This design comes from an exercise in tuning for small area, a short achievable clock period and few clock cycles per item on the open sky130 flow, not from production work.
Function was checked by simulation only, so behaviour that the tests miss may differ from the original.
Some runs may be left out. An edit can pass the tests and still lose a function that they never use.

$ cat flow/run.sh
#!/bin/bash
# synth_recipe.tcl (not shown) runs the flow's synth.tcl, then flattens the netlist and writes it again
# the make line also repeats each setting of config.mk as NAME=value (left out here)
make -C /OpenROAD-flow-scripts/flow DESIGN_CONFIG=/design/flow/config.mk WORK_HOME=/design/flow/orfs CLKGATE_MAP_FILE= SYNTH_SCRIPT=/design/flow/synth_recipe.tcl finish
$ cat flow/config.mk
export PLATFORM = sky130hd
export DESIGN_NAME = top_level
export DESIGN_NICKNAME = top_level
export VERILOG_FILES = /design/flow/design.v
export SDC_FILE = /design/flow/constraint.sdc
export NUM_CORES = 4
export LEC_CHECK = 0
export CAP_MARGIN = 20
export CORE_MARGIN = 2
export CORE_UTILIZATION = 40
export SLEW_MARGIN = 20
$ cat flow/constraint.sdc
create_clock -name core_clock -period 10.0 [get_ports {clk}]
set_input_delay 2.0000 -clock core_clock [delete_from_list [all_inputs] [get_ports {clk}]]
set_output_delay 2.0000 -clock core_clock [all_outputs]
set_load 0.01 [all_outputs]
$ cat flow/design.v
`default_nettype none
module sram_control 
    #(parameter N=8) (
    clk, 
    reset,
    start,
    write_op,
    read_data,
    write_data_in,
    mem_addr_in,
    finished,
    write_enable,         
    read_data_reg,
    write_data_out,    
    mem_addr_out      
    );
    input logic clk;
    input logic reset;
    input logic start;
    input logic write_op;
    input logic [N-1:0] read_data;           
    input logic [N-1:0] write_data_in;       
    input logic [N-1:0] mem_addr_in;         
    output logic finished;
    output logic write_enable;               
    output logic [N-1:0] read_data_reg;      
    output logic [N-1:0] write_data_out;     
    output logic [N-1:0] mem_addr_out;       
    logic read_reg_en;                       
    logic [5:0] state;
    localparam [5:0] idle           = 6'b000_000;
    localparam [5:0] write_state    = 6'b001_010;
    localparam [5:0] read_state     = 6'b010_000;
    localparam [5:0] wait_read      = 6'b011_100;
    localparam [5:0] done           = 6'b100_001;
    assign finished = state[0];
    assign write_enable = state[1];
    assign read_reg_en = state[2];
    assign write_data_out = write_data_in;
    assign mem_addr_out = mem_addr_in;
    always_ff @(posedge clk or posedge reset) begin
        if (reset) read_data_reg <= 0;
        else if (read_reg_en)
            read_data_reg <= read_data;        
    end
    always_ff @(posedge clk or posedge reset) begin
        if (reset) state <= idle;                        
        else begin
            case(state)      
                idle: begin 
                        if (start && write_op)
                            state <= write_state;        
                        else if (start && !write_op)
                            state <= read_state;         
                end
                write_state: state <= done;
                read_state: state <= wait_read;          
                wait_read: state <= done;
                done: state <= idle;
                default: state <= idle;
            endcase    
        end
    end
endmodule
module decrypted_ram_control 
    #(parameter N=8,                     
        parameter M=5,                   
        parameter CHAR_MAX=122,          
        parameter CHAR_MIN=97,           
        parameter CHAR_SPACE=32)         
    (
    clk, 
    reset,
    start,
    write_data_in,
    mem_addr_in,
    finished,
    data_invalid,
    write_enable,
    write_data_out,    
    mem_addr_out      
    );
    input logic clk;
    input logic reset;
    input logic start;
    input logic [N-1:0] write_data_in;       
    input logic [M-1:0] mem_addr_in;         
    output logic finished;                   
    output logic data_invalid;               
    output logic write_enable;               
    output logic [N-1:0] write_data_out;     
    output logic [M-1:0] mem_addr_out;       
    logic check_data;                        
    logic [3:0] state;
    localparam [3:0] idle           = 4'b00_00;
    localparam [3:0] write_state    = 4'b01_00;
    localparam [3:0] check_write    = 4'b10_10;
    localparam [3:0] done           = 4'b11_01;
    assign finished = state[0];
    assign check_data = state[1];
    assign write_data_out = write_data_in;
    assign mem_addr_out = mem_addr_in;
    assign write_enable = 1'b1;              
    always_ff @(posedge clk or posedge reset) begin
        if (reset) data_invalid <= 0;
        else if (check_data) begin
            data_invalid <= (write_data_in > CHAR_MAX) ||        
                            (write_data_in < CHAR_MIN) &&        
                            (write_data_in != CHAR_SPACE);       
        end   
    end
    always_ff @(posedge clk or posedge reset) begin
        if (reset) state <= idle;    
        else begin
            case(state)      
                idle: begin 
                        if (start)
                            state <= write_state;        
                end   
                write_state: state <= check_write;
                check_write: state <= done;              
                done: state <= idle;
                default: state <= idle;         
            endcase    
        end
    end
endmodule
module initialize_sram 
    #(parameter N = 8) (
    clk,
    reset,
    start,
    finished,
    sram_fsm_finished,
    sram_fsm_start,
    write_sram,
    sram_addr,
    sram_write_data
    );
    input logic clk;
    input logic reset;
    input logic start;
    output logic finished;
    input logic sram_fsm_finished;
    output logic sram_fsm_start;
    output logic write_sram;
    output logic [N-1:0] sram_addr;
    output logic [N-1:0] sram_write_data;
    logic max_tick;                
    logic [N-1:0] addr_counter;
    logic counter_en;
    logic counter_reset;
    counter_to_max #(
        .MAX_COUNT(8'hFF), 
        .N(8)
        ) 
        i_counter (
            .clk(clk), 
            .reset(counter_reset),
            .en(counter_en),                     
            .max_tick(max_tick),                 
            .out_count(addr_counter)
        );
    logic [7:0] state;
    localparam [7:0] idle           = 8'b000_00100;
    localparam [7:0] fill_sram      = 8'b001_11000;
    localparam [7:0] wait_fill      = 8'b011_01000;
    localparam [7:0] incr_counter   = 8'b010_00010;
    localparam [7:0] done           = 8'b100_00001;
    assign finished = state[0];
    assign counter_en = state[1];
    assign counter_reset = state[2];           
    assign write_sram = state[3];
    assign sram_fsm_start = state[4];
    always_ff @(posedge clk or posedge reset) begin
        if (reset) sram_addr <= 0;
        else sram_addr <= addr_counter;   
    end
    always_ff @(posedge clk or posedge reset) begin
        if (reset) sram_write_data <= 0;
        else sram_write_data <= addr_counter;         
    end
    always_ff @(posedge clk or posedge reset) begin
        if (reset) state <= idle;    
        else begin
            case (state)      
                idle: begin 
                        if (start)
                            state <= fill_sram;
                end
                fill_sram: state <= wait_fill;
                wait_fill: begin
                    if (sram_fsm_finished && max_tick)          
                        state <= done;                           
                    else if (sram_fsm_finished)
                        state <= incr_counter;                   
                end
                incr_counter: state <= fill_sram;               
                done: state <= idle;
                default: state <= idle;     
            endcase    
        end
    end
endmodule
module sram_swap_control
    #(parameter N = 8) (
    clk, 
    reset,
    start,
    finished,
    addr_select, 
    data_select,   
    sram_write,        
    sram_fsm_finished,
    read_data, 
    sram_fsm_start,
    write_data,
    si_reg,
    sj_reg
    );
    input logic clk; 
    input logic reset;
    input logic start;
    output logic finished;
    output logic addr_select;            
    output logic data_select;            
    output logic sram_write;             
    input logic sram_fsm_finished;
    input logic [N-1:0] read_data;       
    output logic sram_fsm_start;
    output logic [N-1:0] write_data;             
    output logic [N-1:0] si_reg, sj_reg;        
    logic si_reg_en, sj_reg_en;          
    logic [10:0] state;
    localparam idle             = 11'b0000_00_00_00_0;
    localparam read_si          = 11'b0001_00_10_00_0;
    localparam wait_read_si     = 11'b0010_01_00_00_0;
    localparam read_sj          = 11'b0011_00_10_01_0;
    localparam wait_read_sj     = 11'b0100_10_00_01_0;
    localparam swap_1           = 11'b0101_00_11_01_0;          
    localparam wait_swap_1      = 11'b0110_00_01_01_0;
    localparam swap_2           = 11'b0111_00_11_10_0;          
    localparam wait_swap_2      = 11'b1000_00_01_10_0;
    localparam done             = 11'b1111_00_00_00_1;
    assign finished = state[0];
    assign addr_select = state[1];
    assign data_select = state[2];
    assign sram_write = state[3];
    assign sram_fsm_start = state[4];
    assign si_reg_en = state[5];
    assign sj_reg_en = state[6];
    always_ff @(posedge clk or posedge reset) begin
        if (reset) si_reg <= 0;
        else if (si_reg_en)
            si_reg <= read_data;  
    end
    always_ff @(posedge clk or posedge reset) begin
        if (reset) sj_reg <= 0;
        else if (sj_reg_en)
            sj_reg <= read_data;
    end
    always_comb begin
        case (data_select)
            0: write_data <= si_reg;
            1: write_data <= sj_reg;
        endcase     
    end
    always_ff @(posedge clk or posedge reset) begin
        if (reset) state <= idle;    
        else begin
            case (state)      
                idle: begin 
                    if (start)
                        state <= read_si;
                end
                read_si: state <= wait_read_si;
                wait_read_si: begin
                    if (sram_fsm_finished)
                        state <= read_sj;
                end
                read_sj: state <= wait_read_sj;
                wait_read_sj: begin
                    if (sram_fsm_finished)
                        state <= swap_1;
                end
                swap_1: state <= wait_swap_1;
                wait_swap_1: begin
                    if (sram_fsm_finished)
                        state <= swap_2;
                end
                swap_2: state <= wait_swap_2;
                wait_swap_2: begin
                    if (sram_fsm_finished)
                        state <= done;
                end
                done: state <= idle;            
                default: state <= idle;
            endcase    
        end
    end
endmodule
module control_swap (
    clk,
    reset,
    start_task2,
    secret_key,
    done,
    memory_finish,
    memory_data,      
    sram_control_start,           
    sram_write_op,   
    address,
    sram_write_data,     
    swap_done,
    addr_select,
    swap_start_mem,             
    swap_sram_write,        
    swap_write_data,
    start_swap
    );
    input logic clk;
    input logic reset;
    input logic start_task2;
    input logic [23:0] secret_key;
    output logic done;
    input logic memory_finish;
    input logic [7:0] memory_data;               
    output logic sram_control_start;
    output logic sram_write_op;   
    output logic [7:0] address;
    output logic [7:0] sram_write_data;          
    input logic swap_done;
    input logic addr_select;
    input logic swap_start_mem;              
    input logic swap_sram_write;             
    input logic [7:0] swap_write_data;
    output logic start_swap;
    logic start_mem;
    logic swap_control;
    logic write_op;
    logic [7:0] which_key_byte;                    
    logic [7:0] counter;  
    logic [7:0] j;
    assign address = addr_select ? j : counter;
    always_comb begin
        case(swap_control)
            0: {sram_control_start, sram_write_op} = {start_mem, write_op};
            1: {sram_control_start, sram_write_op} = {swap_start_mem, swap_sram_write};
        endcase 
    end
    assign sram_write_data = swap_write_data;
    logic [11:0] state;
    localparam [11:0] idle              = 12'b00000_0000001;
    localparam [11:0] read_ram          = 12'b00100_0000010;
    localparam [11:0] wait_read         = 12'b00000_0000100;
    localparam [11:0] add_all           = 12'b10010_0001000;
    localparam [11:0] wait_done         = 12'b10000_0010000;
    localparam [11:0] done_encoding     = 12'b00001_0100000;
    localparam [11:0] add_i             = 12'b00000_1000000;
    assign swap_control = state[11];
    assign write_op = state[10];
    assign start_mem = state[9];
    assign start_swap = state[8];
    assign done = state[7];
    always_comb begin
     case(counter%3)
        0: which_key_byte = secret_key[23:16];
        1: which_key_byte = secret_key[15:8];
        2: which_key_byte = secret_key[7:0];
        default: which_key_byte = 8'hFF;         
     endcase
    end
    always_ff @(posedge clk or posedge reset) begin
        if (reset) begin
        state <= idle;
        counter <= 8'b0;
        j <= 8'b0;
        end
        else begin
            case(state)  
                    idle: begin 
                        if (start_task2)
                            state <= read_ram;
                        counter <= counter;
                        j <= j;
                    end
                    read_ram: begin 
                        state <= wait_read;
                        counter <= counter;
                        j <= j;
                    end
                    wait_read: begin 
                        if (memory_finish)
                            state <= add_all;
                        counter <= counter;
                        j <= j;
                    end
                    add_all: begin 
                        state <= wait_done;
                        counter <= counter;
                        j <= j + memory_data + which_key_byte;
                    end
                    wait_done: begin 
                        j <= j;
                        if(!swap_done)
                            state <= wait_done;
                        else if (swap_done &&(counter !== 255))
                            state <= add_i;
                        else 
                            state <= done_encoding;
                        counter <= counter;
                    end
                    done_encoding: begin 
                        j <= j;
                        state <= idle;       
                        counter <= counter;
                    end
                    add_i: begin
                        j <= j;
                        state <= read_ram;
                        counter <= counter + 1'b1;
                    end
                    default: begin state <= idle; j <= 0; counter <= 0; end
            endcase
        end
    end
endmodule
module decrypt_message (
    reset,
    clk,
    start,
    memory_done,
    swap_done,
    ROM_done,
    RAM_done,
    MEM_read,
    encrypted_input_ROM,
    swap_start_mem,             
    swap_sram_write,            
    Si,
    Sj,
    swap_write_data,
    swap_select_address,
    start_ROM,
    start_RAM,
    start_swap,
    sram_control_start,
    write_op,
    addr_MEM,
    addr_RAM,
    addr_ROM,
    done,
    decrypted_output_to_RAM,
    sram_write_data
    );
    input logic reset;
    input logic clk;
    input logic start;
    input logic memory_done;
    input logic swap_done;
    input logic ROM_done;
    input logic RAM_done;
    input logic [7:0] MEM_read;
    input logic [7:0] encrypted_input_ROM;
    input logic swap_start_mem;              
    input logic swap_sram_write;             
    input logic [7:0] Si;
    input logic [7:0] Sj;
    input logic [7:0] swap_write_data;
    input logic swap_select_address;
    output logic start_ROM;
    output logic start_RAM;
    output logic start_swap;
    output logic sram_control_start;
    output logic write_op;
    output logic [7:0] addr_MEM;
    output logic [4:0] addr_RAM;
    output logic [4:0] addr_ROM;
    output logic done;
    output logic [7:0] decrypted_output_to_RAM;
    output logic [7:0] sram_write_data;
    logic mux_select_address;
    logic swap_control;                      
    logic start_MEM;                         
    logic [20:0]state ;
    logic [7:0] added_value ;
    logic [7:0] i;
    logic [7:0] j;
    logic [4:0] k;
    localparam [20:0] idle          = 21'b000000_0000_0001_0000000;
    localparam [20:0] addi          = 21'b000000_0000_0010_0000000;
    localparam [20:0] readSi        = 21'b000000_0000_0100_0010000;
    localparam [20:0] wait_MEM_1    = 21'b000000_0000_1000_0000000;
    localparam [20:0] addj          = 21'b000000_0001_0000_0100010;
    localparam [20:0] wait_swap     = 21'b000000_0010_0000_0100000;
    localparam [20:0] readSiSj      = 21'b000000_0100_0000_0010001;
    localparam [20:0] wait_MEM_2    = 21'b000000_1000_0000_0000001;
    localparam [20:0] read_ROM      = 21'b000001_0000_0000_0000100;
    localparam [20:0] wait_ROM      = 21'b000010_0000_0000_0000000;
    localparam [20:0] write_RAM     = 21'b000100_0000_0000_0001000;
    localparam [20:0] wait_RAM      = 21'b001000_0000_0000_0000000;
    localparam [20:0] add_k         = 21'b010000_0000_0000_0000000;
    localparam [20:0] DONE          = 21'b100000_0000_0000_1000000;
    assign mux_select_address = state[0];
    assign start_swap = state [1];
    assign start_ROM = state[2];
    assign start_RAM = state[3];
    assign start_MEM = state[4];
    assign swap_control = state[5];
    assign done = state[6];
    assign write_op = swap_sram_write;   
    assign addr_RAM = k;
    assign addr_ROM = k;
    always_comb begin
        if(mux_select_address)
            addr_MEM = (Si+Sj);
        else if (swap_select_address)
            addr_MEM = j;    
        else
            addr_MEM = i;
    end
    always_comb begin
        case(swap_control)
            0: sram_control_start = start_MEM;           
            1: sram_control_start = swap_start_mem;      
        endcase 
    end
    always_ff @(posedge clk or posedge reset) begin
        if(reset) begin
        state <= idle; k <= 5'b0 ; i <= 8'b0; j <= 8'b0; decrypted_output_to_RAM <= 8'b0;end
        else
        case(state)   
                idle : begin 
                    if(start)
                        state <= addi;
                end
                addi  : begin 
                    state <= readSi;
                    i <= i+1;
                end
                readSi : begin 
                    state <= wait_MEM_1;
                end 
                wait_MEM_1 : begin 
                    if(memory_done)
                        state <= addj;
                end 
                addj : begin 
                    state <= wait_swap;
                    j <= j + MEM_read;
                end 
                wait_swap : begin 
                    if(swap_done)
                        state <= readSiSj;
                end 
                readSiSj : begin
                    state <= wait_MEM_2;
                end 
                wait_MEM_2 : begin 
                    if(memory_done)
                        state <= read_ROM;
                end
                read_ROM : begin 
                    state <= wait_ROM;
                end
                wait_ROM : begin 
                    decrypted_output_to_RAM <= encrypted_input_ROM ^ MEM_read;
                    if(ROM_done)
                        state <= write_RAM;
                end
                write_RAM : begin 
                    state <= wait_RAM;
                end 
                wait_RAM : begin 
                    if(RAM_done)
                        state <= add_k;
                end 
                add_k : begin 
                    if(k !== 31) begin    
                        k <= k + 1;
                        state <= addi;
                    end
                    else
                        state <= DONE;
                end 
                DONE : begin 
                    state <= idle;
                end 
            default: begin  state <= idle; k <= 5'b0 ; i <= 8'b0; j <= 8'b0; decrypted_output_to_RAM <= 8'b0; end
        endcase
    end
    assign sram_write_data = swap_write_data;
endmodule
module counter_to_max 
    #( parameter N = 8, 
        parameter MAX_COUNT = 8'hFF,     
        parameter MIN_COUNT = 8'h00)     
    (
    clk, reset,
    en,
    max_tick,
    out_count
    );
    input logic clk, reset;
    input logic en;
    output logic max_tick;
    output logic [N-1:0] out_count;
    logic [N-1:0] count_next;
    always_ff @(posedge clk, posedge reset) begin
        if (reset) out_count <= MIN_COUNT;
        else if (en) out_count <= count_next;        
    end
    assign count_next = (out_count==(MAX_COUNT)) ? MIN_COUNT : (out_count+1);
    assign max_tick = (out_count==(MAX_COUNT)) ? 1'b1 : 1'b0;        
endmodule
`default_nettype none
module master_fsm (
    clk,
	reset,
	start,
    finished,
    initialize_finished,
    initialize_start,             
    initialize_reset,
    shuffle_finished,
    shuffle_start,             
    shuffle_reset,
    compute_finished,
	data_invalid,
    compute_start,
    compute_reset,
    swap_reset,
    sram_reset,
	decr_ram_reset,
	encr_rom_reset,
    control_select,
	max_key,
	en_next_key,
	reset_key,
	key_not_found
	);
    input logic clk;
	input logic reset;
	input logic start;
    output logic finished;
    input logic initialize_finished;
    output logic initialize_start;             
    output logic initialize_reset;
    input logic shuffle_finished;
    output logic shuffle_start;             
    output logic shuffle_reset;
    input logic compute_finished;
	input logic data_invalid;
    output logic compute_start;
    output logic compute_reset;
    output logic swap_reset;
    output logic sram_reset;
	output logic decr_ram_reset;
	output logic encr_rom_reset;
    output logic [1:0] control_select;
	input logic max_key;
	output logic en_next_key;
	output logic reset_key;
	output logic key_not_found;
    logic [19:0] state;
	localparam [19:0] idle                  = 20'b0000_100_000_00_1111111_0;
	localparam [19:0] begin_initialize      = 20'b0001_000_001_01_0000000_0;
	localparam [19:0] wait_initialize       = 20'b0010_000_000_01_0000000_0;
	localparam [19:0] begin_shuffle         = 20'b0011_000_010_10_0000000_0;    
	localparam [19:0] wait_shuffle          = 20'b0100_000_000_10_0000000_0;    
	localparam [19:0] begin_compute         = 20'b0101_000_100_11_0000000_0;    
	localparam [19:0] wait_compute          = 20'b0110_000_000_11_0000000_0;    
	localparam [19:0] done_succ             = 20'b0111_000_000_00_0000000_1;
	localparam [19:0] change_key			= 20'b1000_010_000_00_1111111_0;
	localparam [19:0] done_fail				= 20'b1001_001_000_00_0000000_0;
	assign finished = state[0];
	assign initialize_reset = state[1];
	assign shuffle_reset = state[2];
	assign compute_reset = state[3];
	assign swap_reset = state[4];
    assign sram_reset = state[5];
	assign decr_ram_reset = state[6];
	assign encr_rom_reset = state[7];
	assign control_select = state[9:8];
	assign initialize_start = state[10];
	assign shuffle_start = state[11];
	assign compute_start = state[12];
	assign key_not_found = state[13];
	assign en_next_key = state[14];
	assign reset_key = state[15];
	always_ff @(posedge clk or posedge reset) begin
		if (reset) state <= idle;    
		else begin
			case (state)      
				idle: begin 
				    if (start)
						state <= begin_initialize;
				end
				begin_initialize: state <= wait_initialize;
                wait_initialize: begin					 
                    if (initialize_finished)
                        state <= begin_shuffle;
                end
                begin_shuffle: state <= wait_shuffle;
                wait_shuffle: begin						 
                    if (shuffle_finished)
                        state <= begin_compute;   
                end
				begin_compute: state <= wait_compute;
                wait_compute: begin						 
					if (data_invalid)					 
						state <= change_key;
                    else if (compute_finished)
                        state <= done_succ;				 
                end
				change_key: begin
					if (max_key)
						state <= done_fail;				 
					else 
						state <= begin_initialize;		 
				end
				done_fail: state <= done_fail;
				done_succ: state <= done_succ;   
				default: state <= idle;
			endcase    
		end
	end
endmodule
`default_nettype none
module top_level(
    clk,
    reset,
    start,
    key_start,
    sram_read_data,
    sram_write_enable,
    sram_write_data,
    sram_addr,
	ram_addr,			
	ram_write_data,		
	ram_write_enable,	
	ram_read_data,	
	rom_addr,			
	rom_read_data,
    key_not_found,
    key_found,
    secret_key_0,
    secret_key_1,
    secret_key_2,
    secret_key_3,
    secret_key_4,
    secret_key_5
	);
	input logic clk;
	input logic reset;
	input logic start;
	input logic [23:0] key_start;        
	input logic [7:0] sram_read_data;
	output logic sram_write_enable;     
	output logic [7:0] sram_write_data;
	output logic [7:0] sram_addr;  
    output logic [4:0] ram_addr;			
	output logic [7:0] ram_write_data;		
	output logic ram_write_enable;	
	input logic [7:0] ram_read_data;
    output logic [4:0] rom_addr;			
    input logic [7:0] rom_read_data;
    output logic key_not_found;
    output logic key_found;
    output logic [3:0] secret_key_0;
    output logic [3:0] secret_key_1;
    output logic [3:0] secret_key_2;
    output logic [3:0] secret_key_3;
    output logic [3:0] secret_key_4;
    output logic [3:0] secret_key_5;
    logic initialize_start;             
    logic initialize_reset;
    logic initialize_finished;
    logic initialize_sram_control_start;
    logic initialize_write_sram;
    logic [7:0] initialize_sram_addr;
    logic [7:0] initialize_sram_write_data;
    logic shuffle_start;             
    logic shuffle_reset;
    logic shuffle_finished;
    logic shuffle_sram_control_start;        
    logic shuffle_write_sram;                
    logic shuffle_start_swap;                
    logic [7:0] shuffle_sram_addr;           
    logic [7:0] shuffle_sram_write_data;     
    logic compute_start;             
    logic compute_reset;
    logic compute_finished;
    logic compute_sram_control_start;        
    logic compute_write_sram;                
    logic compute_start_swap;                
    logic [7:0] compute_sram_addr;           
    logic [7:0] compute_sram_write_data;     
    logic [1:0] control_select;
	logic sram_control_reset;
	logic sram_control_start;         
	logic sram_write_op;              
	logic [7:0] sram_write_data_in;      
	logic [7:0] sram_addr_in;        
	logic sram_finished;         
	logic [7:0] sram_read_data_reg;          
    logic encrypted_rom_control_start;
    logic encrypted_rom_control_reset;
    logic rom_finished;                     
    logic [4:0] rom_addr_in;
    logic [7:0] rom_read_data_reg;
    logic decrypted_ram_control_start;
    logic decrypted_ram_control_reset;
    logic ram_finished;
    logic ram_data_invalid;    
    logic [4:0] ram_addr_in;
    logic [7:0] ram_write_data_in;
    logic swap_reset;
    logic swap_start;
    logic swap_finished;
    logic swap_addr_select;                      
    logic swap_data_select;                      
    logic swap_sram_write;                       
    logic swap_sram_fsm_start;                   
    logic [7:0] swap_write_data;                 
    logic [7:0] swap_si_reg, swap_sj_reg;        
    logic reset_key;
    logic en_next_key;
    logic max_key;
    logic [24:0] secret_key; 
    assign secret_key_0 = secret_key[3:0];
    assign secret_key_1 = secret_key[7:4];
    assign secret_key_2 = secret_key[11:8];
    assign secret_key_3 = secret_key[15:12];
    assign secret_key_4 = secret_key[19:16];
    assign secret_key_5 = secret_key[23:20];
    master_fsm master_fsm0 (
        .clk(clk),
        .reset(reset),
        .start(start),
        .finished(key_found),
        .initialize_finished(initialize_finished),
        .initialize_start(initialize_start),             
        .initialize_reset(initialize_reset),
        .shuffle_finished(shuffle_finished),
        .shuffle_start(shuffle_start),             
        .shuffle_reset(shuffle_reset),
        .compute_finished(compute_finished),
        .compute_start(compute_start),
        .compute_reset(compute_reset),
        .data_invalid(ram_data_invalid),
        .swap_reset(swap_reset),
        .sram_reset(sram_control_reset),
        .decr_ram_reset(decrypted_ram_control_reset),
	    .encr_rom_reset(encrypted_rom_control_reset),
        .max_key(max_key),
	    .en_next_key(en_next_key),
	    .reset_key(reset_key),
	    .key_not_found(key_not_found),
        .control_select(control_select)
    );
    initialize_sram #(
        .N(8) 
        )
        initialize_stage (
            .clk(clk),
            .reset(initialize_reset),
            .start(initialize_start),
            .finished(initialize_finished),
            .sram_fsm_finished(sram_finished),
            .sram_fsm_start(initialize_sram_control_start),
            .write_sram(initialize_write_sram),
            .sram_addr(initialize_sram_addr),
            .sram_write_data(initialize_sram_write_data)
        );
    control_swap shuffle_stage (           
        .clk(clk),
        .reset(shuffle_reset),
        .start_task2(shuffle_start),
        .secret_key(secret_key[23:0]),                       
        .done(shuffle_finished),
        .memory_finish(sram_finished),
        .memory_data(sram_read_data_reg),      
        .sram_control_start(shuffle_sram_control_start),           
        .sram_write_op(shuffle_write_sram),   
        .address(shuffle_sram_addr),
        .sram_write_data(shuffle_sram_write_data),     
        .swap_done(swap_finished),
        .addr_select(swap_addr_select),
        .swap_start_mem(swap_sram_fsm_start),             
        .swap_sram_write(swap_sram_write),        
        .swap_write_data(swap_write_data),
        .start_swap(shuffle_start_swap)  
    );
    decrypt_message compute_stage (
        .clk(clk),
        .reset(compute_reset),
        .start(compute_start),
        .done(compute_finished),   
        .memory_done(sram_finished),                         
        .MEM_read(sram_read_data_reg),                       
        .sram_control_start(compute_sram_control_start),     
        .write_op(compute_write_sram),                       
        .addr_MEM(compute_sram_addr),                        
        .sram_write_data(compute_sram_write_data),
        .swap_done(swap_finished),                   
        .swap_start_mem(swap_sram_fsm_start),        
        .swap_sram_write(swap_sram_write),           
        .Si(swap_si_reg),                            
        .Sj(swap_sj_reg),                            
        .swap_select_address(swap_addr_select),      
        .swap_write_data(swap_write_data),            
        .start_swap(compute_start_swap),             
        .ROM_done(rom_finished),                     
        .encrypted_input_ROM(rom_read_data_reg),     
        .start_ROM(encrypted_rom_control_start),     
        .addr_ROM(rom_addr_in),                      
        .RAM_done(ram_finished),                     
        .start_RAM(decrypted_ram_control_start),     
        .addr_RAM(ram_addr_in),                      
        .decrypted_output_to_RAM(ram_write_data_in)  
    );
	sram_control sram_control0 (
		.clk(clk),
		.reset(sram_control_reset),
		.start(sram_control_start),                
		.write_op(sram_write_op),                  
		.read_data(sram_read_data),                
		.write_data_in(sram_write_data_in),        
		.mem_addr_in(sram_addr_in),                
		.finished(sram_finished),                  
		.write_enable(sram_write_enable),          
		.read_data_reg(sram_read_data_reg),        
		.write_data_out(sram_write_data),          
		.mem_addr_out(sram_addr)                   
	);
    always_comb begin
        case(control_select)
            2'b00: {sram_control_start, sram_write_op, sram_write_data_in, sram_addr_in} = {1'b0,1'b0,8'hAA,8'hBB};
            2'b01: {sram_control_start, sram_write_op, sram_write_data_in, sram_addr_in} = {initialize_sram_control_start, initialize_write_sram, initialize_sram_write_data, initialize_sram_addr};
            2'b10: {sram_control_start, sram_write_op, sram_write_data_in, sram_addr_in} = {shuffle_sram_control_start, shuffle_write_sram, shuffle_sram_write_data, shuffle_sram_addr};
            2'b11: {sram_control_start, sram_write_op, sram_write_data_in, sram_addr_in} = {compute_sram_control_start, compute_write_sram, compute_sram_write_data, compute_sram_addr};
        endcase  
    end
    decrypted_ram_control #(
        .N(8),       
        .M(5),       
        .CHAR_MAX(122),      
        .CHAR_MIN(97),       
        .CHAR_SPACE(32)      
        )
        decrypted_ram_control_instance (
            .clk(clk), 
            .reset(decrypted_ram_control_reset),
            .start(decrypted_ram_control_start),     
            .write_data_in(ram_write_data_in),       
            .mem_addr_in(ram_addr_in),               
            .finished(ram_finished),                 
            .data_invalid(ram_data_invalid),         
            .write_enable(ram_write_enable),         
            .write_data_out(ram_write_data),         
            .mem_addr_out (ram_addr)                 
        );
    sram_control encrypted_rom_control (
		.clk(clk),
		.reset(encrypted_rom_control_reset),
		.start(encrypted_rom_control_start),         
		.write_op(1'b0),                             
		.read_data(rom_read_data),                   
		.mem_addr_in(rom_addr_in),                   
		.finished(rom_finished),                     
		.read_data_reg(rom_read_data_reg),           
		.mem_addr_out(rom_addr)                      
	);
    sram_swap_control #(
        .N(8)
        )
        sram_swap_control0 (
            .clk(clk),                               
            .reset(swap_reset),                      
            .start(swap_start),                      
            .finished(swap_finished),                
            .addr_select(swap_addr_select),          
            .data_select(swap_data_select),          
            .sram_write(swap_sram_write),            
            .sram_fsm_finished(sram_finished),       
            .read_data(sram_read_data_reg),          
            .sram_fsm_start(swap_sram_fsm_start),    
            .write_data(swap_write_data),            
            .si_reg(swap_si_reg),                    
            .sj_reg(swap_sj_reg)                     
        );
    always_comb begin
        case(control_select[0])      
            0: swap_start = shuffle_start_swap;      
            1: swap_start = compute_start_swap;      
        endcase  
    end
    localparam [24:0] MAX_KEY = 25'b0_01000000_00000000_00000000;
    always_ff @(posedge clk) begin
        if (reset_key) secret_key <= {1'b0, key_start};
        else if (en_next_key) secret_key <= max_key ? {1'b0, key_start} : (secret_key + 1'b1);
    end
    assign max_key = (secret_key == MAX_KEY);
endmodule
==> flow_summary.yaml, run 1 <==
floorplan:
  dieHeight_um: 174.2
  start_util_pct: 40.48
  dieArea_um2: 30340
  io_pins: 113
  fp.dieW_um: 174.2
  row_count: 62
  coreArea_um2: 28630
synthesis:
  synth.net_count: 1351
  yosys.area.top_type: "dfrtp_1"
  ys_top_cells_by_area: "dfrtp_1 34%, edfxtp_1 6.2%, nand2_1 4.3%"
  synthCells: 1258
  synth-main-ff-cell: "dfrtp_1"
  synth.distinct_cells: 89
  synth-edff-count: 24
  avgSynthCellArea_um2: 9.210
  yosysTopAreaCellShare_pct: 33.91
  yosys_warnings: 11
  netlist_top_cells_count: "157 x dfrtp_1, 132 x nand2_1, 105 x nor2_1, 88 x o21ai_0, 66 x inv_1"
  syn_area_um2: 11590
  ys_ff_latch: 187
  async_reset_ff_share_pct: 86.63
  yosysMostFrequentCell: "dfrtp_1"
  synth-seq-area-share_pct: 41.44
placed_design:
  hpwl_mm: 22.02
  place_congestion: 0.9162
  place_area_um2: 12720
  port_buffers: 103
layout:
  reg_top3: "secret_key x25, compute_stage.state x17, master_fsm0.state x14"
  largest_reg_flops: 25
  num-nets-final: 1402
  n_fill_cell: 2756
  antenna_cells: 0
  stdcell_area_um2: 13280
  drive_gt1_share_pct: 8.258
  synthToLayoutAreaGrowth_pct: 14.60
  regMostFlops: "secret_key"
  final_util_pct: 46.39
worst_setup_path:
  slowest_stage: "dfrtp_1"
  start_kind: "register"
  worstSetupEndpointType: "register"
  worst_path_largest_cell_delay_ns: 0.67
  cp_max_fo: 17
  crit_required_ns: 10.31
  crit_type: "reg2reg"
  cp.arrival_ns: 8.74
routing:
  drt_pass1_iterations: 6
  ant_nets: 0
  viasPerCell: 5.505
  drt_iter0_drc: 669
  wl_per_cell_um: 17.36
  route.detailed.drc: 0
sta:
  period_share_pct: 84.35
  fin_setup_tns_ns: 0
  final_max_slew_viol_count: 0
  skew_ns: 0.01415
  fmax_ghz: 0.1186
  grt_setup_unrepaired: "false"
  relSlewSlack_pct: 28.17
  setup_violations: 0
  finalCriticalPeriod_ns: 8.435
  whs_ns: 0.2211
  hold_viol: 0
  tightest_slew_ns: 1.077
global_route:
  grt_pass1_vias: 9072
  track_usage_pct: 19.84
  grt_remaining_overflow: 0
  grt_max_degree: 77
  grt_pass1_wl_mm: 48.21
  grt_antenna_before_repair: 0
worst_hold_path:
  hp-class: "reg2async"
clock_network:
  post_cts_buffers: 0
  clock-sinks: 187
  clk_pin_slew_worst_paths_ns: 0.07
  tritoncts: "built"
  cts_resized: 0
  htreeDepth: 4
  hold_buffers: 0
  cts_root_buffer: "clkbuf_16"
  cts_buffer_depth: 2
  cts_made_buffers: 17
status:
  outcome: "no timing/DRC/antenna violations"
job:
  cap_violations: 0
Testbench counts for the RTL of run 1, summed over its fixed seeds: cycles 2,677,902, keys 408.
[run 1: layout make-up]
| type | count | area (um^2) | area share (%) |
|---|---|---|---|
| flip-flops and latches | 187 | 4801 | 36.16 |
| repair buffers | 107 | 1061 | 7.991 |
| clock buffers | 20 | 460.4 | 3.468 |
| clock inverters | 10 | 93.84 | 0.7067 |
| multi-input cells | 927 | 6117 | 46.07 |
| well taps | 384 | 480.5 | 3.619 |
| inverters | 69 | 264.0 | 1.988 |
[run 1: worst max-delay path, delay by kind of cell (launching register included)]
kind,cells,cell delay [ns]
compound gates,15,3.53
fa+ha+maj,5,2.00
simple gates,6,1.30
flops,1,0.67
mux,1,0.37
xor+xnor,1,0.23
buf+inv,3,0.22
[run 1: routing by layer]
layer / part of all wire [%] / GRT usage [%] / vias up
li1: - / - / 4558
met1: 47 / 26.97 / 4531
met2: 46 / 31.27 / 253
met3: 4.9 / 4.068 / 38
met4: 2.9 / 7.318 / 0
met5: 0 / 0 / -
[run 1: kinds of logic (layout without fill, tap and decap cells)]
family / after synthesis / in the layout / share of synthesized area [%]
compound gates: 262 / 262 / 14.87
xor+xnor: 65 / 65 / 4.914
fa+ha+maj: 42 / 42 / 5.184
buf+inv: 144 / 206 / 5.810
flops: 187 / 187 / 41.44
mux: 63 / 63 / 5.864
other cells: 1 / 1 / 0.03237
simple gates: 494 / 494 / 21.89
[run 1: layout by cell type (no fill, tap or decap), drive strengths merged, types with 10 or more instances in the layout]
master	count
dfrtp	157
nor2	106
a22o	16
nor2b	16
xnor2	38
nand4	19
nand2	133
mux2i	27
clkbuf	20
o21ai	91
clkdlybuf4s50	103
a21oi	54
or2	17
nor4	16
xor2	27
mux2	36
nand3	51
inv	69
fa	10
edfxtp	24
nand2b	15
and3	18
ha	32
o211ai	13
nor3	33
[run 1: final timing paths]
check,slack [ns],cells after the start,start,endpoint
min in group core_clock,0.43,0,initialize_stage.i_counter.out_count[5],initialize_stage.sram_write_data[5]
worst min-delay path,0.22,1,initialize_stage.state[2],initialize_stage.i_counter.out_count[5]
worst min register to register,0.22,1,initialize_stage.state[2],initialize_stage.i_counter.out_count[5]
worst max register to register,1.56,31,shuffle_stage.counter[6],shuffle_stage.j[7]
max in group asynchronous,7.74,2,reset,master_fsm0.state[15]
worst max-delay path,1.56,31,shuffle_stage.counter[6],shuffle_stage.j[7]
[run 1: through the flow]
| stage | worst slack, ns | instances |
|---|---|---|
| 2_1_floorplan | 2.608 | 1258 |
| 3_3_place_gp | 1.797 | 1674 |
| 3_5_place_dp | 1.681 | 1674 |
| 4_1_cts | 1.660 | 1704 |
| 5_1_grt | 0.9821 | 1704 |
| 6_report | 1.565 | 1704 |
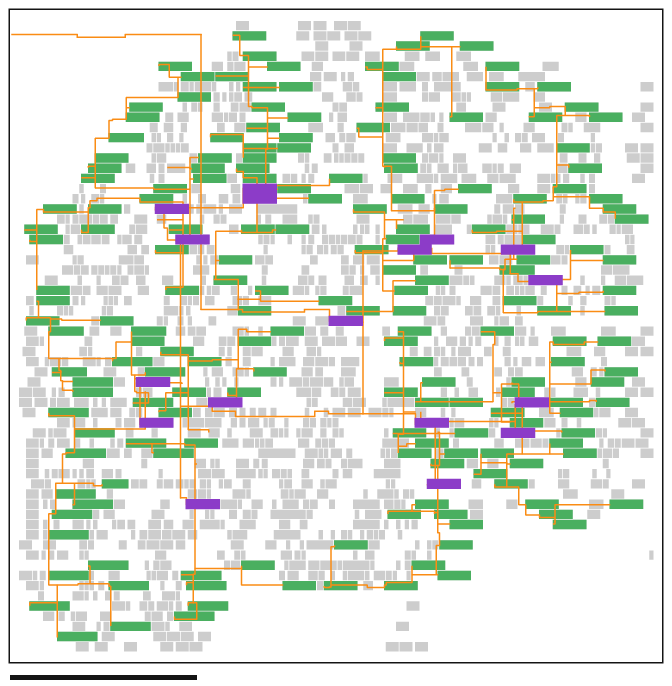
*Clock network drawn from the DEF, run 1*
Bar = 50 um.
[green] flip-flops | count: 187
[purple] clock drivers | count: 17
[orange] clock wires | length: 2480 um
flops lie	spread over the die
routed clock nets	18
clock latency on the worst-skew pair: 0.44 ns

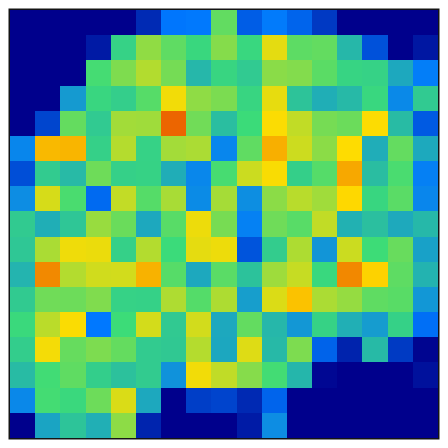
*Cell density map, run 1*
The die is cut into 17 by 17 equal tiles; dark blue is low, red is high, 0 to 100% covered.
nearly empty tiles	14%
mean over tiles	42%
emptiest ninth of the die	bottom right
tiles over 75% full	3.8%

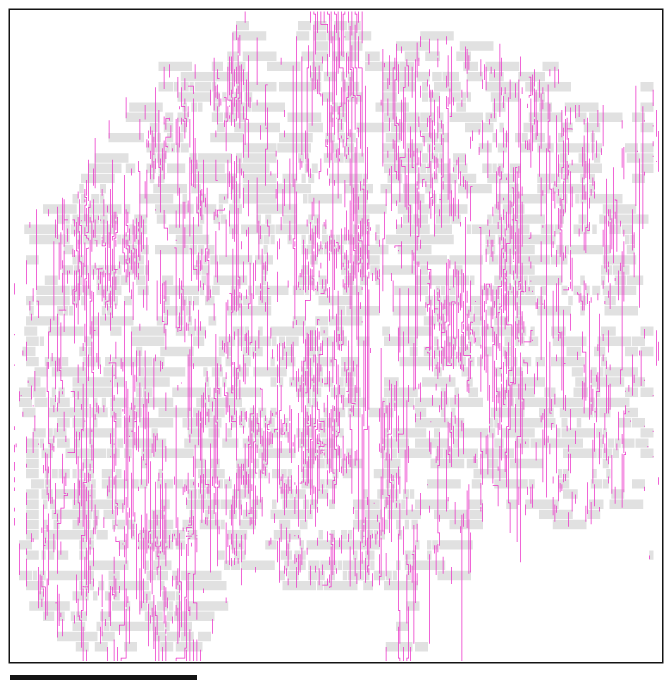
*Signal wires on met2, run 1*
Bar = 50 um.
longest straight run	93.2 um
share of all routed wire	46%
wire length on this layer	13500 um
nets with wire on the layer	1141
main direction	vertical
WL final: 29.58 mm
met2 global-route usage: 31.27%
routed vias: 9380

## Run 2: files that changed since run 1, shown whole
==> flow/design.v <==
`default_nettype none
module top_level(
    clk,
    reset,
    start,
    key_start,
    sram_read_data,
    sram_write_enable,
    sram_write_data,
    sram_addr,
    ram_addr,
    ram_write_data,
    ram_write_enable,
    ram_read_data,
    rom_addr,
    rom_read_data,
    key_not_found,
    key_found,
    secret_key_0,
    secret_key_1,
    secret_key_2,
    secret_key_3,
    secret_key_4,
    secret_key_5
    );
    input  logic clk;
    input  logic reset;
    input  logic start;
    input  logic [23:0] key_start;
    input  logic [7:0] sram_read_data;
    output logic sram_write_enable;
    output logic [7:0] sram_write_data;
    output logic [7:0] sram_addr;
    output logic [4:0] ram_addr;
    output logic [7:0] ram_write_data;
    output logic ram_write_enable;
    input  logic [7:0] ram_read_data;
    output logic [4:0] rom_addr;
    input  logic [7:0] rom_read_data;
    output logic key_not_found;
    output logic key_found;
    output logic [3:0] secret_key_0;
    output logic [3:0] secret_key_1;
    output logic [3:0] secret_key_2;
    output logic [3:0] secret_key_3;
    output logic [3:0] secret_key_4;
    output logic [3:0] secret_key_5;
    localparam [2:0] ST_IDLE  = 3'b000;
    localparam [2:0] ST_INIT  = 3'b001;
    localparam [2:0] ST_KSA   = 3'b010;
    localparam [2:0] ST_PRGA  = 3'b011;
    localparam [2:0] ST_FOUND = 3'b100;
    localparam [2:0] ST_FAIL  = 3'b101;
    logic [2:0]  st;
    logic [22:0] key;        
    logic [8:0]  ctr;        
    logic [3:0]  ph;         
    logic [1:0]  km;         
    logic [7:0]  j, si, sj;
    logic        h2;         
    logic [7:0]  rd;         
    logic [7:0]  romr;       
    logic [7:0]  a_r, wd_r;
    logic        we_r;
    assign sram_addr = a_r;
    assign sram_write_data = wd_r;
    assign sram_write_enable = we_r;
    assign secret_key_0 = key[3:0];
    assign secret_key_1 = key[7:4];
    assign secret_key_2 = key[11:8];
    assign secret_key_3 = key[15:12];
    assign secret_key_4 = key[19:16];
    assign secret_key_5 = {1'b0, key[22:20]};
    assign key_found = (st == ST_FOUND);
    assign key_not_found = (st == ST_FAIL);
    logic [7:0] plain;
    assign plain = rd ^ romr;
    assign rom_addr = ctr[4:0];
    assign ram_addr = ctr[4:0];
    assign ram_write_data = plain;
    assign ram_write_enable = (st == ST_PRGA) && (ph == 4'd9);
    logic plain_ok;
    assign plain_ok = (plain >= 8'd97 && plain <= 8'd122) || plain == 8'd32;
    logic [8:0] ctr_inc;
    assign ctr_inc = ctr + 9'd1;
    logic [7:0] ctr_m2;
    assign ctr_m2 = ctr[7:0] - 8'd2;
    logic [7:0] kbyte;
    always_comb begin
        case (km)
            2'd0: kbyte = {1'b0, key[22:16]};
            2'd1: kbyte = key[15:8];
            default: kbyte = key[7:0];
        endcase
    end
    logic h1;                        
    assign h1 = (j == ctr[7:0]);
    logic eq2;                       
    assign eq2 = (j == ctr_m2);
    logic [7:0] si_new;
    assign si_new = h1 ? si : rd;
    logic last_blk;                  
    assign last_blk = ctr[8] & ctr[0];
    logic m_ge1, m_ge2;
    assign m_ge1 = (ctr != 9'd0);
    assign m_ge2 = ctr[8] | (ctr[7:1] != 7'd0);
    always_ff @(posedge clk or posedge reset) begin
        if (reset) st <= ST_IDLE;
        else begin
            case (st)
                ST_IDLE: if (start) st <= ST_INIT;
                ST_INIT: if (ctr[7:0] == 8'd255) st <= ST_KSA;
                ST_KSA:  if (ph == 4'd2 && last_blk) st <= ST_PRGA;
                ST_PRGA: if (ph == 4'd9) begin
                    if (!plain_ok) st <= key[22] ? ST_FAIL : ST_INIT;
                    else if (ctr[4:0] == 5'd31) st <= ST_FOUND;
                end
                default: st <= st;
            endcase
        end
    end
    always_ff @(posedge clk) begin
        rd <= sram_read_data;
        romr <= rom_read_data;
    end
    always_ff @(posedge clk) begin
        case (st)
            ST_IDLE: begin
                key <= key_start[22:0];
                ctr <= 9'd0;
                a_r <= 8'd0;
                wd_r <= 8'd0;
                we_r <= start;
            end
            ST_INIT: begin
                a_r <= ctr_inc[7:0];
                wd_r <= ctr_inc[7:0];
                we_r <= (ctr[7:0] != 8'd255);
                ctr <= (ctr[7:0] == 8'd255) ? 9'd0 : ctr_inc;
                ph <= 4'd0;
                km <= 2'd0;
                j <= 8'd0;
                si <= 8'd0;      
                sj <= 8'd255;    
            end
            ST_KSA: begin
                case (ph)
                    4'd0: begin
                        a_r <= j;
                        wd_r <= si;
                        we_r <= m_ge1 && !last_blk;
                        if (m_ge2) sj <= h2 ? sj : rd;    
                        ph <= 4'd1;
                    end
                    4'd1: begin
                        a_r <= ctr_m2;
                        wd_r <= sj;
                        we_r <= m_ge2 && !(eq2 && !last_blk);
                        h2 <= eq2;
                        ph <= 4'd2;
                    end
                    default: begin
                        si <= si_new;
                        j <= j + kbyte + si_new;
                        km <= (km == 2'd2) ? 2'd0 : km + 2'd1;
                        ph <= 4'd0;
                        we_r <= 1'b0;
                        if (last_blk) begin
                            a_r <= 8'd1;
                            ctr <= 9'd0;
                            j <= 8'd0;
                        end else begin
                            a_r <= ctr_inc[7:0];
                            ctr <= ctr_inc;
                        end
                    end
                endcase
            end
            ST_PRGA: begin
                case (ph)
                    4'd2: begin
                        j <= j + rd;
                        si <= rd;
                        a_r <= j + rd;
                        wd_r <= rd;
                        we_r <= 1'b1;
                    end
                    4'd5: begin
                        wd_r <= rd;
                        a_r <= {2'd0, ctr[5:0] + 6'd1};
                        we_r <= 1'b1;
                    end
                    4'd6: begin
                        a_r <= si + wd_r;
                        we_r <= 1'b0;
                    end
                    4'd9: begin
                        if (!plain_ok) begin
                            key <= key + 23'd1;
                            ctr <= 9'd0;
                            a_r <= 8'd0;
                            wd_r <= 8'd0;
                            we_r <= 1'b1;
                        end else begin
                            ctr <= ctr_inc;
                            a_r <= {2'd0, ctr[5:0] + 6'd2};
                            we_r <= 1'b0;
                        end
                    end
                    default: we_r <= 1'b0;
                endcase
                ph <= (ph == 4'd9) ? 4'd0 : ph + 4'd1;
            end
            default: begin
                we_r <= 1'b0;
            end
        endcase
    end
endmodule
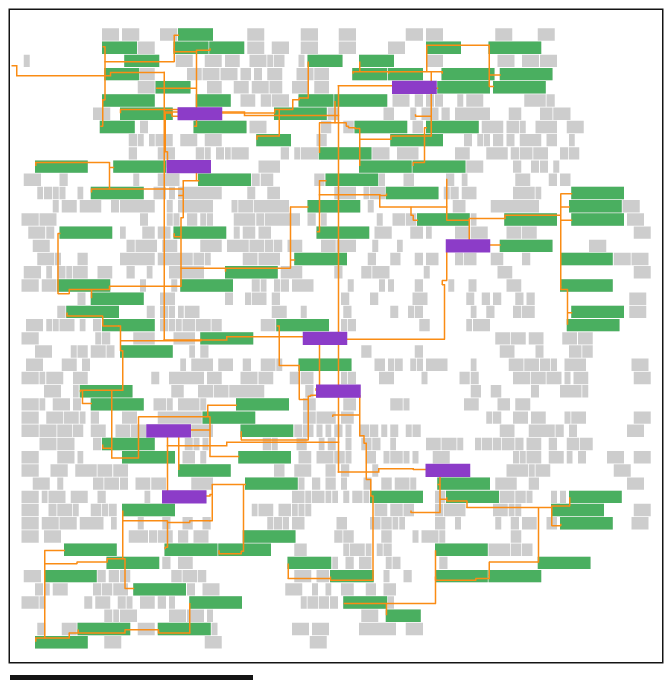
*Clock network drawn from the DEF, run 2*
Bar = 50 um.
[green] flip-flops | count: 99
[orange] clock wires | length: 1470 um
[purple] clock drivers | count: 9
flops lie	spread over the die
routed clock nets	10

==> flow_summary.yaml, run 2 <==
floorplan:
  io_pins: 113
  fp.dieW_um: 134.2
  start_util_pct: 40.92
  row_count: 47
  dieArea_um2: 18020
  dieHeight_um: 134.2
sta:
  grt_setup_unrepaired: "false"
  setup_violations: 0
  relSlewSlack_pct: 39.55
  hold_viol: 0
  whs_ns: 0.6292
  final_max_slew_viol_count: 0
  fin_setup_tns_ns: 0
  finalCriticalPeriod_ns: 4.686
  tightest_slew_ns: 0.9026
  period_share_pct: 46.86
routing:
  wl_mm: 20.52
  drt_iter0_drc: 437
  route.detailed.drc: 0
  top_layer: "met4"
  met2_length_mm: 9.666
  vias: 5606
  wl_met1_mm: 9.119
  ant_nets: 0
  drt_pass1_iterations: 6
layout:
  synthToLayoutAreaGrowth_pct: 21.24
  antenna_cells: 0
  drive_gt1_share_pct: 5.290
  reg_top3: "key x23, ctr x9"
  final_util_pct: 49.61
  largest_reg_flops: 23
  regMostFlops: "key"
  regArea_um2: 2788
  n_fill_cell: 1549
  final_common_cell: "clkdlybuf4s50_1"
  layout_common_cells: "102 x clkdlybuf4s50_1, 81 x nand2_1, 79 x edfxtp_1"
  num-nets-final: 880
  multi_input_area_um2: 3633
synthesis:
  synth-edff-count: 79
  yosys.area.top_type: "edfxtp_1"
  ys_ff_latch: 99
  async_reset_ff_share_pct: 3.030
  yosys_warnings: 1
  ys_top_cells_by_area: "edfxtp_1 35%, ha_1 5.5%, xnor2_1 5.2%"
  synthCells: 712
  syn_area_um2: 6785
  synth-main-ff-cell: "edfxtp_1"
  synth.distinct_cells: 66
  synth.net_count: 803
  avgSynthCellArea_um2: 9.530
  synth-seq-area-share_pct: 41.08
  yosysMostFrequentCell: "nand2_1"
clock_network:
  hold_buffers: 0
  clock_latency_ns: 0.36
  cts_root_buffer: "clkbuf_16"
  clk_pin_slew_worst_paths_ns: 0.07
  cts_made_buffers: 9
  post_cts_buffers: 0
  cts_resized: 0
  cts_buffer_depth: 2
  clock-sinks: 99
  tritoncts: "built"
global_route:
  grt_remaining_overflow: 0
  grt_antenna_before_repair: 0
  grt_pass1_vias: 5612
  grt_max_degree: 59
  grt_pass1_wl_mm: 31.71
worst_setup_path:
  r2r_cells: 17
  cp_max_fo: 11
  crit_type: "reg2out"
  start_kind: "register"
  rrSetupSlack_ns: 5.91
  cp.arrival_ns: 2.69
  r2r-start: "ctr[0]"
  worstSetupEndpointType: "output port"
  crit_required_ns: 8.00
job:
  cap_violations: 0
status:
  outcome: "no timing/DRC/antenna violations"
worst_hold_path:
  hold_start: "km[0]"
  hp-class: "reg2reg"
  min_to: "km[0]"
  worst_hold_path.num_cells: 1
placed_design:
  port_buffers: 102
  hpwl_mm: 15.67
  place_congestion: 0.9651
  pre_cts_ws_ns: 5.725
Testbench counts for the RTL of run 2, summed over its fixed seeds: cycles 439,518, keys 408.
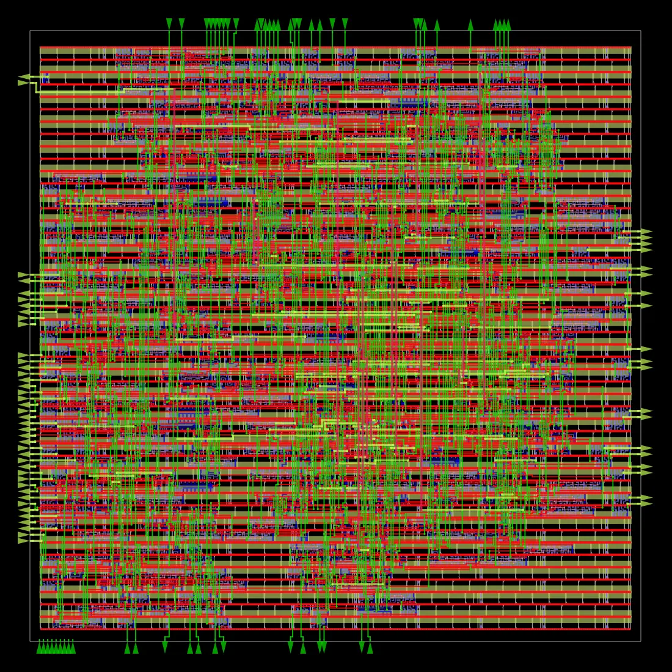
*Signal routing as the flow saved it, run 2*
WL per Instance: 20.24 um
GR Util All Layers: 23.14%

## run 2: how the worst max path moves through the flow
stage	startpoint	slack [ns]	endpoint	cells after the start
after global routing	st[1]	5.20	ram_write_enable	4
final	st[1]	5.31	ram_write_enable	4
after floorplan	ctr[0]	6.57	j[7]	18
after global placement	st[1]	5.76	ram_write_enable	4
after detailed placement	st[1]	5.72	ram_write_enable	4
after CTS	st[1]	5.32	ram_write_enable	4
## run 2: cells by family after synthesis
logic type / after synthesis / share of synthesized area (%)
buf+inv: 81 / 5.716
mux: 15 / 2.231
fa+ha+maj: 40 / 8.482
other cells: 1 / 0.05527
simple gates: 227 / 16.69
compound gates: 174 / 15.78
flops: 99 / 41.08
xor+xnor: 75 / 9.958
## run 2: layout make-up
type	instances	area share [%]
clock buffer	12	3.392
clock inverter	4	0.3346
inverter	37	1.688
multi-input combinational	532	44.17
sequential	99	33.89
tap	220	3.346
timing repair buffer	110	13.19
## run 2: critical path, stage by stage (launching register included)
cell and delay [ns]:
dfrtp_1 0.59, inv_1 0.26, or2_2 0.36, nor2_1 0.46, clkdlybuf4s50_1 0.65
## run 2: layer usage
metal | global-route usage (%) | vias to the layer above
met5 | 0 | -
met4 | 8.304 | 0
met3 | 4.195 | 37
met2 | 37.05 | 211
li1 | - | 2684
met1 | 31.47 | 2674
## run 2: through the flow
| step | instances | cell area, um^2 |
|---|---|---|
| 2_1_floorplan | 712 | 6785 |
| 3_3_place_gp | 997 | 7904 |
| 3_5_place_dp | 998 | 7920 |
| 4_1_cts | 1014 | 8227 |
| 5_1_grt | 1014 | 8227 |
| 6_report | 1014 | 8227 |
## Run 3: files that changed since run 2, shown whole
==> flow/design.v <==
`default_nettype none
module top_level(
    clk,
    reset,
    start,
    key_start,
    sram_read_data,
    sram_write_enable,
    sram_write_data,
    sram_addr,
    ram_addr,
    ram_write_data,
    ram_write_enable,
    ram_read_data,
    rom_addr,
    rom_read_data,
    key_not_found,
    key_found,
    secret_key_0,
    secret_key_1,
    secret_key_2,
    secret_key_3,
    secret_key_4,
    secret_key_5
    );
    input  logic clk;
    input  logic reset;
    input  logic start;
    input  logic [23:0] key_start;
    input  logic [7:0] sram_read_data;
    output logic sram_write_enable;
    output logic [7:0] sram_write_data;
    output logic [7:0] sram_addr;
    output logic [4:0] ram_addr;
    output logic [7:0] ram_write_data;
    output logic ram_write_enable;
    input  logic [7:0] ram_read_data;
    output logic [4:0] rom_addr;
    input  logic [7:0] rom_read_data;
    output logic key_not_found;
    output logic key_found;
    output logic [3:0] secret_key_0;
    output logic [3:0] secret_key_1;
    output logic [3:0] secret_key_2;
    output logic [3:0] secret_key_3;
    output logic [3:0] secret_key_4;
    output logic [3:0] secret_key_5;
    localparam [2:0] ST_IDLE = 3'd0;
    localparam [2:0] ST_INIT = 3'd1;
    localparam [2:0] ST_KSA  = 3'd2;
    localparam [2:0] ST_PRGA = 3'd3;
    localparam [2:0] ST_DONE = 3'd4;
    logic [2:0]  st;
    logic        found, fail;
    logic [22:0] key;        
    logic [8:0]  ctr;        
    logic [3:0]  ph;         
    logic [1:0]  km;         
    logic [7:0]  j, jk, si, sj;
    logic        h1r, h2;    
    logic [7:0]  rd;         
    logic [7:0]  ramd;       
    logic [4:0]  nr;         
    logic        ramwe;
    logic [7:0]  a_r, wd_r;
    logic        we_r;
    assign sram_addr = a_r;
    assign sram_write_data = wd_r;
    assign sram_write_enable = we_r;
    assign rom_addr = nr;
    assign ram_addr = nr;
    assign ram_write_data = ramd;
    assign ram_write_enable = ramwe;
    assign key_found = found;
    assign key_not_found = fail;
    assign secret_key_0 = key[3:0];
    assign secret_key_1 = key[7:4];
    assign secret_key_2 = key[11:8];
    assign secret_key_3 = key[15:12];
    assign secret_key_4 = key[19:16];
    assign secret_key_5 = {1'b0, key[22:20]};
    logic in_ksa, in_prga;
    assign in_ksa = (st == ST_KSA);
    assign in_prga = (st == ST_PRGA);
    logic plain_ok;
    assign plain_ok = (ramd >= 8'd97 && ramd <= 8'd122) || ramd == 8'd32;
    logic [8:0] ctr_inc;
    assign ctr_inc = ctr + 9'd1;
    logic [7:0] ctr_m2;
    assign ctr_m2 = ctr[7:0] - 8'd2;
    logic [7:0] kbyte;
    always_comb begin
        case (km)
            2'd0: kbyte = {1'b0, key[22:16]};
            2'd1: kbyte = key[15:8];
            2'd2: kbyte = key[7:0];
            default: kbyte = 8'd0;
        endcase
    end
    logic eq2;                       
    assign eq2 = (j == ctr_m2);
    logic [7:0] si_new;              
    assign si_new = h1r ? si : rd;
    logic [7:0] j_new;
    assign j_new = jk + si_new;
    logic blk256, last_blk;
    assign blk256 = ctr[8] & ~ctr[0];
    assign last_blk = ctr[8] & ctr[0];    
    logic m_ge1, m_ge2;
    assign m_ge1 = (ctr != 9'd0);
    assign m_ge2 = ctr[8] | (ctr[7:1] != 7'd0);
    always_ff @(posedge clk or posedge reset) begin
        if (reset) begin
            st <= ST_IDLE;
            found <= 1'b0;
            fail <= 1'b0;
        end else begin
            case (st)
                ST_IDLE: if (start) st <= ST_INIT;
                ST_INIT: if (ctr == 9'd255) st <= ST_KSA;
                ST_KSA:  if (ph == 4'd2 && last_blk) st <= ST_PRGA;
                ST_PRGA: begin
                    if (ph == 4'd0 && ramwe && nr == 5'd31) begin
                        st <= ST_DONE;
                        found <= 1'b1;
                    end
                    if (ph == 4'd11 && !plain_ok) begin
                        if (key[22]) begin
                            st <= ST_DONE;
                            fail <= 1'b1;
                        end else st <= ST_INIT;
                    end
                end
                default: st <= st;
            endcase
        end
    end
    always_ff @(posedge clk) begin
        rd <= sram_read_data;
        ramd <= sram_read_data ^ rom_read_data;
        jk <= j + kbyte;
        h1r <= in_ksa && (j == ctr[7:0]);
    end
    always_ff @(posedge clk) begin
        ramwe <= 1'b0;
        case (st)
            ST_IDLE: begin
                key <= key_start[22:0];
                ctr <= 9'h1ff;
                we_r <= 1'b0;
            end
            ST_INIT: begin
                a_r <= ctr_inc[7:0];
                wd_r <= ctr_inc[7:0];
                we_r <= (ctr != 9'd255);
                ctr <= (ctr == 9'd255) ? 9'd0 : ctr_inc;
                ph <= 4'd0;
                km <= 2'd0;
                j <= 8'd0;
                si <= 8'd0;      
                sj <= 8'd255;    
            end
            ST_KSA: begin
                case (ph)
                    4'd0: begin
                        a_r <= j;
                        wd_r <= si;
                        we_r <= m_ge1 && !last_blk;
                        if (m_ge2) sj <= h2 ? sj : rd;    
                        ph <= 4'd1;
                    end
                    4'd1: begin
                        a_r <= ctr_m2;
                        wd_r <= sj;
                        we_r <= m_ge2 && !(eq2 && !last_blk);
                        h2 <= eq2;
                        ph <= 4'd2;
                    end
                    default: begin
                        a_r <= ctr_inc[7:0];
                        we_r <= 1'b0;
                        si <= si_new;
                        if (blk256) begin
                            j <= 8'd0;
                            km <= 2'd3;
                        end else begin
                            j <= j_new;
                            if (!last_blk) km <= (km == 2'd2) ? 2'd0 : km + 2'd1;
                        end
                        if (last_blk) begin
                            ctr <= 9'd0;
                            ph <= 4'd3;
                        end else begin
                            ctr <= ctr_inc;
                            ph <= 4'd0;
                        end
                    end
                endcase
            end
            ST_PRGA: begin
                case (ph)
                    4'd2: begin
                        si <= rd;
                        j <= j_new;
                        we_r <= 1'b0;
                    end
                    4'd3: begin
                        a_r <= j;
                        wd_r <= si;
                        we_r <= 1'b1;
                        nr <= ctr[4:0];
                    end
                    4'd6: begin
                        sj <= rd;
                        we_r <= 1'b0;
                    end
                    4'd7: begin
                        a_r <= ctr_inc[7:0];
                        wd_r <= sj;
                        we_r <= 1'b1;
                    end
                    4'd8: begin
                        a_r <= si + sj;
                        we_r <= 1'b0;
                        ctr <= ctr_inc;
                    end
                    4'd11: begin
                        if (!plain_ok) begin
                            key <= key + 23'd1;
                            ctr <= 9'h1ff;
                            we_r <= 1'b0;
                        end else begin
                            a_r <= ctr_inc[7:0];
                            we_r <= 1'b0;
                            ramwe <= 1'b1;
                        end
                    end
                    default: we_r <= 1'b0;
                endcase
                ph <= (ph == 4'd11) ? 4'd0 : ph + 4'd1;
            end
            default: begin
                we_r <= 1'b0;
            end
        endcase
    end
endmodule
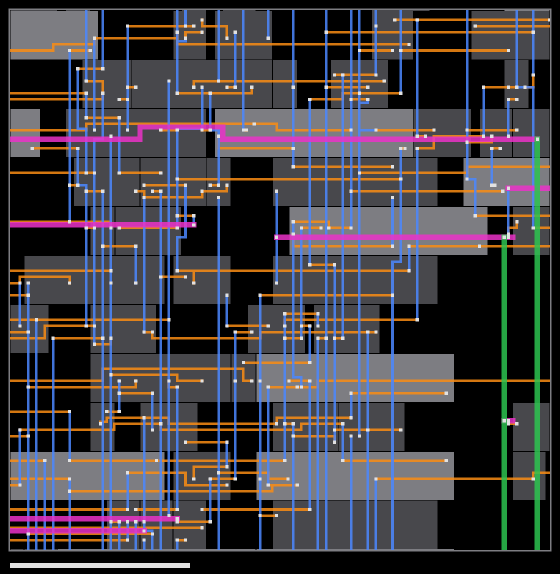
*Layout detail, run 3*
Bar = 10 um. Region (19, 87) to (49, 117) um. Cells in gray, sequential cells in the stronger gray; small squares are vias.
color	layer
green	metal 4
orange	metal 1
magenta	metal 3
blue	metal 2
sequential cells in the window	5
netlist names of flops here include	`key` (5)
cells with their middle in the window	41
most frequent	mux2i_1 (6), edfxtp_1 (5), nand2_1 (4)

==> flow_summary.yaml, run 3 <==
placed_design:
  place_area_um2: 8170
  hpwl_mm: 13.77
  port_buffers: 102
  place_congestion: 0.9310
layout:
  drive_gt1_share_pct: 8.197
  largest_reg_flops: 23
  stdcell_area_um2: 8752
  regMostFlops: "key"
  layout_common_cells: "102 x clkdlybuf4s50_1, 84 x edfxtp_1, 66 x nand2_1"
  synthToLayoutAreaGrowth_pct: 25.04
  final_common_cell: "clkdlybuf4s50_1"
  num-nets-final: 867
  reg_top3: "key x23, ctr x9"
  antenna_cells: 0
synthesis:
  avgSynthCellArea_um2: 10.13
  syn_area_um2: 6999
  synth-edff-count: 84
  synth.net_count: 778
  yosysMostFrequentCell: "edfxtp_1"
  synthCells: 691
  async_reset_ff_share_pct: 4.310
  yosysTopAreaCellShare_pct: 36.04
  synth-seq-area-share_pct: 45.55
  ys_top_cells_by_area: "edfxtp_1 36%, dfxtp_1 7.7%, ha_1 5.9%"
  yosys_warnings: 1
  netlist_top_cells_count: "84 x edfxtp_1, 66 x nand2_1, 55 x o21ai_0, 43 x inv_1, 41 x nor2_1"
  ys_ff_latch: 116
  synth.distinct_cells: 70
  synth-main-ff-cell: "edfxtp_1"
  yosys.area.top_type: "edfxtp_1"
worst_setup_path:
  crit_type: "reg2out"
  path_buf_inv: 1
  path_delay_family: "buffers and inverters"
  crit_required_ns: 8.00
  cp.arrival_ns: 1.57
  crit_path_cell_trace: "clkdlybuf4s50_1"
  worst_path_largest_cell_delay_ns: 0.63
  start_kind: "register"
  cp_max_fo: 5
  slowest_stage: "clkdlybuf4s50_1"
  worstSetupEndpointType: "output port"
floorplan:
  dieArea_um2: 18570
  start_util_pct: 40.75
  dieHeight_um: 136.3
  fp.dieW_um: 136.3
  row_count: 48
  io_pins: 113
  coreArea_um2: 17180
routing:
  wl_per_cell_um: 17.97
  wl_mm: 18.30
  ant_nets: 0
  vias: 5601
  route.detailed.drc: 0
  drt_pass1_iterations: 5
  viasPerCell: 5.502
  drt_iter0_drc: 489
sta:
  final_max_slew_viol_count: 0
  hold_viol: 0
  relSlewSlack_pct: 31.59
  fin_setup_tns_ns: 0
  tightest_slew_ns: 1.022
  finalCriticalPeriod_ns: 3.569
  skew_ns: 0.01376
  setup_violations: 0
  period_share_pct: 35.69
  fmax_ghz: 0.2802
  grt_setup_unrepaired: "false"
clock_network:
  tritoncts: "built"
  cts_made_buffers: 17
  htreeDepth: 4
  clk_pin_slew_worst_paths_ns: 0.06
  hold_buffers: 0
  post_cts_buffers: 0
  clock-sinks: 116
  clock_latency_ns: 0.42
  cts_buffer_depth: 2
  cts_resized: 0
  cts_root_buffer: "clkbuf_16"
global_route:
  use_met1_pct: 27.62
  use_met2_pct: 31.94
  grt_pass1_vias: 5529
  grt_remaining_overflow: 0
  grt_max_degree: 54
  grt_antenna_before_repair: 0
  grt_pass1_wl_mm: 29.19
  grt_busiest_layer: "met2"
  grtUsageMet3_pct: 4.698
worst_hold_path:
  hp-class: "reg2reg"
status:
  outcome: "no timing/DRC/antenna violations"
job:
  cap_violations: 0
Testbench counts for the RTL of run 3, summed over its fixed seeds: cycles 442,596, keys 408.
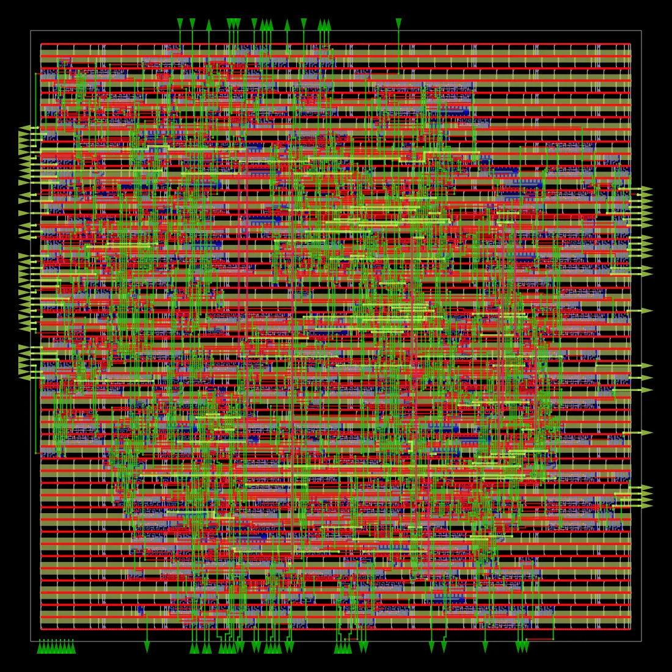
*Signal routing as the flow saved it, run 3*
Met2 Wirelength: 8.659 mm
Highest Signal Layer: met4
GR Util All Layers: 20.43%
WL met3: 1.155 mm

## run 3: path summary, 6_finish.rpt
kind	startpoint	slack [ns]	cells past startpoint	endpoint
worst max register to register	ph[3]	6.88	4	ctr[7]
max in group asynchronous	reset	8.06	2	st[1]
worst min-delay path	found	0.46	1	found
worst min register to register	found	0.46	1	found
min in group asynchronous	reset	1.78	2	fail
worst max-delay path	key[8]	6.43	1	secret_key_2[0]
## run 3: metal layers
layer  up-vias  part of all wire [%]
li1       2692                     -
met5         -                     0
met1      2695                    44
met4         0                   2.2
met3        25                   6.3
met2       189                    47
## run 3: final cells by class
class,count,area (um^2)
inverters,44,165.2
flip-flops and latches,116,3188
well taps,225,281.5
fillers,1593,8424
clock inverters,7,42.54
clock buffers,25,539.3
multi-input cells,494,3477
repair buffers,107,1059
## run 3: metrics by stage
stage	hold WS [ns]	cells	util, %	worst slack [ns]
2_1_floorplan	0.4206	691	-	6.767
3_3_place_gp	0.4500	986	47.52	6.808
3_5_place_dp	0.4556	986	47.57	6.854
4_1_cts	0.4672	1018	50.95	6.396
5_1_grt	0.4827	1018	50.95	6.367
6_report	0.4619	1018	50.95	6.431
## run 3: cell families after synthesis
family,synth area share [%]
simple gates,15.62
compound gates,15.86
flops,45.55
buf+inv,5.005
xor+xnor,8.759
fa+ha+maj,6.757
mux,2.395
other cells,0.05358
==> run 3 -> run 4 <==
==> flow/flow/run.sh (new file) <==
#!/bin/bash
# The standard layout, with the port buffers made from the smallest buffer
# cell instead of the flow's default choice.
set -euo pipefail
export BUFFER_PORTS_ARGS="-buffer_cell sky130_fd_sc_hd__buf_1"
bash standard.sh > standard_make.log 2>&1
==> flow/standard.sh (new file) <==
#!/bin/bash
# synth_recipe.tcl (not shown) runs the flow's synth.tcl, then flattens the netlist and writes it again
# the make line also repeats each setting of config.mk as NAME=value (left out here)
make -C /OpenROAD-flow-scripts/flow DESIGN_CONFIG=/design/flow/config.mk WORK_HOME=/design/flow/orfs CLKGATE_MAP_FILE= SYNTH_SCRIPT=/design/flow/synth_recipe.tcl "${@:-finish}"
removed: flow/run.sh
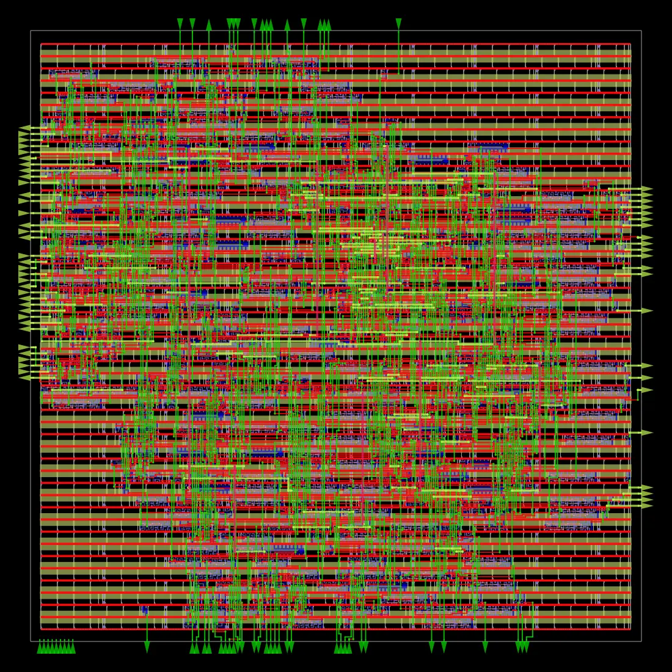
*Signal routing as the flow saved it, run 4*
routed vias: 5677
met1 WL: 7.990 mm
GR Util All Layers: 20.10%
Met2 Wirelength: 8.812 mm
WL final: 18.27 mm

==> flow_summary.yaml, run 4 <==
worst_setup_path:
  start_kind: "register"
  crit_required_ns: 8.00
  cp_max_fo: 5
  r2r_cells: 11
  crit_path_cell_trace: "buf_1"
  path_delay_family: "flip-flops"
  worst_path_largest_cell_delay_ns: 0.54
  slowest_stage: "edfxtp_1"
  path_buf_inv: 1
  worstSetupPathDepth: 1
  r2r-start: "km[1]"
  crit_type: "reg2out"
  cp.arrival_ns: 1.18
  worstSetupEndpointType: "output port"
  crit_start: "key[8]"
synthesis:
  synth.distinct_cells: 70
  avgSynthCellArea_um2: 10.13
  synthCells: 691
  netlist_top_cells_count: "84 x edfxtp_1, 66 x nand2_1, 55 x o21ai_0, 43 x inv_1, 41 x nor2_1"
  yosysTopAreaCellShare_pct: 36.04
  syn_area_um2: 6999
  synth-seq-area-share_pct: 45.55
  yosys.area.top_type: "edfxtp_1"
  ys_ff_latch: 116
  async_reset_ff_share_pct: 4.310
  synth-main-ff-cell: "edfxtp_1"
  synth.net_count: 778
  synth-edff-count: 84
  ys_top_cells_by_area: "edfxtp_1 36%, dfxtp_1 7.7%, ha_1 5.9%"
  yosys_warnings: 1
  yosysMostFrequentCell: "edfxtp_1"
status:
  outcome: "no timing/DRC/antenna violations"
clock_network:
  clock_latency_ns: 0.43
  cts_made_buffers: 17
  cts_buffer_depth: 2
  cts_root_buffer: "clkbuf_16"
  cts_resized: 0
  clk_pin_slew_worst_paths_ns: 0.06
  htreeDepth: 4
  tritoncts: "built"
  clock-sinks: 116
  post_cts_buffers: 0
  hold_buffers: 0
floorplan:
  start_util_pct: 40.75
  dieArea_um2: 18570
  dieHeight_um: 136.3
  fp.dieW_um: 136.3
  row_count: 48
  coreArea_um2: 17180
  io_pins: 113
layout:
  layout_common_cells: "102 x buf_1, 84 x edfxtp_1, 66 x nand2_1"
  drive_gt1_share_pct: 8.312
  antenna_cells: 0
  fin_cells: 1019
  synthToLayoutAreaGrowth_pct: 16.36
  reg_top3: "key x23, ctr x9"
  largest_reg_flops: 23
  n_fill_cell: 1674
  final_util_pct: 47.41
  final_common_cell: "buf_1"
  regArea_um2: 3188
  multi_input_area_um2: 3472
  regMostFlops: "key"
  num-nets-final: 868
sta:
  finalCriticalPeriod_ns: 3.179
  tightest_slew_ns: 0.9511
  fin_setup_tns_ns: 0
  grt_setup_unrepaired: "false"
  relSlewSlack_pct: 36.31
  period_share_pct: 31.79
  final_max_slew_viol_count: 0
  setup_violations: 0
  hold_viol: 0
  skew_ns: 0.01121
  fmax_ghz: 0.3146
routing:
  drt_iter0_drc: 498
  viasPerCell: 5.571
  drt_pass1_iterations: 6
  ant_nets: 0
  route.detailed.drc: 0
  wl_per_cell_um: 17.93
placed_design:
  place_congestion: 0.9148
  hpwl_mm: 13.58
  port_buffers: 102
  dp.cells: 987
worst_hold_path:
  worst_hold_path.num_cells: 1
  hold_start: "found"
  hp-class: "reg2reg"
job:
  cap_violations: 0
global_route:
  grt_antenna_before_repair: 0
  grt_pass1_vias: 5458
  grt_remaining_overflow: 0
  grt_pass1_wl_mm: 28.61
  grt_max_degree: 54
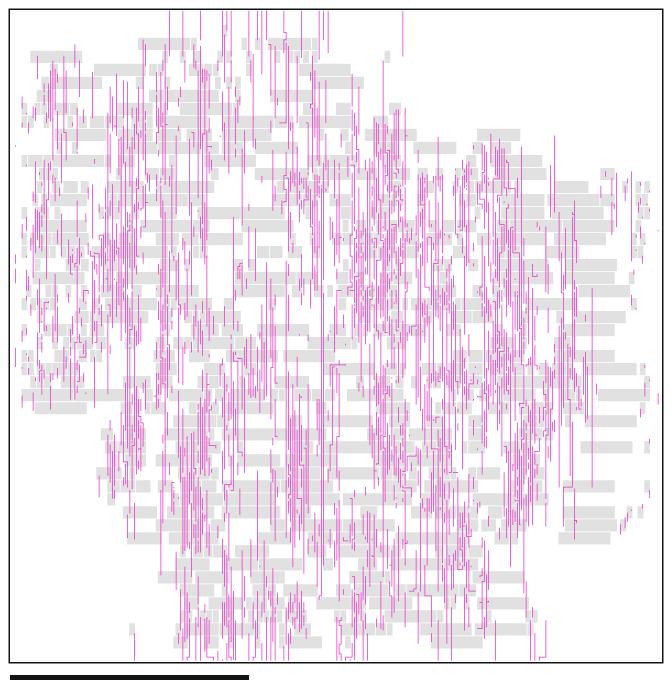
*Signal wires on met2, run 4*
Bar = 50 um.
share of all routed wire	48%
nets with wire on the layer	738
longest straight run	85.1 um
wire length on this layer	8810 um
main direction	vertical
met2 global-route usage: 33.05%

==> run 4: cell counts after synthesis <==
No cell type changed its count.
==> run 4: path summary, 6_finish.rpt <==
kind                                    to  slack [ns]
max                        secret_key_2[0]        6.82
min                                  found        0.47
max reg2reg                          jk[6]        7.19
min reg2reg                          found        0.47
max in group asynchronous            st[2]        8.39
min in group asynchronous             fail        1.44
==> run 4: cells by family after synthesis <==
| group | Yosys count | synth area share (%) |
|---|---|---|
| and+or+nand+nor | 203 | 15.62 |
| AOI/OAI and AO/OA | 168 | 15.86 |
| DFF | 116 | 45.55 |
| buffers and inverters | 81 | 5.005 |
| xor gates and xnor gates | 70 | 8.759 |
| adders and majority gates | 36 | 6.757 |
| muxes | 16 | 2.395 |
| other | 1 | 0.05358 |
==> run 4: through the flow <==
step / area (um^2) / setup WS [ns] / hold WS [ns]
6_report: 8144 / 6.821 / 0.4650
2_1_floorplan: 6999 / 6.767 / 0.4206
5_1_grt: 8144 / 6.762 / 0.4974
3_3_place_gp: 7532 / 7.244 / 0.4523
3_5_place_dp: 7535 / 7.215 / 0.4549
4_1_cts: 8144 / 6.807 / 0.4674
==> run 4: final cells by class <==
type	count	area share [%]
tap	225	3.457
inverter	44	2.028
multi-input combinational	494	42.63
clock inverter	5	0.3841
timing repair buffer	108	5.254
clock buffer	27	7.098
sequential	116	39.15
==> run 4: layer usage <==
metal | share of wire (%) | vias up | global-route usage, %
met3 | 6.4 | 29 | 4.549
met5 | 0 | - | 0
met4 | 1.7 | 0 | 7.350
li1 | - | 2690 | -
met1 | 44 | 2732 | 25.93
met2 | 48 | 226 | 33.05
--- run 5 (changed files replaced; the others as in run 4) ---
==> flow/design.v <==
`default_nettype none
module top_level(
    clk,
    reset,
    start,
    key_start,
    sram_read_data,
    sram_write_enable,
    sram_write_data,
    sram_addr,
    ram_addr,
    ram_write_data,
    ram_write_enable,
    ram_read_data,
    rom_addr,
    rom_read_data,
    key_not_found,
    key_found,
    secret_key_0,
    secret_key_1,
    secret_key_2,
    secret_key_3,
    secret_key_4,
    secret_key_5
    );
    input  logic clk;
    input  logic reset;
    input  logic start;
    input  logic [23:0] key_start;
    input  logic [7:0] sram_read_data;
    output logic sram_write_enable;
    output logic [7:0] sram_write_data;
    output logic [7:0] sram_addr;
    output logic [4:0] ram_addr;
    output logic [7:0] ram_write_data;
    output logic ram_write_enable;
    input  logic [7:0] ram_read_data;
    output logic [4:0] rom_addr;
    input  logic [7:0] rom_read_data;
    output logic key_not_found;
    output logic key_found;
    output logic [3:0] secret_key_0;
    output logic [3:0] secret_key_1;
    output logic [3:0] secret_key_2;
    output logic [3:0] secret_key_3;
    output logic [3:0] secret_key_4;
    output logic [3:0] secret_key_5;
    localparam [2:0] ST_IDLE = 3'd0;
    localparam [2:0] ST_INIT = 3'd1;
    localparam [2:0] ST_KSA  = 3'd2;
    localparam [2:0] ST_PRGA = 3'd3;
    localparam [2:0] ST_DONE = 3'd4;
    logic [2:0]  st;
    logic        found, fail;
    logic [23:0] key;
    logic [8:0]  ctr;        
    logic [3:0]  ph;         
    logic [7:0]  j, jk, si, sj;
    logic        h1r, h2;    
    logic [7:0]  rd;         
    logic [7:0]  ramd;       
    logic        ramwe;
    logic [7:0]  a_r, wd_r;
    logic        we_r;
    assign sram_addr = a_r;
    assign sram_write_data = wd_r;
    assign sram_write_enable = we_r;
    assign rom_addr = ctr[4:0];
    assign ram_addr = ctr[4:0];
    assign ram_write_data = ramd;
    assign ram_write_enable = ramwe;
    assign key_found = found;
    assign key_not_found = fail;
    assign secret_key_0 = key[3:0];
    assign secret_key_1 = key[7:4];
    assign secret_key_2 = key[11:8];
    assign secret_key_3 = key[15:12];
    assign secret_key_4 = key[19:16];
    assign secret_key_5 = key[23:20];
    logic in_ksa;
    assign in_ksa = (st == ST_KSA);
    logic plain_ok;
    assign plain_ok = (ramd >= 8'd97 && ramd <= 8'd122) || ramd == 8'd32;
    logic [8:0] ctr_inc;
    assign ctr_inc = ctr + 9'd1;
    logic [7:0] ctr_m2;
    assign ctr_m2 = ctr[7:0] - 8'd2;
    logic eq2;                       
    assign eq2 = (j == ctr_m2);
    logic [7:0] si_new;              
    assign si_new = h1r ? si : rd;
    logic [7:0] j_new;
    assign j_new = jk + si_new;
    logic blk256, last_blk;
    assign blk256 = ctr[8] & ~ctr[0];
    assign last_blk = ctr[8] & ctr[0];    
    logic m_ge1, m_ge2;
    assign m_ge1 = (ctr != 9'd0);
    assign m_ge2 = ctr[8] | (ctr[7:1] != 7'd0);
    logic key_step, key_carry;
    assign key_step = ctr[8] & ~(ctr[1] & ctr[0]);
    always_comb begin
        case (ctr[1:0])
            2'd0: key_carry = (key[15:0] == 16'hffff);
            2'd1: key_carry = (key[15:8] == 8'hff);
            default: key_carry = 1'b1;
        endcase
    end
    logic [23:0] key_rot;
    assign key_rot = {key[15:0], key[23:16] + {7'd0, key_carry & ~in_ksa}};
    always_ff @(posedge clk or posedge reset) begin
        if (reset) begin
            st <= ST_IDLE;
            found <= 1'b0;
            fail <= 1'b0;
        end else begin
            case (st)
                ST_IDLE: if (start) st <= ST_INIT;
                ST_INIT: if (ctr == 9'd255) st <= ST_KSA;
                ST_KSA:  if (ph == 4'd2 && last_blk) st <= ST_PRGA;
                ST_PRGA: if (ph == 4'd12) begin
                    if (!plain_ok) begin
                        if (key[22]) begin
                            st <= ST_DONE;
                            fail <= 1'b1;
                        end else st <= ST_INIT;
                    end else if (ctr[4:0] == 5'd31) begin
                        st <= ST_DONE;
                        found <= 1'b1;
                    end
                end
                default: st <= st;
            endcase
        end
    end
    always_ff @(posedge clk) begin
        rd <= sram_read_data;
        ramd <= sram_read_data ^ rom_read_data;
        jk <= j + (key[23:16] & {8{in_ksa & ~last_blk}});
        h1r <= in_ksa && (j == ctr[7:0]);
        ramwe <= (st == ST_PRGA) && (ph == 4'd11);
    end
    always_ff @(posedge clk) begin
        case (st)
            ST_IDLE: begin
                key <= key_start;
                ctr <= 9'h1ff;
                a_r <= ctr_inc[7:0];
                wd_r <= ctr_inc[7:0];
                we_r <= 1'b0;
            end
            ST_INIT: begin
                a_r <= ctr_inc[7:0];
                wd_r <= ctr_inc[7:0];
                we_r <= (ctr != 9'd255);
                ctr <= (ctr == 9'd255) ? 9'd0 : ctr_inc;
                if (key_step) key <= key_rot;
                ph <= 4'd0;
                j <= 8'd0;
                si <= 8'd0;      
                sj <= 8'd255;    
            end
            ST_KSA: begin
                case (ph)
                    4'd0: begin
                        a_r <= j;
                        wd_r <= si;
                        we_r <= m_ge1 && !last_blk;
                        if (m_ge2) sj <= h2 ? sj : rd;    
                        ph <= 4'd1;
                    end
                    4'd1: begin
                        a_r <= ctr_m2;
                        wd_r <= sj;
                        we_r <= m_ge2 && !(eq2 && !last_blk);
                        h2 <= eq2;
                        ph <= 4'd2;
                    end
                    default: begin
                        a_r <= ctr_inc[7:0];
                        wd_r <= sj;
                        we_r <= 1'b0;
                        si <= si_new;
                        key <= key_rot;
                        j <= blk256 ? 8'd0 : j_new;
                        if (last_blk) begin
                            ctr <= 9'd0;
                            ph <= 4'd4;
                        end else begin
                            ctr <= ctr_inc;
                            ph <= 4'd0;
                        end
                    end
                endcase
            end
            ST_PRGA: begin
                a_r <= ctr_inc[7:0];
                wd_r <= sj;
                we_r <= 1'b0;
                case (ph)
                    4'd3: begin
                        si <= rd;
                        j <= j_new;
                    end
                    4'd4: begin
                        a_r <= j;
                        wd_r <= si;
                        we_r <= 1'b1;
                    end
                    4'd7: begin
                        sj <= rd;
                    end
                    4'd8: begin
                        we_r <= 1'b1;
                    end
                    4'd9: begin
                        a_r <= si + sj;
                    end
                    4'd12: begin
                        if (!plain_ok) begin
                            ctr <= 9'h1fc;
                        end else begin
                            ctr <= ctr_inc;
                        end
                    end
                    default: ;
                endcase
                ph <= (ph == 4'd12) ? 4'd0 : ph + 4'd1;
            end
            default: begin
                a_r <= ctr_inc[7:0];
                wd_r <= ctr_inc[7:0];
                we_r <= 1'b0;
            end
        endcase
    end
endmodule
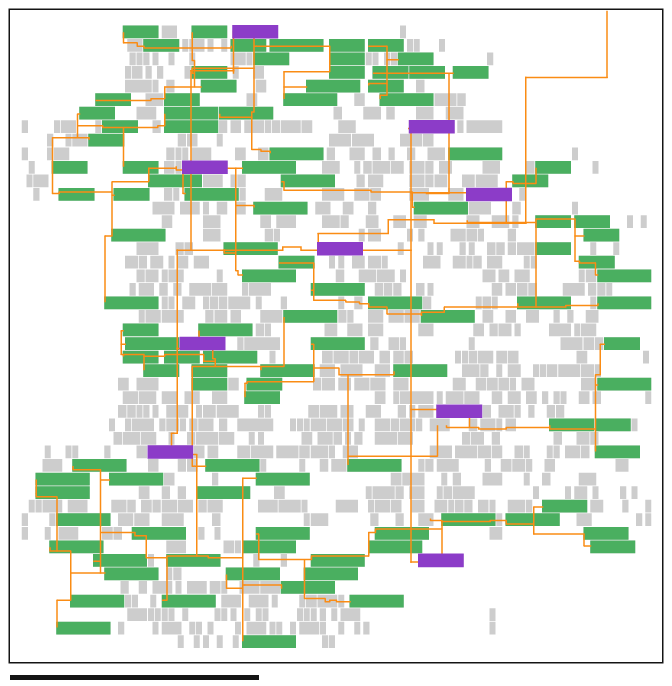
*Clock network drawn from the DEF, run 5*
Bar = 50 um.
[purple] clock drivers | count: 9
[orange] clock wires | length: 1470 um
[green] flip-flops | count: 110
routed clock nets	10
flops lie	spread over the die
Final Skew: 0.01288 ns

==> flow_summary.yaml, run 5 <==
clock_network:
  cts_root_buffer: "clkbuf_16"
  post_cts_buffers: 0
  cts_buffer_depth: 2
  clock-sinks: 110
  cts_resized: 0
  tritoncts: "built"
  hold_buffers: 0
  clk_pin_slew_worst_paths_ns: 0.08
  clock_latency_ns: 0.37
  htreeDepth: 3
  cts_made_buffers: 9
routing:
  vias: 5194
  drt_pass1_iterations: 7
  viasPerCell: 5.473
  route.detailed.drc: 0
  ant_nets: 0
  drt_iter0_drc: 487
  wl_per_cell_um: 17.74
  wl_mm: 16.83
global_route:
  grt_antenna_before_repair: 0
  grt_pass1_vias: 4931
  grt_max_degree: 47
  grt_remaining_overflow: 0
  track_usage_pct: 19.84
  grt_pass1_wl_mm: 25.89
sta:
  grt_setup_unrepaired: "false"
  finalCriticalPeriod_ns: 3.338
  final_max_slew_viol_count: 0
  tightest_slew_ns: 0.9502
  hold_viol: 0
  period_share_pct: 33.38
  setup_violations: 0
  fmax_ghz: 0.2996
  fin_ws_ns: 6.662
  relSlewSlack_pct: 36.42
  fin_setup_tns_ns: 0
synthesis:
  synth-main-ff-cell: "edfxtp_1"
  synthCells: 648
  synth.net_count: 737
  synth-seq-area-share_pct: 44.24
  yosys.area.top_type: "edfxtp_1"
  synth.distinct_cells: 68
  synth-edff-count: 62
  ys_top_cells_by_area: "edfxtp_1 29%, dfxtp_1 13%, ha_1 6.8%"
  async_reset_ff_share_pct: 4.545
  ys_ff_latch: 110
  yosys_warnings: 1
  avgSynthCellArea_um2: 9.934
  yosysTopAreaCellShare_pct: 28.92
  netlist_top_cells_count: "71 x nor2_1, 62 x edfxtp_1, 43 x dfxtp_1, 42 x a21oi_1, 35 x ha_1"
  syn_area_um2: 6437
  yosysMostFrequentCell: "nor2_1"
worst_setup_path:
  crit_type: "reg2out"
  crit_required_ns: 8.00
  cp.arrival_ns: 1.34
  path_buf_inv: 1
  path_delay_family: "flip-flops"
  cp_max_fo: 16
  worst_path_largest_cell_delay_ns: 0.76
  slowest_stage: "edfxtp_1"
  worstSetupEndpointType: "output port"
  start_kind: "register"
  crit_path_cell_trace: "buf_1"
layout:
  antenna_cells: 0
  n_fill_cell: 1542
  final_util_pct: 45.68
  layout_common_cells: "104 x buf_1, 68 x nor2_1, 62 x edfxtp_1"
  largest_reg_flops: 24
  regArea_um2: 2848
  regMostFlops: "key"
  num-nets-final: 817
  final_common_cell: "buf_1"
  multi_input_area_um2: 3291
  synthToLayoutAreaGrowth_pct: 12.30
  drive_gt1_share_pct: 7.776
  reg_top3: "key x24, ctr x9"
floorplan:
  dieArea_um2: 17120
  row_count: 46
  dieHeight_um: 130.9
  coreArea_um2: 15830
  fp.dieW_um: 130.9
  io_pins: 113
  start_util_pct: 40.67
placed_design:
  port_buffers: 104
  hpwl_mm: 12.43
  pre_cts_ws_ns: 6.855
  place_congestion: 0.8947
worst_hold_path:
  hp-class: "reg2reg"
job:
  cap_violations: 0
status:
  outcome: "no timing/DRC/antenna violations"
Testbench counts for the RTL of run 5, summed over its fixed seeds: cycles 445,143, keys 408.
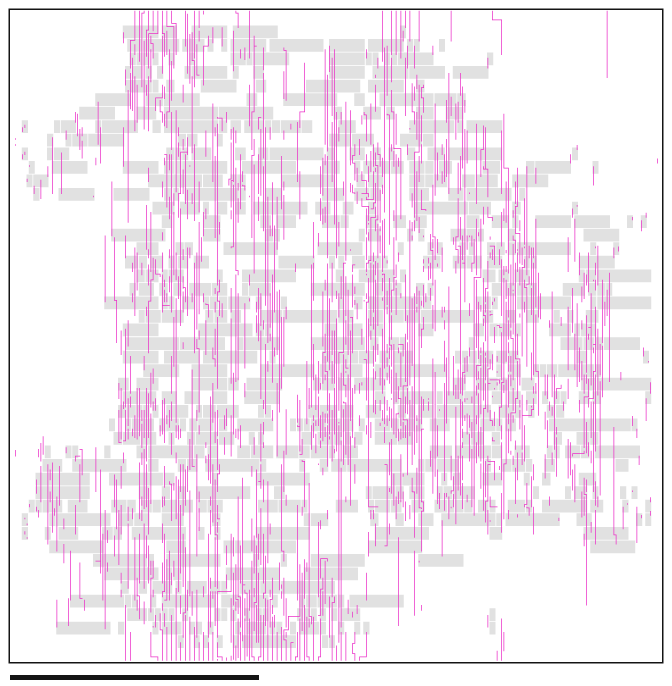
*Signal wires on met2, run 5*
Bar = 50 um.
longest straight run	47.8 um
nets with wire on the layer	691

-- run 5: worst paths after layout --
check                      cells past startpoint  startpoint           to  slack [ns]
setup / recovery                               1      ctr[3]  rom_addr[3]        6.66
hold / removal                                 1        fail         fail        0.48
setup reg to reg                               9      ctr[0]        jk[6]        6.76
hold reg to reg                                1        fail         fail        0.48
max in group asynchronous                      2       reset        st[1]        8.33
min in group asynchronous                      2       reset        st[0]        1.49
-- run 5: layout make-up --
class	count	share of cell area (%)
multi-input combinational	469	45.52
sequential	110	39.39
timing repair buffer	110	6.023
tap	216	3.738
clock buffer	9	3.115
inverter	28	1.454
clock inverter	7	0.7615
-- run 5: through the flow --
stage	area (um^2)	instances	hold WS (ns)
floorplan	6437	648	0.5065
global placement	6932	932	0.4524
detailed placement	6944	933	0.4671
CTS	7224	949	0.4811
global route	7229	949	0.5091
finish	7229	949	0.4776
-- run 5: metal layers --
metal	share of wire [%]	track usage, %	vias to the layer above
met2	47	32.14	180
li1	-	-	2482
met4	2.5	8.260	0
met3	5.4	2.972	32
met1	45	26.65	2500
met5	0	0	-
-- run 5: cells by family (layout without fill, tap and decap cells) --
group,after synthesis,count (layout),share of synthesized area (%)
flip-flops,110,110,44.24
XOR/XNOR,51,51,6.939
AND/OR/NAND/NOR,207,207,16.05
multiplexers,38,38,6.375
adder cells (fa/ha/maj),38,38,7.736
AO/OA/AOI/OAI,135,135,13.74
buffers and inverters,69,154,4.917
==> run 5 -> run 6 <==
--- a/flow/design.v
+++ b/flow/design.v
@@ -57,6 +57,7 @@
     logic [3:0]  ph;         
     logic [7:0]  j, jk, si, sj;
     logic        h1r, h2;    
+    logic        kmask;      
     logic [7:0]  rd;         
     logic [7:0]  ramd;       
     logic        ramwe;
@@ -136,7 +137,8 @@
     always_ff @(posedge clk) begin
         rd <= sram_read_data;
         ramd <= sram_read_data ^ rom_read_data;
-        jk <= j + (key[23:16] & {8{in_ksa & ~last_blk}});
+        kmask <= in_ksa & ~last_blk;
+        jk <= j + (key[23:16] & {8{kmask}});
         h1r <= in_ksa && (j == ctr[7:0]);
         ramwe <= (st == ST_PRGA) && (ph == 4'd11);
     end
--- a/flow/config.mk
+++ b/flow/config.mk
@@ -8,4 +8,5 @@
 export CAP_MARGIN = 20
 export CORE_MARGIN = 2
 export CORE_UTILIZATION = 40
+export CTS_BUF_LIST = sky130_fd_sc_hd__clkbuf_8
 export SLEW_MARGIN = 20
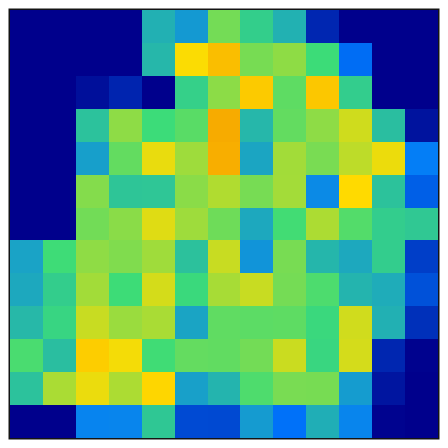
*Cell density map, run 6*
The die is cut into 13 by 13 equal tiles; dark blue is low, red is high, 0 to 100% covered.
fullest tile	81%
tiles over 75% full	4.7%
nearly empty tiles	19%
mean over tiles	40%
emptiest ninth of the die	top left
core box area: 15890 um^2
Initial Util: 40.81%
Util after Layout: 45.07%

==> flow_summary.yaml, run 6 <==
worst_setup_path:
  crit_path_cell_trace: "buf_1"
  crit_required_ns: 8.00
  start_kind: "register"
  worst_path_largest_cell_delay_ns: 0.81
  path_buf_inv: 1
  worstSetupEndpointType: "output port"
  cp.arrival_ns: 1.41
  slowest_stage: "edfxtp_1"
  cp_max_fo: 16
  crit_type: "reg2out"
  path_delay_family: "flip-flops"
layout:
  reg_top3: "key x24, ctr x9"
  synthToLayoutAreaGrowth_pct: 10.44
  num-nets-final: 804
  drive_gt1_share_pct: 5.833
  fin_cells: 936
  final_common_cell: "buf_1"
  largest_reg_flops: 24
  regMostFlops: "key"
  antenna_cells: 0
  layout_common_cells: "104 x buf_1, 62 x edfxtp_1, 53 x nor2_1"
clock_network:
  clk_pin_slew_worst_paths_ns: 0.10
  clock_latency_ns: 0.40
  tritoncts: "built"
  cts_made_buffers: 9
  clock-sinks: 111
  hold_buffers: 0
  htreeDepth: 3
  cts_buffer_depth: 2
  post_cts_buffers: 0
  cts_resized: 0
  cts_root_buffer: "clkbuf_8"
synthesis:
  synthCells: 636
  synth.distinct_cells: 71
  ys_top_cells_by_area: "edfxtp_1 29%, dfxtp_1 14%, ha_1 6.8%"
  synth_compound_area_share_pct: 13.88
  synth_top_family_by_area: "simple AND/OR/NAND/NOR gates"
  avgSynthCellArea_um2: 10.19
  syn_area_um2: 6482
  synth-seq-area-share_pct: 44.24
  synth.net_count: 725
  synth_simple_gate_area_share_pct: 15.38
  yosysMostFrequentCell: "edfxtp_1"
  yosys.area_share.adder_pct: 7.682
  yosys_warnings: 1
  synth-edff-count: 62
  yosys.area.top_type: "edfxtp_1"
  async_reset_ff_share_pct: 4.505
  ys_ff_latch: 111
  synth_xor_area_share_pct: 7.431
  muxShareOfSynthArea_pct: 6.350
  netlist_top_cells_count: "62 x edfxtp_1, 55 x nor2_1, 50 x a21oi_1, 44 x dfxtp_1, 37 x xor2_1"
  yosysTopAreaCellShare_pct: 28.72
  synth-main-ff-cell: "edfxtp_1"
sta:
  fin_setup_tns_ns: 0
  finalCriticalPeriod_ns: 3.412
  relSlewSlack_pct: 31.82
  fmax_ghz: 0.2930
  grt_setup_unrepaired: "false"
  skew_ns: 0.008250
  fin_ws_ns: 6.588
  setup_violations: 0
  period_share_pct: 34.12
  final_max_slew_viol_count: 0
  hold_viol: 0
  tightest_slew_ns: 1.023
placed_design:
  dp.cells: 920
  pre_cts_ws_ns: 6.930
  port_buffers: 104
  hpwl_mm: 12.47
  place_congestion: 0.8726
routing:
  drt_pass1_iterations: 5
  vias: 5146
  route.detailed.drc: 0
  wl_mm: 16.65
  viasPerCell: 5.498
  drt_iter0_drc: 382
  ant_nets: 0
  wl_per_cell_um: 17.79
global_route:
  grt_max_degree: 37
  track_usage_pct: 19.32
  grt_pass1_wl_mm: 26.56
  grt_pass1_vias: 5154
  grt_antenna_before_repair: 0
  grt_remaining_overflow: 0
job:
  cap_violations: 0
floorplan:
  dieArea_um2: 17240
  dieHeight_um: 131.3
  row_count: 46
  fp.dieW_um: 131.3
  io_pins: 113
worst_hold_path:
  hp-class: "reg2reg"
status:
  outcome: "no timing/DRC/antenna violations"
Testbench counts for the RTL of run 6, summed over its fixed seeds: cycles 445,143, keys 408.
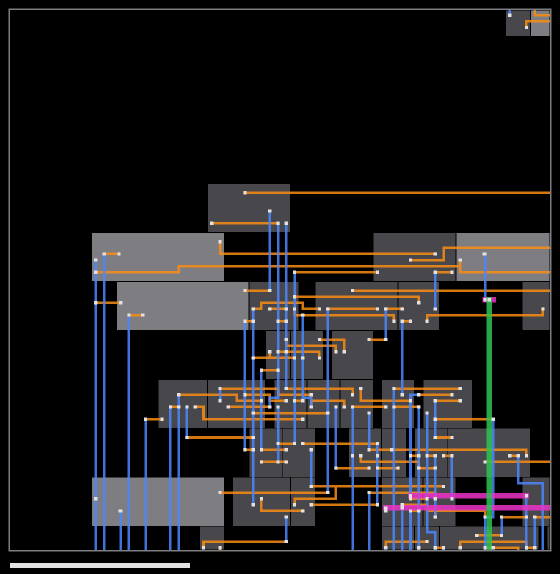
*Layout detail, run 6*
Bar = 10 um. Region (18, 83) to (48, 113) um. Cells in gray, sequential cells in the stronger gray; small squares are vias.
color	layer
magenta	metal 3
green	metal 4
orange	metal 1
blue	metal 2
cells with their middle in the window	30
most frequent	o21ai_0 (6), ha_1 (4), dfxtp_1 (4)
netlist names of flops here include	`jk` (4)
sequential cells in the window	4

run 6: per-stage QoR:
step	hold slack [ns]	cell area, um^2
6_report	0.4720	7159
5_1_grt	0.5087	7159
4_1_cts	0.4763	7159
3_5_place_dp	0.4525	6964
3_3_place_gp	0.4528	6959
2_1_floorplan	0.5025	6482
run 6: cell families (layout without fill, tap and decap cells):
logic type               after synthesis  count (layout)
multiplexers                          38              38
flip-flops                           111             111
buffers and inverters                 67             151
adder cells (fa/ha/maj)               38              38
AO/OA/AOI/OAI                        140             140
XOR/XNOR                              55              55
AND/OR/NAND/NOR                      187             187
run 6: area by class of cell:
type	instances	area [um^2]
flip-flops and latches	111	2868
well taps	216	270.3
multi-input cells	458	3301
clock inverters	7	71.32
inverters	26	97.59
repair buffers	109	427.9
clock buffers	9	123.9
fillers	1561	8726
run 6: worst paths after layout:
path / depth (start not counted) / startpoint / endpoint / slack [ns]
worst max-delay path: 1 / ctr[3] / ram_addr[3] / 6.59
worst min-delay path: 1 / found / found / 0.47
worst max register to register: 11 / ctr[0] / ctr[3] / 7.08
worst min register to register: 1 / found / found / 0.47
max in group asynchronous: 2 / reset / st[0] / 8.38
min in group asynchronous: 2 / reset / st[2] / 1.46
run 6: per-layer routing:
metal | GRT usage (%) | wire (um)
met5 | 0 | 0
met4 | 8.394 | 435
met3 | 3.819 | 946
met1 | 24.64 | 7389
met2 | 31.93 | 7876
==> run 6 -> run 7 <==
==> flow/flow/run.sh (replaced) <==
#!/bin/bash
# The standard layout, with the port buffers made from the smallest buffer
# cell, and timing repair aiming for 7.1 ns of setup slack at the 10 ns clock.
set -euo pipefail
export BUFFER_PORTS_ARGS="-buffer_cell sky130_fd_sc_hd__buf_1"
export SETUP_SLACK_MARGIN=7.1
bash standard.sh > standard_make.log 2>&1
--- a/flow/config.mk
+++ b/flow/config.mk
@@ -8,5 +8,4 @@
 export CAP_MARGIN = 20
 export CORE_MARGIN = 2
 export CORE_UTILIZATION = 40
-export CTS_BUF_LIST = sky130_fd_sc_hd__clkbuf_8
 export SLEW_MARGIN = 20
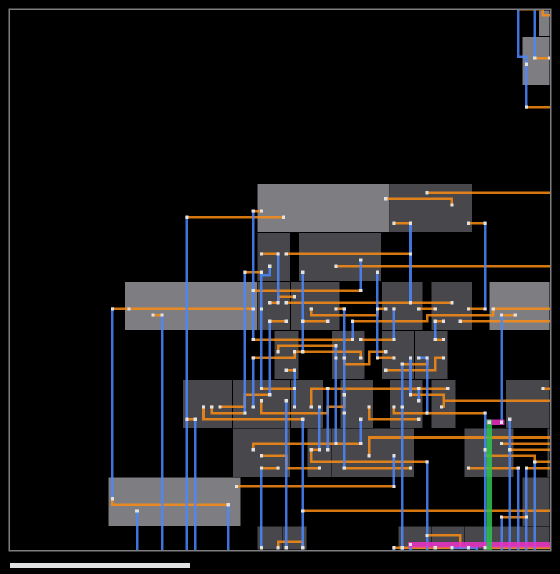
*Layout detail, run 7*
Bar = 10 um. Region (18, 83) to (48, 113) um. Cells in gray, sequential cells in the stronger gray; small squares are vias.
color	layer
magenta	metal 3
green	metal 4
orange	metal 1
blue	metal 2
sequential cells in the window	3
netlist names of flops here include	`jk` (3)
most frequent	o21ai_0 (4), ha_1 (4), dfxtp_1 (3)
cells with their middle in the window	25

==> flow_summary.yaml, run 7 <==
routing:
  wl_met1_mm: 7.503
  route.detailed.drc: 0
  met2_length_mm: 8.192
  wl_mm: 17.04
  vias: 5306
  drt_pass1_iterations: 5
  wl_met3_um: 962
  drt_iter0_drc: 432
  top_layer: "met4"
  wl_per_cell_um: 17.50
  ant_nets: 0
  viasPerCell: 5.448
layout:
  drive_gt1_share_pct: 16.23
  synthToLayoutAreaGrowth_pct: 17.41
  regMostFlops: "key"
  reg_top3: "key x24, ctr x9"
  largest_reg_flops: 24
  final_common_cell: "buf_1"
  layout_common_cells: "73 x buf_1, 62 x edfxtp_1, 51 x nor2_1"
  antenna_cells: 0
  num-nets-final: 842
worst_setup_path:
  path_delay_family: "flip-flops"
  slowest_stage: "edfxtp_1"
  cp_max_fo: 3
  reg2reg_to: "ctr[2]"
  r2r_cells: 5
  worst_path_largest_cell_delay_ns: 0.49
  start_kind: "register"
  crit_required_ns: 8.00
  r2r-start: "ph[0]"
  rrSetupSlack_ns: 7.26
  path_buf_inv: 1
  worstSetupEndpointType: "output port"
  crit_path_cell_trace: "buf_1"
  crit_type: "reg2out"
  cp.arrival_ns: 1.02
synthesis:
  yosys.area.top_type: "edfxtp_1"
  synth-main-ff-cell: "edfxtp_1"
  async_reset_ff_share_pct: 4.505
  netlist_top_cells_count: "62 x edfxtp_1, 55 x nor2_1, 50 x a21oi_1, 44 x dfxtp_1, 37 x xor2_1"
  yosysTopAreaCellShare_pct: 28.72
  synth.distinct_cells: 71
  syn_area_um2: 6482
  synth-edff-count: 62
  synth-seq-area-share_pct: 44.24
  ys_top_cells_by_area: "edfxtp_1 29%, dfxtp_1 14%, ha_1 6.8%"
  avgSynthCellArea_um2: 10.19
  ys_ff_latch: 111
  synth.net_count: 725
  yosysMostFrequentCell: "edfxtp_1"
  synthCells: 636
  yosys_warnings: 1
clock_network:
  clk_pin_slew_worst_paths_ns: 0.08
  hold_buffers: 0
  cts_buffer_depth: 2
  cts_root_buffer: "clkbuf_16"
  clock_latency_ns: 0.36
  tritoncts: "built"
  clock-sinks: 111
  htreeDepth: 3
  cts_made_buffers: 9
worst_hold_path:
  min_to: "found"
  worst_hold_path.num_cells: 1
  hp-class: "reg2reg"
  hold_start: "found"
global_route:
  grt_remaining_overflow: 0
  grt_antenna_before_repair: 0
  grt_pass1_vias: 5291
  grt_pass1_wl_mm: 27.24
  grt_max_degree: 37
  track_usage_pct: 19.76
sta:
  fmax_ghz: 0.3316
  period_share_pct: 30.15
  final_max_slew_viol_count: 0
  tightest_slew_ns: 1.087
  hold_viol: 0
  relSlewSlack_pct: 27.53
  whs_ns: 0.4745
  grt_setup_unrepaired: "true"
  finalCriticalPeriod_ns: 3.015
  setup_violations: 0
  fin_setup_tns_ns: 0
  skew_ns: 0.007879
job:
  cap_violations: 0
placed_design:
  hpwl_mm: 12.36
  place_congestion: 0.8769
  port_buffers: 104
floorplan:
  fp.dieW_um: 131.3
  io_pins: 113
  row_count: 46
  dieArea_um2: 17240
  start_util_pct: 40.81
  coreArea_um2: 15890
  dieHeight_um: 131.3
status:
  outcome: "no timing/DRC/antenna violations"
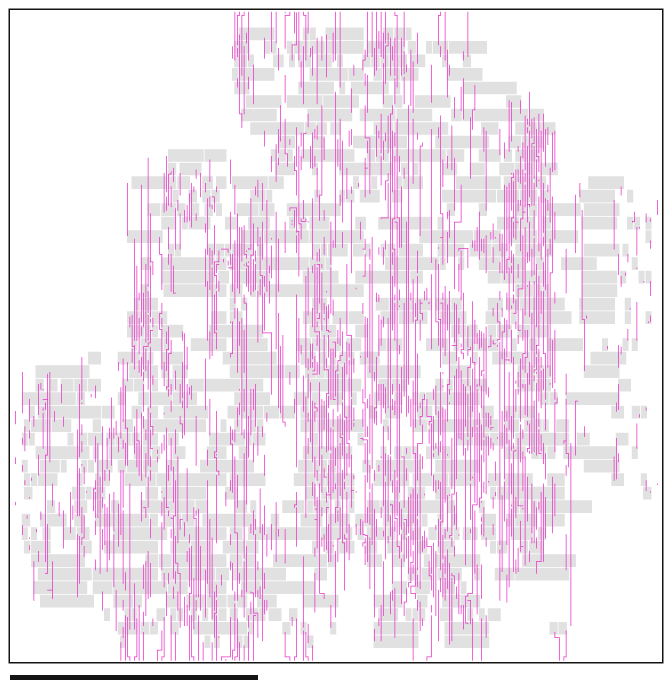
*Signal wires on met2, run 7*
Bar = 50 um.
longest straight run	68.6 um
nets with wire on the layer	710
wire length on this layer	8190 um
share of all routed wire	48%
main direction	vertical

run 7: cell count changes in the layout (fill, tap and decap cells not counted), moves of 9 or more:
cell,previous run,this run
clkbuf_2,0,26
buf_1,104,73
clkbuf_16,0,9
clkbuf_8,9,0
buf_4,5,42
run 7: worst max path at each step:
stage	from	end	slack [ns]	cells past startpoint
after floorplan	start	st[1]	7.12	4
after global placement	start	st[1]	6.98	5
after detailed placement	start	st[1]	6.97	5
after CTS	ctr[1]	rom_addr[1]	6.99	1
after global routing	ctr[1]	rom_addr[1]	6.98	1
final	ctr[1]	rom_addr[1]	6.98	1
run 7: logic make-up after synthesis:
logic type | Yosys count | share of synthesized area (%)
AND/OR/NAND/NOR | 187 | 15.38
AO/OA/AOI/OAI | 140 | 13.88
flip-flops | 111 | 44.24
buffers and inverters | 67 | 5.037
XOR/XNOR | 55 | 7.431
multiplexers | 38 | 6.350
adder cells (fa/ha/maj) | 38 | 7.682
run 7: metrics by stage:
stage / setup WS [ns] / instances / util (%) / area [um^2]
after floorplan: 7.117 / 636 / - / 6482
after global placement: 6.982 / 919 / 43.76 / 6952
after detailed placement: 6.972 / 919 / 43.82 / 6962
after CTS: 6.989 / 964 / 47.08 / 7478
after global routing: 6.980 / 974 / 47.91 / 7611
final: 6.985 / 974 / 47.91 / 7611
run 7: layout make-up:
class | instances | area, um^2
clock buffer | 10 | 230.2
inverter | 26 | 97.59
multi-input combinational | 458 | 3326
fill | 1524 | 8274
sequential | 111 | 2874
clock inverter | 6 | 51.30
tap | 216 | 270.3
timing repair buffer | 147 | 762.0
run 7: routing by layer:
layer | up-vias | global-route usage [%]
li1 | 2534 | -
met5 | - | 0
met2 | 176 | 32.84
met1 | 2568 | 25.58
met3 | 28 | 3.742
met4 | 0 | 7.548
run 7: what timing repair did:
action | in CTS | in global routing
pin swaps | 0 | 1
endpoints found under the setup margin | 47 | 64
endpoints found under the hold margin | 0 | 0
buffers inserted | 29 | 10
resized for setup | 10 | 36
==> run 7 -> run 8 <==
==> flow/flow/run.sh (replaced) <==
#!/bin/bash
# The standard layout, with the port buffers made from the smallest buffer
# cell, and timing repair aiming for 6.95 ns of setup slack at the 10 ns clock.
set -euo pipefail
export BUFFER_PORTS_ARGS="-buffer_cell sky130_fd_sc_hd__buf_1"
export SETUP_SLACK_MARGIN=6.95
bash standard.sh > standard_make.log 2>&1
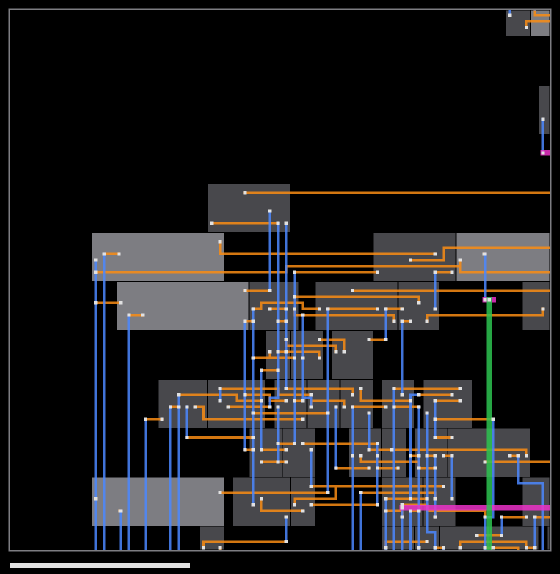
*Layout detail, run 8*
Bar = 10 um. Region (18, 83) to (48, 113) um. Cells in gray, sequential cells in the stronger gray; small squares are vias.
color	layer
green	metal 4
magenta	metal 3
orange	metal 1
blue	metal 2
netlist names of flops here include	`jk` (4)
most frequent	o21ai_0 (6), ha_1 (4), dfxtp_1 (4)
cells with their middle in the window	30
sequential cells in the window	4

==> flow_summary.yaml, run 8 <==
clock_network:
  clk_pin_slew_worst_paths_ns: 0.07
  htreeDepth: 3
  tritoncts: "built"
  hold_buffers: 0
  clock_latency_ns: 0.36
  cts_made_buffers: 9
  cts_buffer_depth: 2
  cts_root_buffer: "clkbuf_16"
  clock-sinks: 111
placed_design:
  port_buffers: 104
  place_congestion: 0.8726
  place_area_um2: 6964
  dp.cells: 920
  hpwl_mm: 12.47
global_route:
  use_met1_pct: 25.36
  grt_pass1_vias: 5089
  grt_remaining_overflow: 0
  grtUsageMet3_pct: 3.742
  grt_max_degree: 37
  grt_antenna_before_repair: 0
  use_met2_pct: 32.34
  grt_busiest_layer: "met2"
  grt_pass1_wl_mm: 26.70
worst_setup_path:
  cp_max_fo: 5
  slowest_stage: "edfxtp_1"
  path_delay_family: "flip-flops"
  crit_type: "reg2out"
  worstSetupEndpointType: "output port"
  crit_required_ns: 8.00
  worst_path_largest_cell_delay_ns: 0.48
  cp.arrival_ns: 1.00
  crit_path_cell_trace: "buf_1"
  start_kind: "register"
  path_buf_inv: 1
routing:
  drt_pass1_iterations: 6
  viasPerCell: 5.483
  ant_nets: 0
  route.detailed.drc: 0
  drt_iter0_drc: 396
  vias: 5181
status:
  outcome: "no timing/DRC/antenna violations"
worst_hold_path:
  hp-class: "reg2reg"
layout:
  final_common_cell: "buf_1"
  layout_common_cells: "104 x buf_1, 62 x edfxtp_1, 53 x nor2_1"
  num-nets-final: 813
  stdcell_area_um2: 7330
  largest_reg_flops: 24
  synthToLayoutAreaGrowth_pct: 13.07
  regMostFlops: "key"
  drive_gt1_share_pct: 7.133
  reg_top3: "key x24, ctr x9"
  antenna_cells: 0
  final_util_pct: 46.14
  fin_cells: 945
synthesis:
  synth-main-ff-cell: "edfxtp_1"
  synthCells: 636
  synth-seq-area-share_pct: 44.24
  netlist_top_cells_count: "62 x edfxtp_1, 55 x nor2_1, 50 x a21oi_1, 44 x dfxtp_1, 37 x xor2_1"
  ys_ff_latch: 111
  yosysTopAreaCellShare_pct: 28.72
  yosys_warnings: 1
  ys_top_cells_by_area: "edfxtp_1 29%, dfxtp_1 14%, ha_1 6.8%"
  synth.distinct_cells: 71
  yosysMostFrequentCell: "edfxtp_1"
  synth-edff-count: 62
  synth.net_count: 725
  async_reset_ff_share_pct: 4.505
  syn_area_um2: 6482
  avgSynthCellArea_um2: 10.19
  yosys.area.top_type: "edfxtp_1"
sta:
  final_max_slew_viol_count: 0
  hold_viol: 0
  tightest_slew_ns: 1.067
  skew_ns: 0.01189
  period_share_pct: 30.05
  relSlewSlack_pct: 28.89
  fmax_ghz: 0.3328
  setup_violations: 0
  whs_ns: 0.4661
  grt_setup_unrepaired: "false"
  fin_setup_tns_ns: 0
  finalCriticalPeriod_ns: 3.005
floorplan:
  coreArea_um2: 15890
  dieArea_um2: 17240
  fp.dieW_um: 131.3
  dieHeight_um: 131.3
  io_pins: 113
  row_count: 46
  start_util_pct: 40.81
job:
  cap_violations: 0
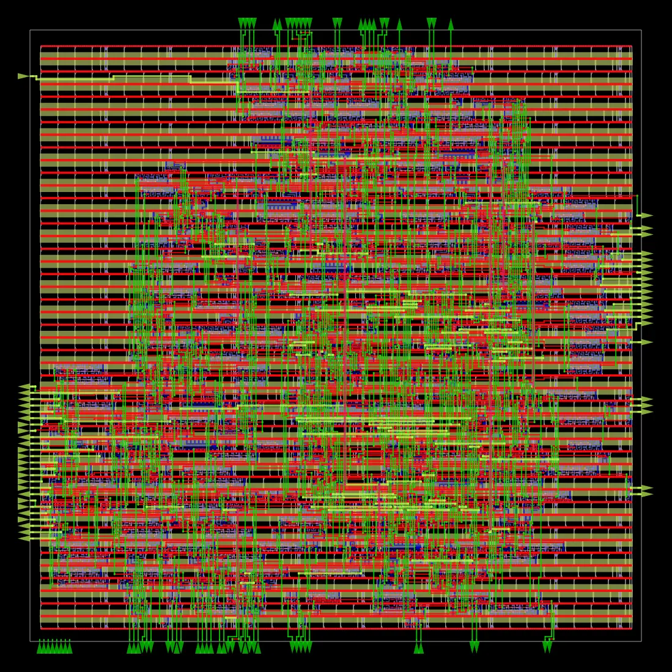
*Signal routing as the flow saved it, run 8*
WL final: 16.74 mm
GR Util All Layers: 19.37%
WL per Instance: 17.71 um

==> run 8: cell counts after synthesis <==
Identical to the previous run, type by type.
==> run 8: worst paths after layout <==
kind	from	endpoint	slack, ns	depth (start not counted)
setup / recovery	key[21]	secret_key_5[1]	7.00	1
hold / removal	found	found	0.47	1
setup reg to reg	ctr[1]	ctr[3]	7.22	12
hold reg to reg	found	found	0.47	1
max in group asynchronous	reset	st[0]	8.32	2
min in group asynchronous	reset	st[1]	1.51	2
==> run 8: area by class of cell <==
cell class / count / area, um^2
fill: 1552 / 8556
multi-input combinational: 458 / 3307
timing repair buffer: 118 / 495.5
inverter: 26 / 97.59
tap: 216 / 270.3
sequential: 111 / 2868
clock inverter: 5 / 37.54
clock buffer: 11 / 254.0
==> run 8: timing repair <==
| action | 4_1_cts | 5_1_grt |
|---|---|---|
| resized for setup | 0 | 1 |
| endpoints found under the hold margin | 0 | 0 |
| endpoints found under the setup margin | 12 | 9 |
| setup buffers | 7 | 2 |
==> run 8: layer usage <==
| metal | up-vias | part of all wire [%] |
|---|---|---|
| met4 | 0 | 1.8 |
| met5 | - | 0 |
| li1 | 2471 | - |
| met2 | 190 | 48 |
| met1 | 2496 | 45 |
| met3 | 24 | 5.9 |
==> run 8: logic make-up after synthesis <==
family | count (synthesis) | share of synthesized area [%]
buffers and inverters | 67 | 5.037
and+or+nand+nor | 187 | 15.38
xor gates and xnor gates | 55 | 7.431
adders and majority gates | 38 | 7.682
AOI/OAI and AO/OA | 140 | 13.88
DFF | 111 | 44.24
muxes | 38 | 6.350
==> run 8: worst reg2reg max path, stage by stage (launching register included) <==
cell,delay (ns)
edfxtp_1,0.47
buf_4,0.22
ha_1,0.26
nand2_1,0.09
nor2_1,0.06
nand3_1,0.13
inv_1,0.06
ha_1,0.19
nor3b_1,0.28
a31oi_1,0.10
nor2_1,0.45
a21oi_1,0.12
o21ai_0,0.20
==> run 8: stage by stage <==
step / setup WS (ns)
after global placement: 6.959
after floorplan: 7.092
after CTS: 6.969
final: 6.995
after global routing: 6.958
after detailed placement: 6.930
==> run 8 -> run 9 <==
--- a/flow/config.mk
+++ b/flow/config.mk
@@ -8,4 +8,5 @@
 export CAP_MARGIN = 20
 export CORE_MARGIN = 2
 export CORE_UTILIZATION = 40
+export CTS_CLUSTER_SIZE = 30
 export SLEW_MARGIN = 20
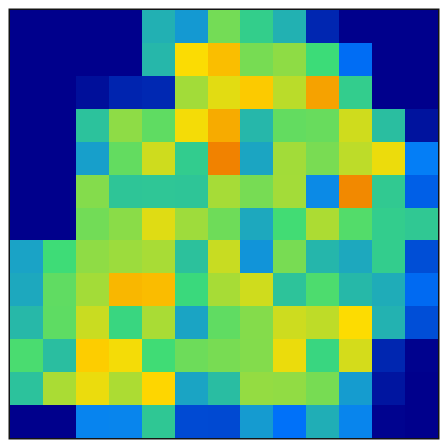
*Cell density map, run 9*
The die is cut into 13 by 13 equal tiles; dark blue is low, red is high, 0 to 100% covered.
fullest tile	85%
mean over tiles	41%
nearly empty tiles	18%
Util after Layout: 46.14%

==> flow_summary.yaml, run 9 <==
status:
  outcome: "no timing/DRC/antenna violations"
floorplan:
  fp.dieW_um: 131.3
  start_util_pct: 40.81
  row_count: 46
  io_pins: 113
  coreArea_um2: 15890
  dieArea_um2: 17240
  dieHeight_um: 131.3
synthesis:
  synth_compound_area_share_pct: 13.88
  ys_top_cells_by_area: "edfxtp_1 29%, dfxtp_1 14%, ha_1 6.8%"
  synth_simple_gate_area_share_pct: 15.38
  async_reset_ff_share_pct: 4.505
  synth-edff-count: 62
  synth-main-ff-cell: "edfxtp_1"
  yosys.area_share.adder_pct: 7.682
  muxShareOfSynthArea_pct: 6.350
  synth.net_count: 725
  synth_xor_area_share_pct: 7.431
  yosys_warnings: 1
  yosys.area.top_type: "edfxtp_1"
  synthCells: 636
  netlist_top_cells_count: "62 x edfxtp_1, 55 x nor2_1, 50 x a21oi_1, 44 x dfxtp_1, 37 x xor2_1"
  avgSynthCellArea_um2: 10.19
  yosysTopAreaCellShare_pct: 28.72
  synth_top_family_by_area: "simple AND/OR/NAND/NOR gates"
  synth.distinct_cells: 71
  synth-seq-area-share_pct: 44.24
  yosysMostFrequentCell: "edfxtp_1"
  syn_area_um2: 6482
  ys_ff_latch: 111
global_route:
  grt_antenna_before_repair: 0
  grt_pass1_vias: 5089
  track_usage_pct: 19.37
  grt_max_degree: 37
  grt_pass1_wl_mm: 26.70
  grt_remaining_overflow: 0
clock_network:
  clock-sinks: 111
  tritoncts: "built"
  cts_root_buffer: "clkbuf_16"
  clock_latency_ns: 0.36
  cts_buffer_depth: 2
  clk_pin_slew_worst_paths_ns: 0.07
  htreeDepth: 3
  cts_made_buffers: 9
worst_hold_path:
  hold_start: "found"
  hp-class: "reg2reg"
routing:
  wl_per_cell_um: 17.71
  drt_pass1_iterations: 6
  viasPerCell: 5.483
  ant_nets: 0
  vias: 5181
  wl_mm: 16.74
  drt_iter0_drc: 396
  route.detailed.drc: 0
worst_setup_path:
  worstSetupEndpointType: "output port"
  start_kind: "register"
  crit_type: "reg2out"
  path_delay_family: "flip-flops"
  crit_required_ns: 8.00
  worst_path_largest_cell_delay_ns: 0.48
  crit_path_cell_trace: "buf_1"
  rrSetupSlack_ns: 7.22
  r2r-start: "ctr[1]"
  cp.arrival_ns: 1.00
  path_buf_inv: 1
  cp_max_fo: 5
  slowest_stage: "edfxtp_1"
  crit_start: "key[21]"
placed_design:
  hpwl_mm: 12.47
  place_area_um2: 6964
  dp.cells: 920
  place_congestion: 0.8726
  port_buffers: 104
sta:
  relSlewSlack_pct: 28.89
  period_share_pct: 30.05
  finalCriticalPeriod_ns: 3.005
  skew_ns: 0.01189
  hold_viol: 0
  grt_setup_unrepaired: "false"
  setup_violations: 0
  tightest_slew_ns: 1.067
  fin_setup_tns_ns: 0
  final_max_slew_viol_count: 0
  fmax_ghz: 0.3328
layout:
  largest_reg_flops: 24
  final_common_cell: "buf_1"
  layout_common_cells: "104 x buf_1, 62 x edfxtp_1, 53 x nor2_1"
  stdcell_area_um2: 7330
  num-nets-final: 813
  antenna_cells: 0
  fin_cells: 945
  synthToLayoutAreaGrowth_pct: 13.07
  regMostFlops: "key"
  reg_top3: "key x24, ctr x9"
  drive_gt1_share_pct: 7.133
job:
  cap_violations: 0
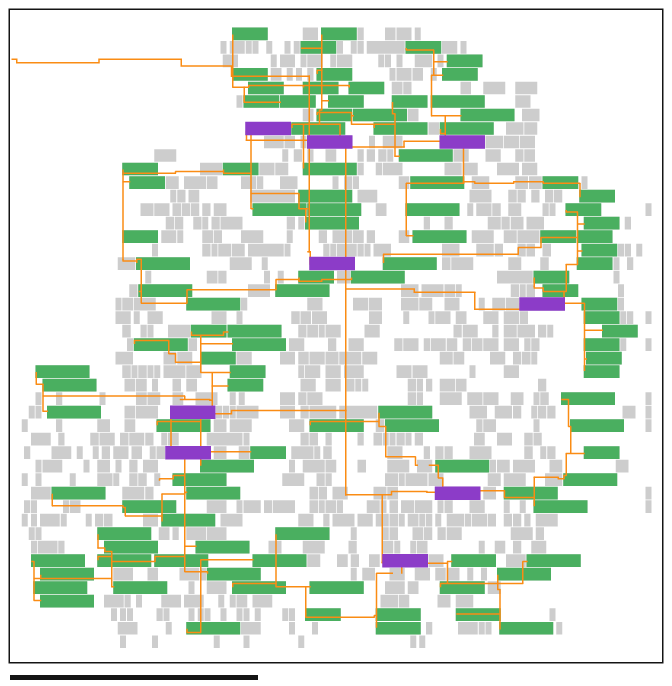
*Clock network drawn from the DEF, run 9*
Bar = 50 um.
[purple] clock drivers | count: 9
[orange] clock wires | length: 1320 um
[green] flip-flops | count: 111
routed clock nets	10

[run 9: cell counts in the layout (fill, tap and decap cells not counted)]
Identical to the previous run, type by type.
[run 9: through the flow]
stage,hold slack (ns),worst slack (ns),utilization [%]
after global placement,0.4528,6.959,43.81
final,0.4661,6.995,46.14
after floorplan,0.5025,7.092,-
after global routing,0.5003,6.958,46.14
after CTS,0.4688,6.969,46.01
after detailed placement,0.4525,6.930,43.84
[run 9: timing repair]
| action | CTS | global route |
|---|---|---|
| resized for setup | 0 | 1 |
| pin swaps | 0 | 0 |
| buffers inserted | 7 | 2 |
| hold buffers | 0 | 0 |
| endpoints found under the setup margin | 12 | 9 |
| gates cloned | 0 | 0 |
| hold endpoints to repair | 0 | 0 |
[run 9: layout make-up]
cell class                      count  area (um^2)
Inverter                           26        97.59
Timing Repair Buffer              118        495.5
Multi-Input combinational cell    458         3307
Sequential cell                   111         2868
Tap cell                          216        270.3
Fill cell                        1552         8556
Clock buffer                       11        254.0
Clock inverter                      5        37.54
[run 9: logic make-up (layout without fill, tap and decap cells)]
| family | after synthesis | in the layout |
|---|---|---|
| fa+ha+maj | 38 | 38 |
| mux | 38 | 38 |
| buf+inv | 67 | 160 |
| compound gates | 140 | 140 |
| simple gates | 187 | 187 |
| flops | 111 | 111 |
| xor+xnor | 55 | 55 |
[run 9: final timing paths]
kind | to | depth (start not counted)
worst max register to register | ctr[3] | 12
worst min-delay path | found | 1
max in group asynchronous | st[0] | 2
worst max-delay path | secret_key_5[1] | 1
min in group asynchronous | st[1] | 2
worst min register to register | found | 1
[run 9: worst reg2reg max path, cell delays in order, from the launching register on]
cell and delay [ns]:
edfxtp_1 0.47, buf_4 0.22, ha_1 0.26, nand2_1 0.09, nor2_1 0.06, nand3_1 0.13, inv_1 0.06, ha_1 0.19
nor3b_1 0.28, a31oi_1 0.10, nor2_1 0.45, a21oi_1 0.12, o21ai_0 0.20
[run 9: routing by layer]
layer | wire length (um) | up-vias | GRT usage [%]
met5 | 0 | - | 0
li1 | - | 2471 | -
met3 | 986 | 24 | 3.742
met2 | 7981 | 190 | 32.34
met4 | 302 | 0 | 6.280
met1 | 7467 | 2496 | 25.36
==> run 9 -> run 10 <==
--- a/flow/design.v
+++ b/flow/design.v
@@ -61,13 +61,14 @@
     logic [7:0]  rd;         
     logic [7:0]  ramd;       
     logic        ramwe;
+    logic [4:0]  nr;         
     logic [7:0]  a_r, wd_r;
     logic        we_r;
     assign sram_addr = a_r;
     assign sram_write_data = wd_r;
     assign sram_write_enable = we_r;
-    assign rom_addr = ctr[4:0];
-    assign ram_addr = ctr[4:0];
+    assign rom_addr = nr;
+    assign ram_addr = nr;
     assign ram_write_data = ramd;
     assign ram_write_enable = ramwe;
     assign key_found = found;
@@ -141,6 +142,7 @@
         jk <= j + (key[23:16] & {8{kmask}});
         h1r <= in_ksa && (j == ctr[7:0]);
         ramwe <= (st == ST_PRGA) && (ph == 4'd11);
+        nr <= ctr[4:0];
     end
     always_ff @(posedge clk) begin
         case (st)
==> flow/flow/run.sh (replaced) <==
#!/bin/bash
# The standard layout, with the port buffers made from the smallest buffer
# cell, and timing repair aiming for 7.05 ns of setup slack at the 10 ns clock.
set -euo pipefail
export BUFFER_PORTS_ARGS="-buffer_cell sky130_fd_sc_hd__buf_1"
export SETUP_SLACK_MARGIN=7.05
bash standard.sh > standard_make.log 2>&1
--- a/flow/config.mk
+++ b/flow/config.mk
@@ -8,5 +8,4 @@
 export CAP_MARGIN = 20
 export CORE_MARGIN = 2
 export CORE_UTILIZATION = 40
-export CTS_CLUSTER_SIZE = 30
 export SLEW_MARGIN = 20
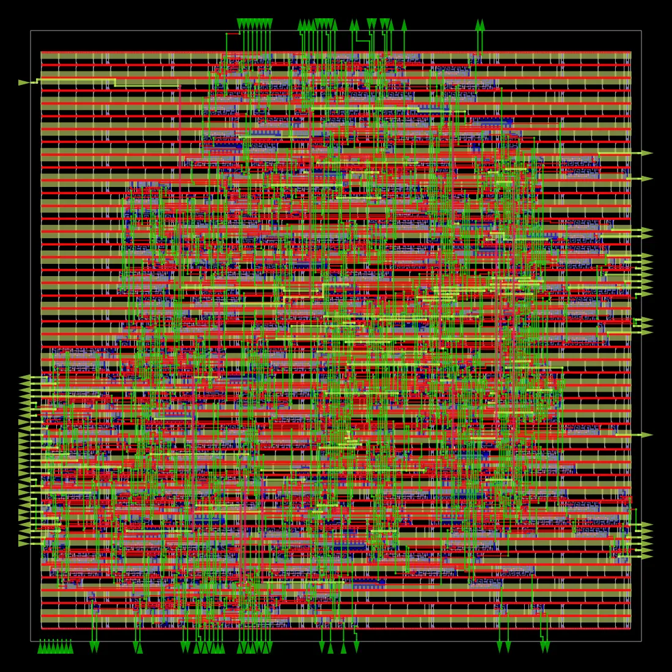
*Signal routing as the flow saved it, run 10*
routed vias: 5096
GR Util All Layers: 19.89%
met1 WL: 7.280 mm
WL met3: 931 um

==> flow_summary.yaml, run 10 <==
status:
  outcome: "no timing/DRC/antenna violations"
floorplan:
  coreArea_um2: 15310
  dieArea_um2: 16830
  row_count: 45
  start_util_pct: 41.28
  fp.dieW_um: 129.7
synthesis:
  synth.net_count: 700
  syn_area_um2: 6322
  yosys.area.top_type: "edfxtp_1"
  ys_top_cells_by_area: "edfxtp_1 29%, dfxtp_1 16%, ha_1 6.9%"
  yosysMostFrequentCell: "edfxtp_1"
  async_reset_ff_share_pct: 4.310
  yosysTopAreaCellShare_pct: 29.45
  synth-seq-area-share_pct: 46.94
  synth-edff-count: 62
  netlist_top_cells_count: "62 x edfxtp_1, 53 x nor2_1, 49 x dfxtp_1, 35 x ha_1, 33 x nand2_1"
  synth-main-ff-cell: "edfxtp_1"
  synthCells: 611
  yosys_warnings: 1
sta:
  hold_viol: 0
  tightest_slew_ns: 0.9735
  finalCriticalPeriod_ns: 3.021
  fin_setup_tns_ns: 0
  grt_setup_unrepaired: "true"
  period_share_pct: 30.21
  skew_ns: 0.006527
  setup_violations: 0
worst_setup_path:
  crit_path_cell_trace: "clkbuf_2"
  crit_required_ns: 8.00
  start_kind: "register"
  cp.arrival_ns: 1.02
  slowest_stage: "edfxtp_1"
  crit_type: "reg2out"
  worst_path_largest_cell_delay_ns: 0.44
  worstSetupEndpointType: "output port"
  path_delay_family: "flip-flops"
  cp_max_fo: 2
routing:
  drt_iter0_drc: 374
  wl_per_cell_um: 17.04
  drt_pass1_iterations: 7
  route.detailed.drc: 0
  wl_mm: 16.34
  ant_nets: 0
clock_network:
  clock-sinks: 116
  cts_buffer_depth: 2
  tritoncts: "built"
  cts_made_buffers: 17
  htreeDepth: 4
  hold_buffers: 0
  clock_latency_ns: 0.42
  clk_pin_slew_worst_paths_ns: 0.05
layout:
  layout_common_cells: "73 x buf_1, 62 x edfxtp_1, 51 x nor2_1"
  final_util_pct: 50.64
  antenna_cells: 0
  largest_reg_flops: 24
  synthToLayoutAreaGrowth_pct: 22.66
  num-nets-final: 824
  fin_cells: 959
  drive_gt1_share_pct: 18.45
placed_design:
  hpwl_mm: 11.64
  port_buffers: 104
  dp.cells: 896
global_route:
  grt_pass1_vias: 4919
  grt_pass1_wl_mm: 25.54
  grt_antenna_before_repair: 0
worst_hold_path:
  hp-class: "reg2reg"
Testbench counts for the RTL of run 10, summed over its fixed seeds: cycles 445,143, keys 408.
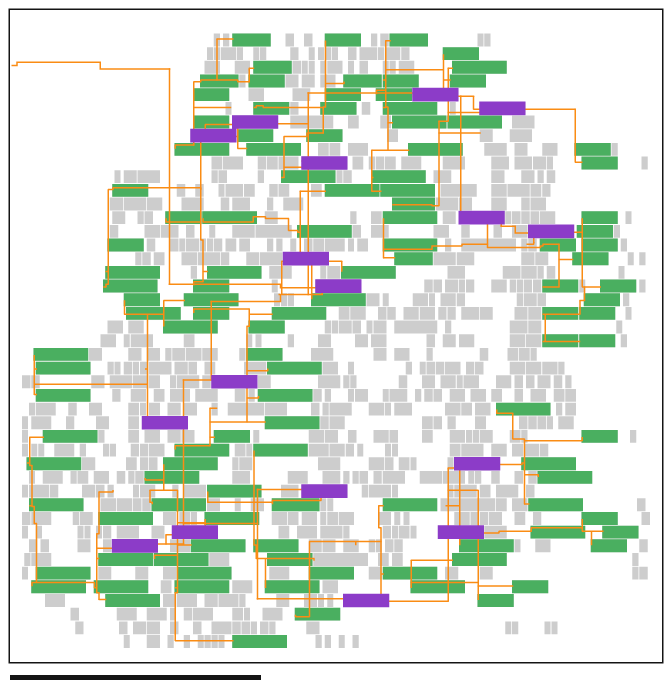
*Clock network drawn from the DEF, run 10*
Bar = 50 um.
[orange] clock wires | length: 1650 um
[purple] clock drivers | count: 17
[green] flip-flops | count: 116
flops lie	spread over the die

==> run 10: path summary, 6_finish.rpt <==
kind / slack [ns] / to / depth (start not counted) / startpoint
max in group asynchronous: 8.37 / st[2] / 2 / reset
max reg2reg: 7.24 / ctr[0] / 5 / ph[0]
max: 6.98 / secret_key_1[1] / 1 / key[5]
min: 0.47 / found / 1 / found
min in group asynchronous: 1.45 / st[1] / 2 / reset
min reg2reg: 0.47 / found / 1 / found
==> run 10: cell families (layout without fill, tap and decap cells) <==
| logic type | after synthesis | after routing | share of synthesized area (%) |
|---|---|---|---|
| simple gates | 190 | 190 | 15.54 |
| flops | 116 | 116 | 46.94 |
| fa+ha+maj | 38 | 38 | 7.877 |
| xor+xnor | 54 | 54 | 7.481 |
| buf+inv | 61 | 198 | 3.998 |
| compound gates | 122 | 122 | 12.90 |
| mux | 30 | 30 | 5.264 |
==> run 10: metrics by stage <==
stage	setup WS, ns	instance area [um^2]
final	6.979	7755
after global routing	6.938	7755
after CTS	6.948	7614
after detailed placement	6.797	6865
after global placement	6.839	6860
after floorplan	7.082	6322
==> run 10: area by class of cell <==
cell class	count	area, um^2
fillers	1471	7560
multi-input cells	434	3138
flip-flops and latches	116	2980
repair buffers	138	690.7
clock buffers	22	444.2
well taps	211	264.0
clock inverters	10	132.6
inverters	28	105.1
==> run 10: what timing repair did <==
item                                    CTS  global route
endpoints found under the setup margin   53            42
pin swaps                                 0             0
hold endpoints to repair                  0             0
buffers inserted                         19            12
resized for setup                        15            30
==> run 10: routing by layer <==
layer / part of all wire (%) / vias to the layer above / global-route usage [%]
met4: 2.3 / 0 / 7.843
met1: 45 / 2439 / 26.42
met3: 5.7 / 35 / 4.920
met5: 0 / - / 0
li1: - / 2454 / -
met2: 47 / 168 / 31.38

-- port drivers added, routing unchanged --
The results above use ideal ports. As a check the final layouts listed here were re-extracted and re-timed, cells and wires unchanged. Step 1, drivers: a clkbuf_16 drives clk and a buf_2 each remaining input, both assumed. Step 2, shift: input delay + t, output delay - t, t = (earliest + latest rising clock arrival at the registers) / 2. This alone moves slack from input paths to output paths. Three values: ideal ports, drivers, drivers and shift; two values: the first two.
run | shift t [ns] | setup WS [ns] | cell pins on the clock port's net
run 1 | 0.479 | 1.565 / 1.565 / 1.565 | 1
run 2 | 0.398 | 5.314 / 5.271 / 5.669 | 1
run 3 | 0.451 | 6.431 / 6.391 / 6.842 | 1
run 4 | 0.462 | 6.821 / 6.779 / 7.188 | 1
run 5 | 0.398 | 6.662 / 6.623 / 6.757 | 1
run 6 | 0.427 | 6.588 / 6.553 / 6.943 | 1
run 7 | 0.393 | 6.985 / 6.946 / 6.933 | 1
run 8 | 0.391 | 6.995 / 6.958 / 6.932 | 1
run 9 | 0.391 | 6.995 / 6.958 / 6.932 | 1
run 10 | 0.457 | 6.979 / 6.940 / 6.866 | 1
After both steps every run listed still meets setup and hold. For run 10, which loses most, drivers alone change the setup slack by -0.039 ns; drivers and shift together by -0.113 ns.
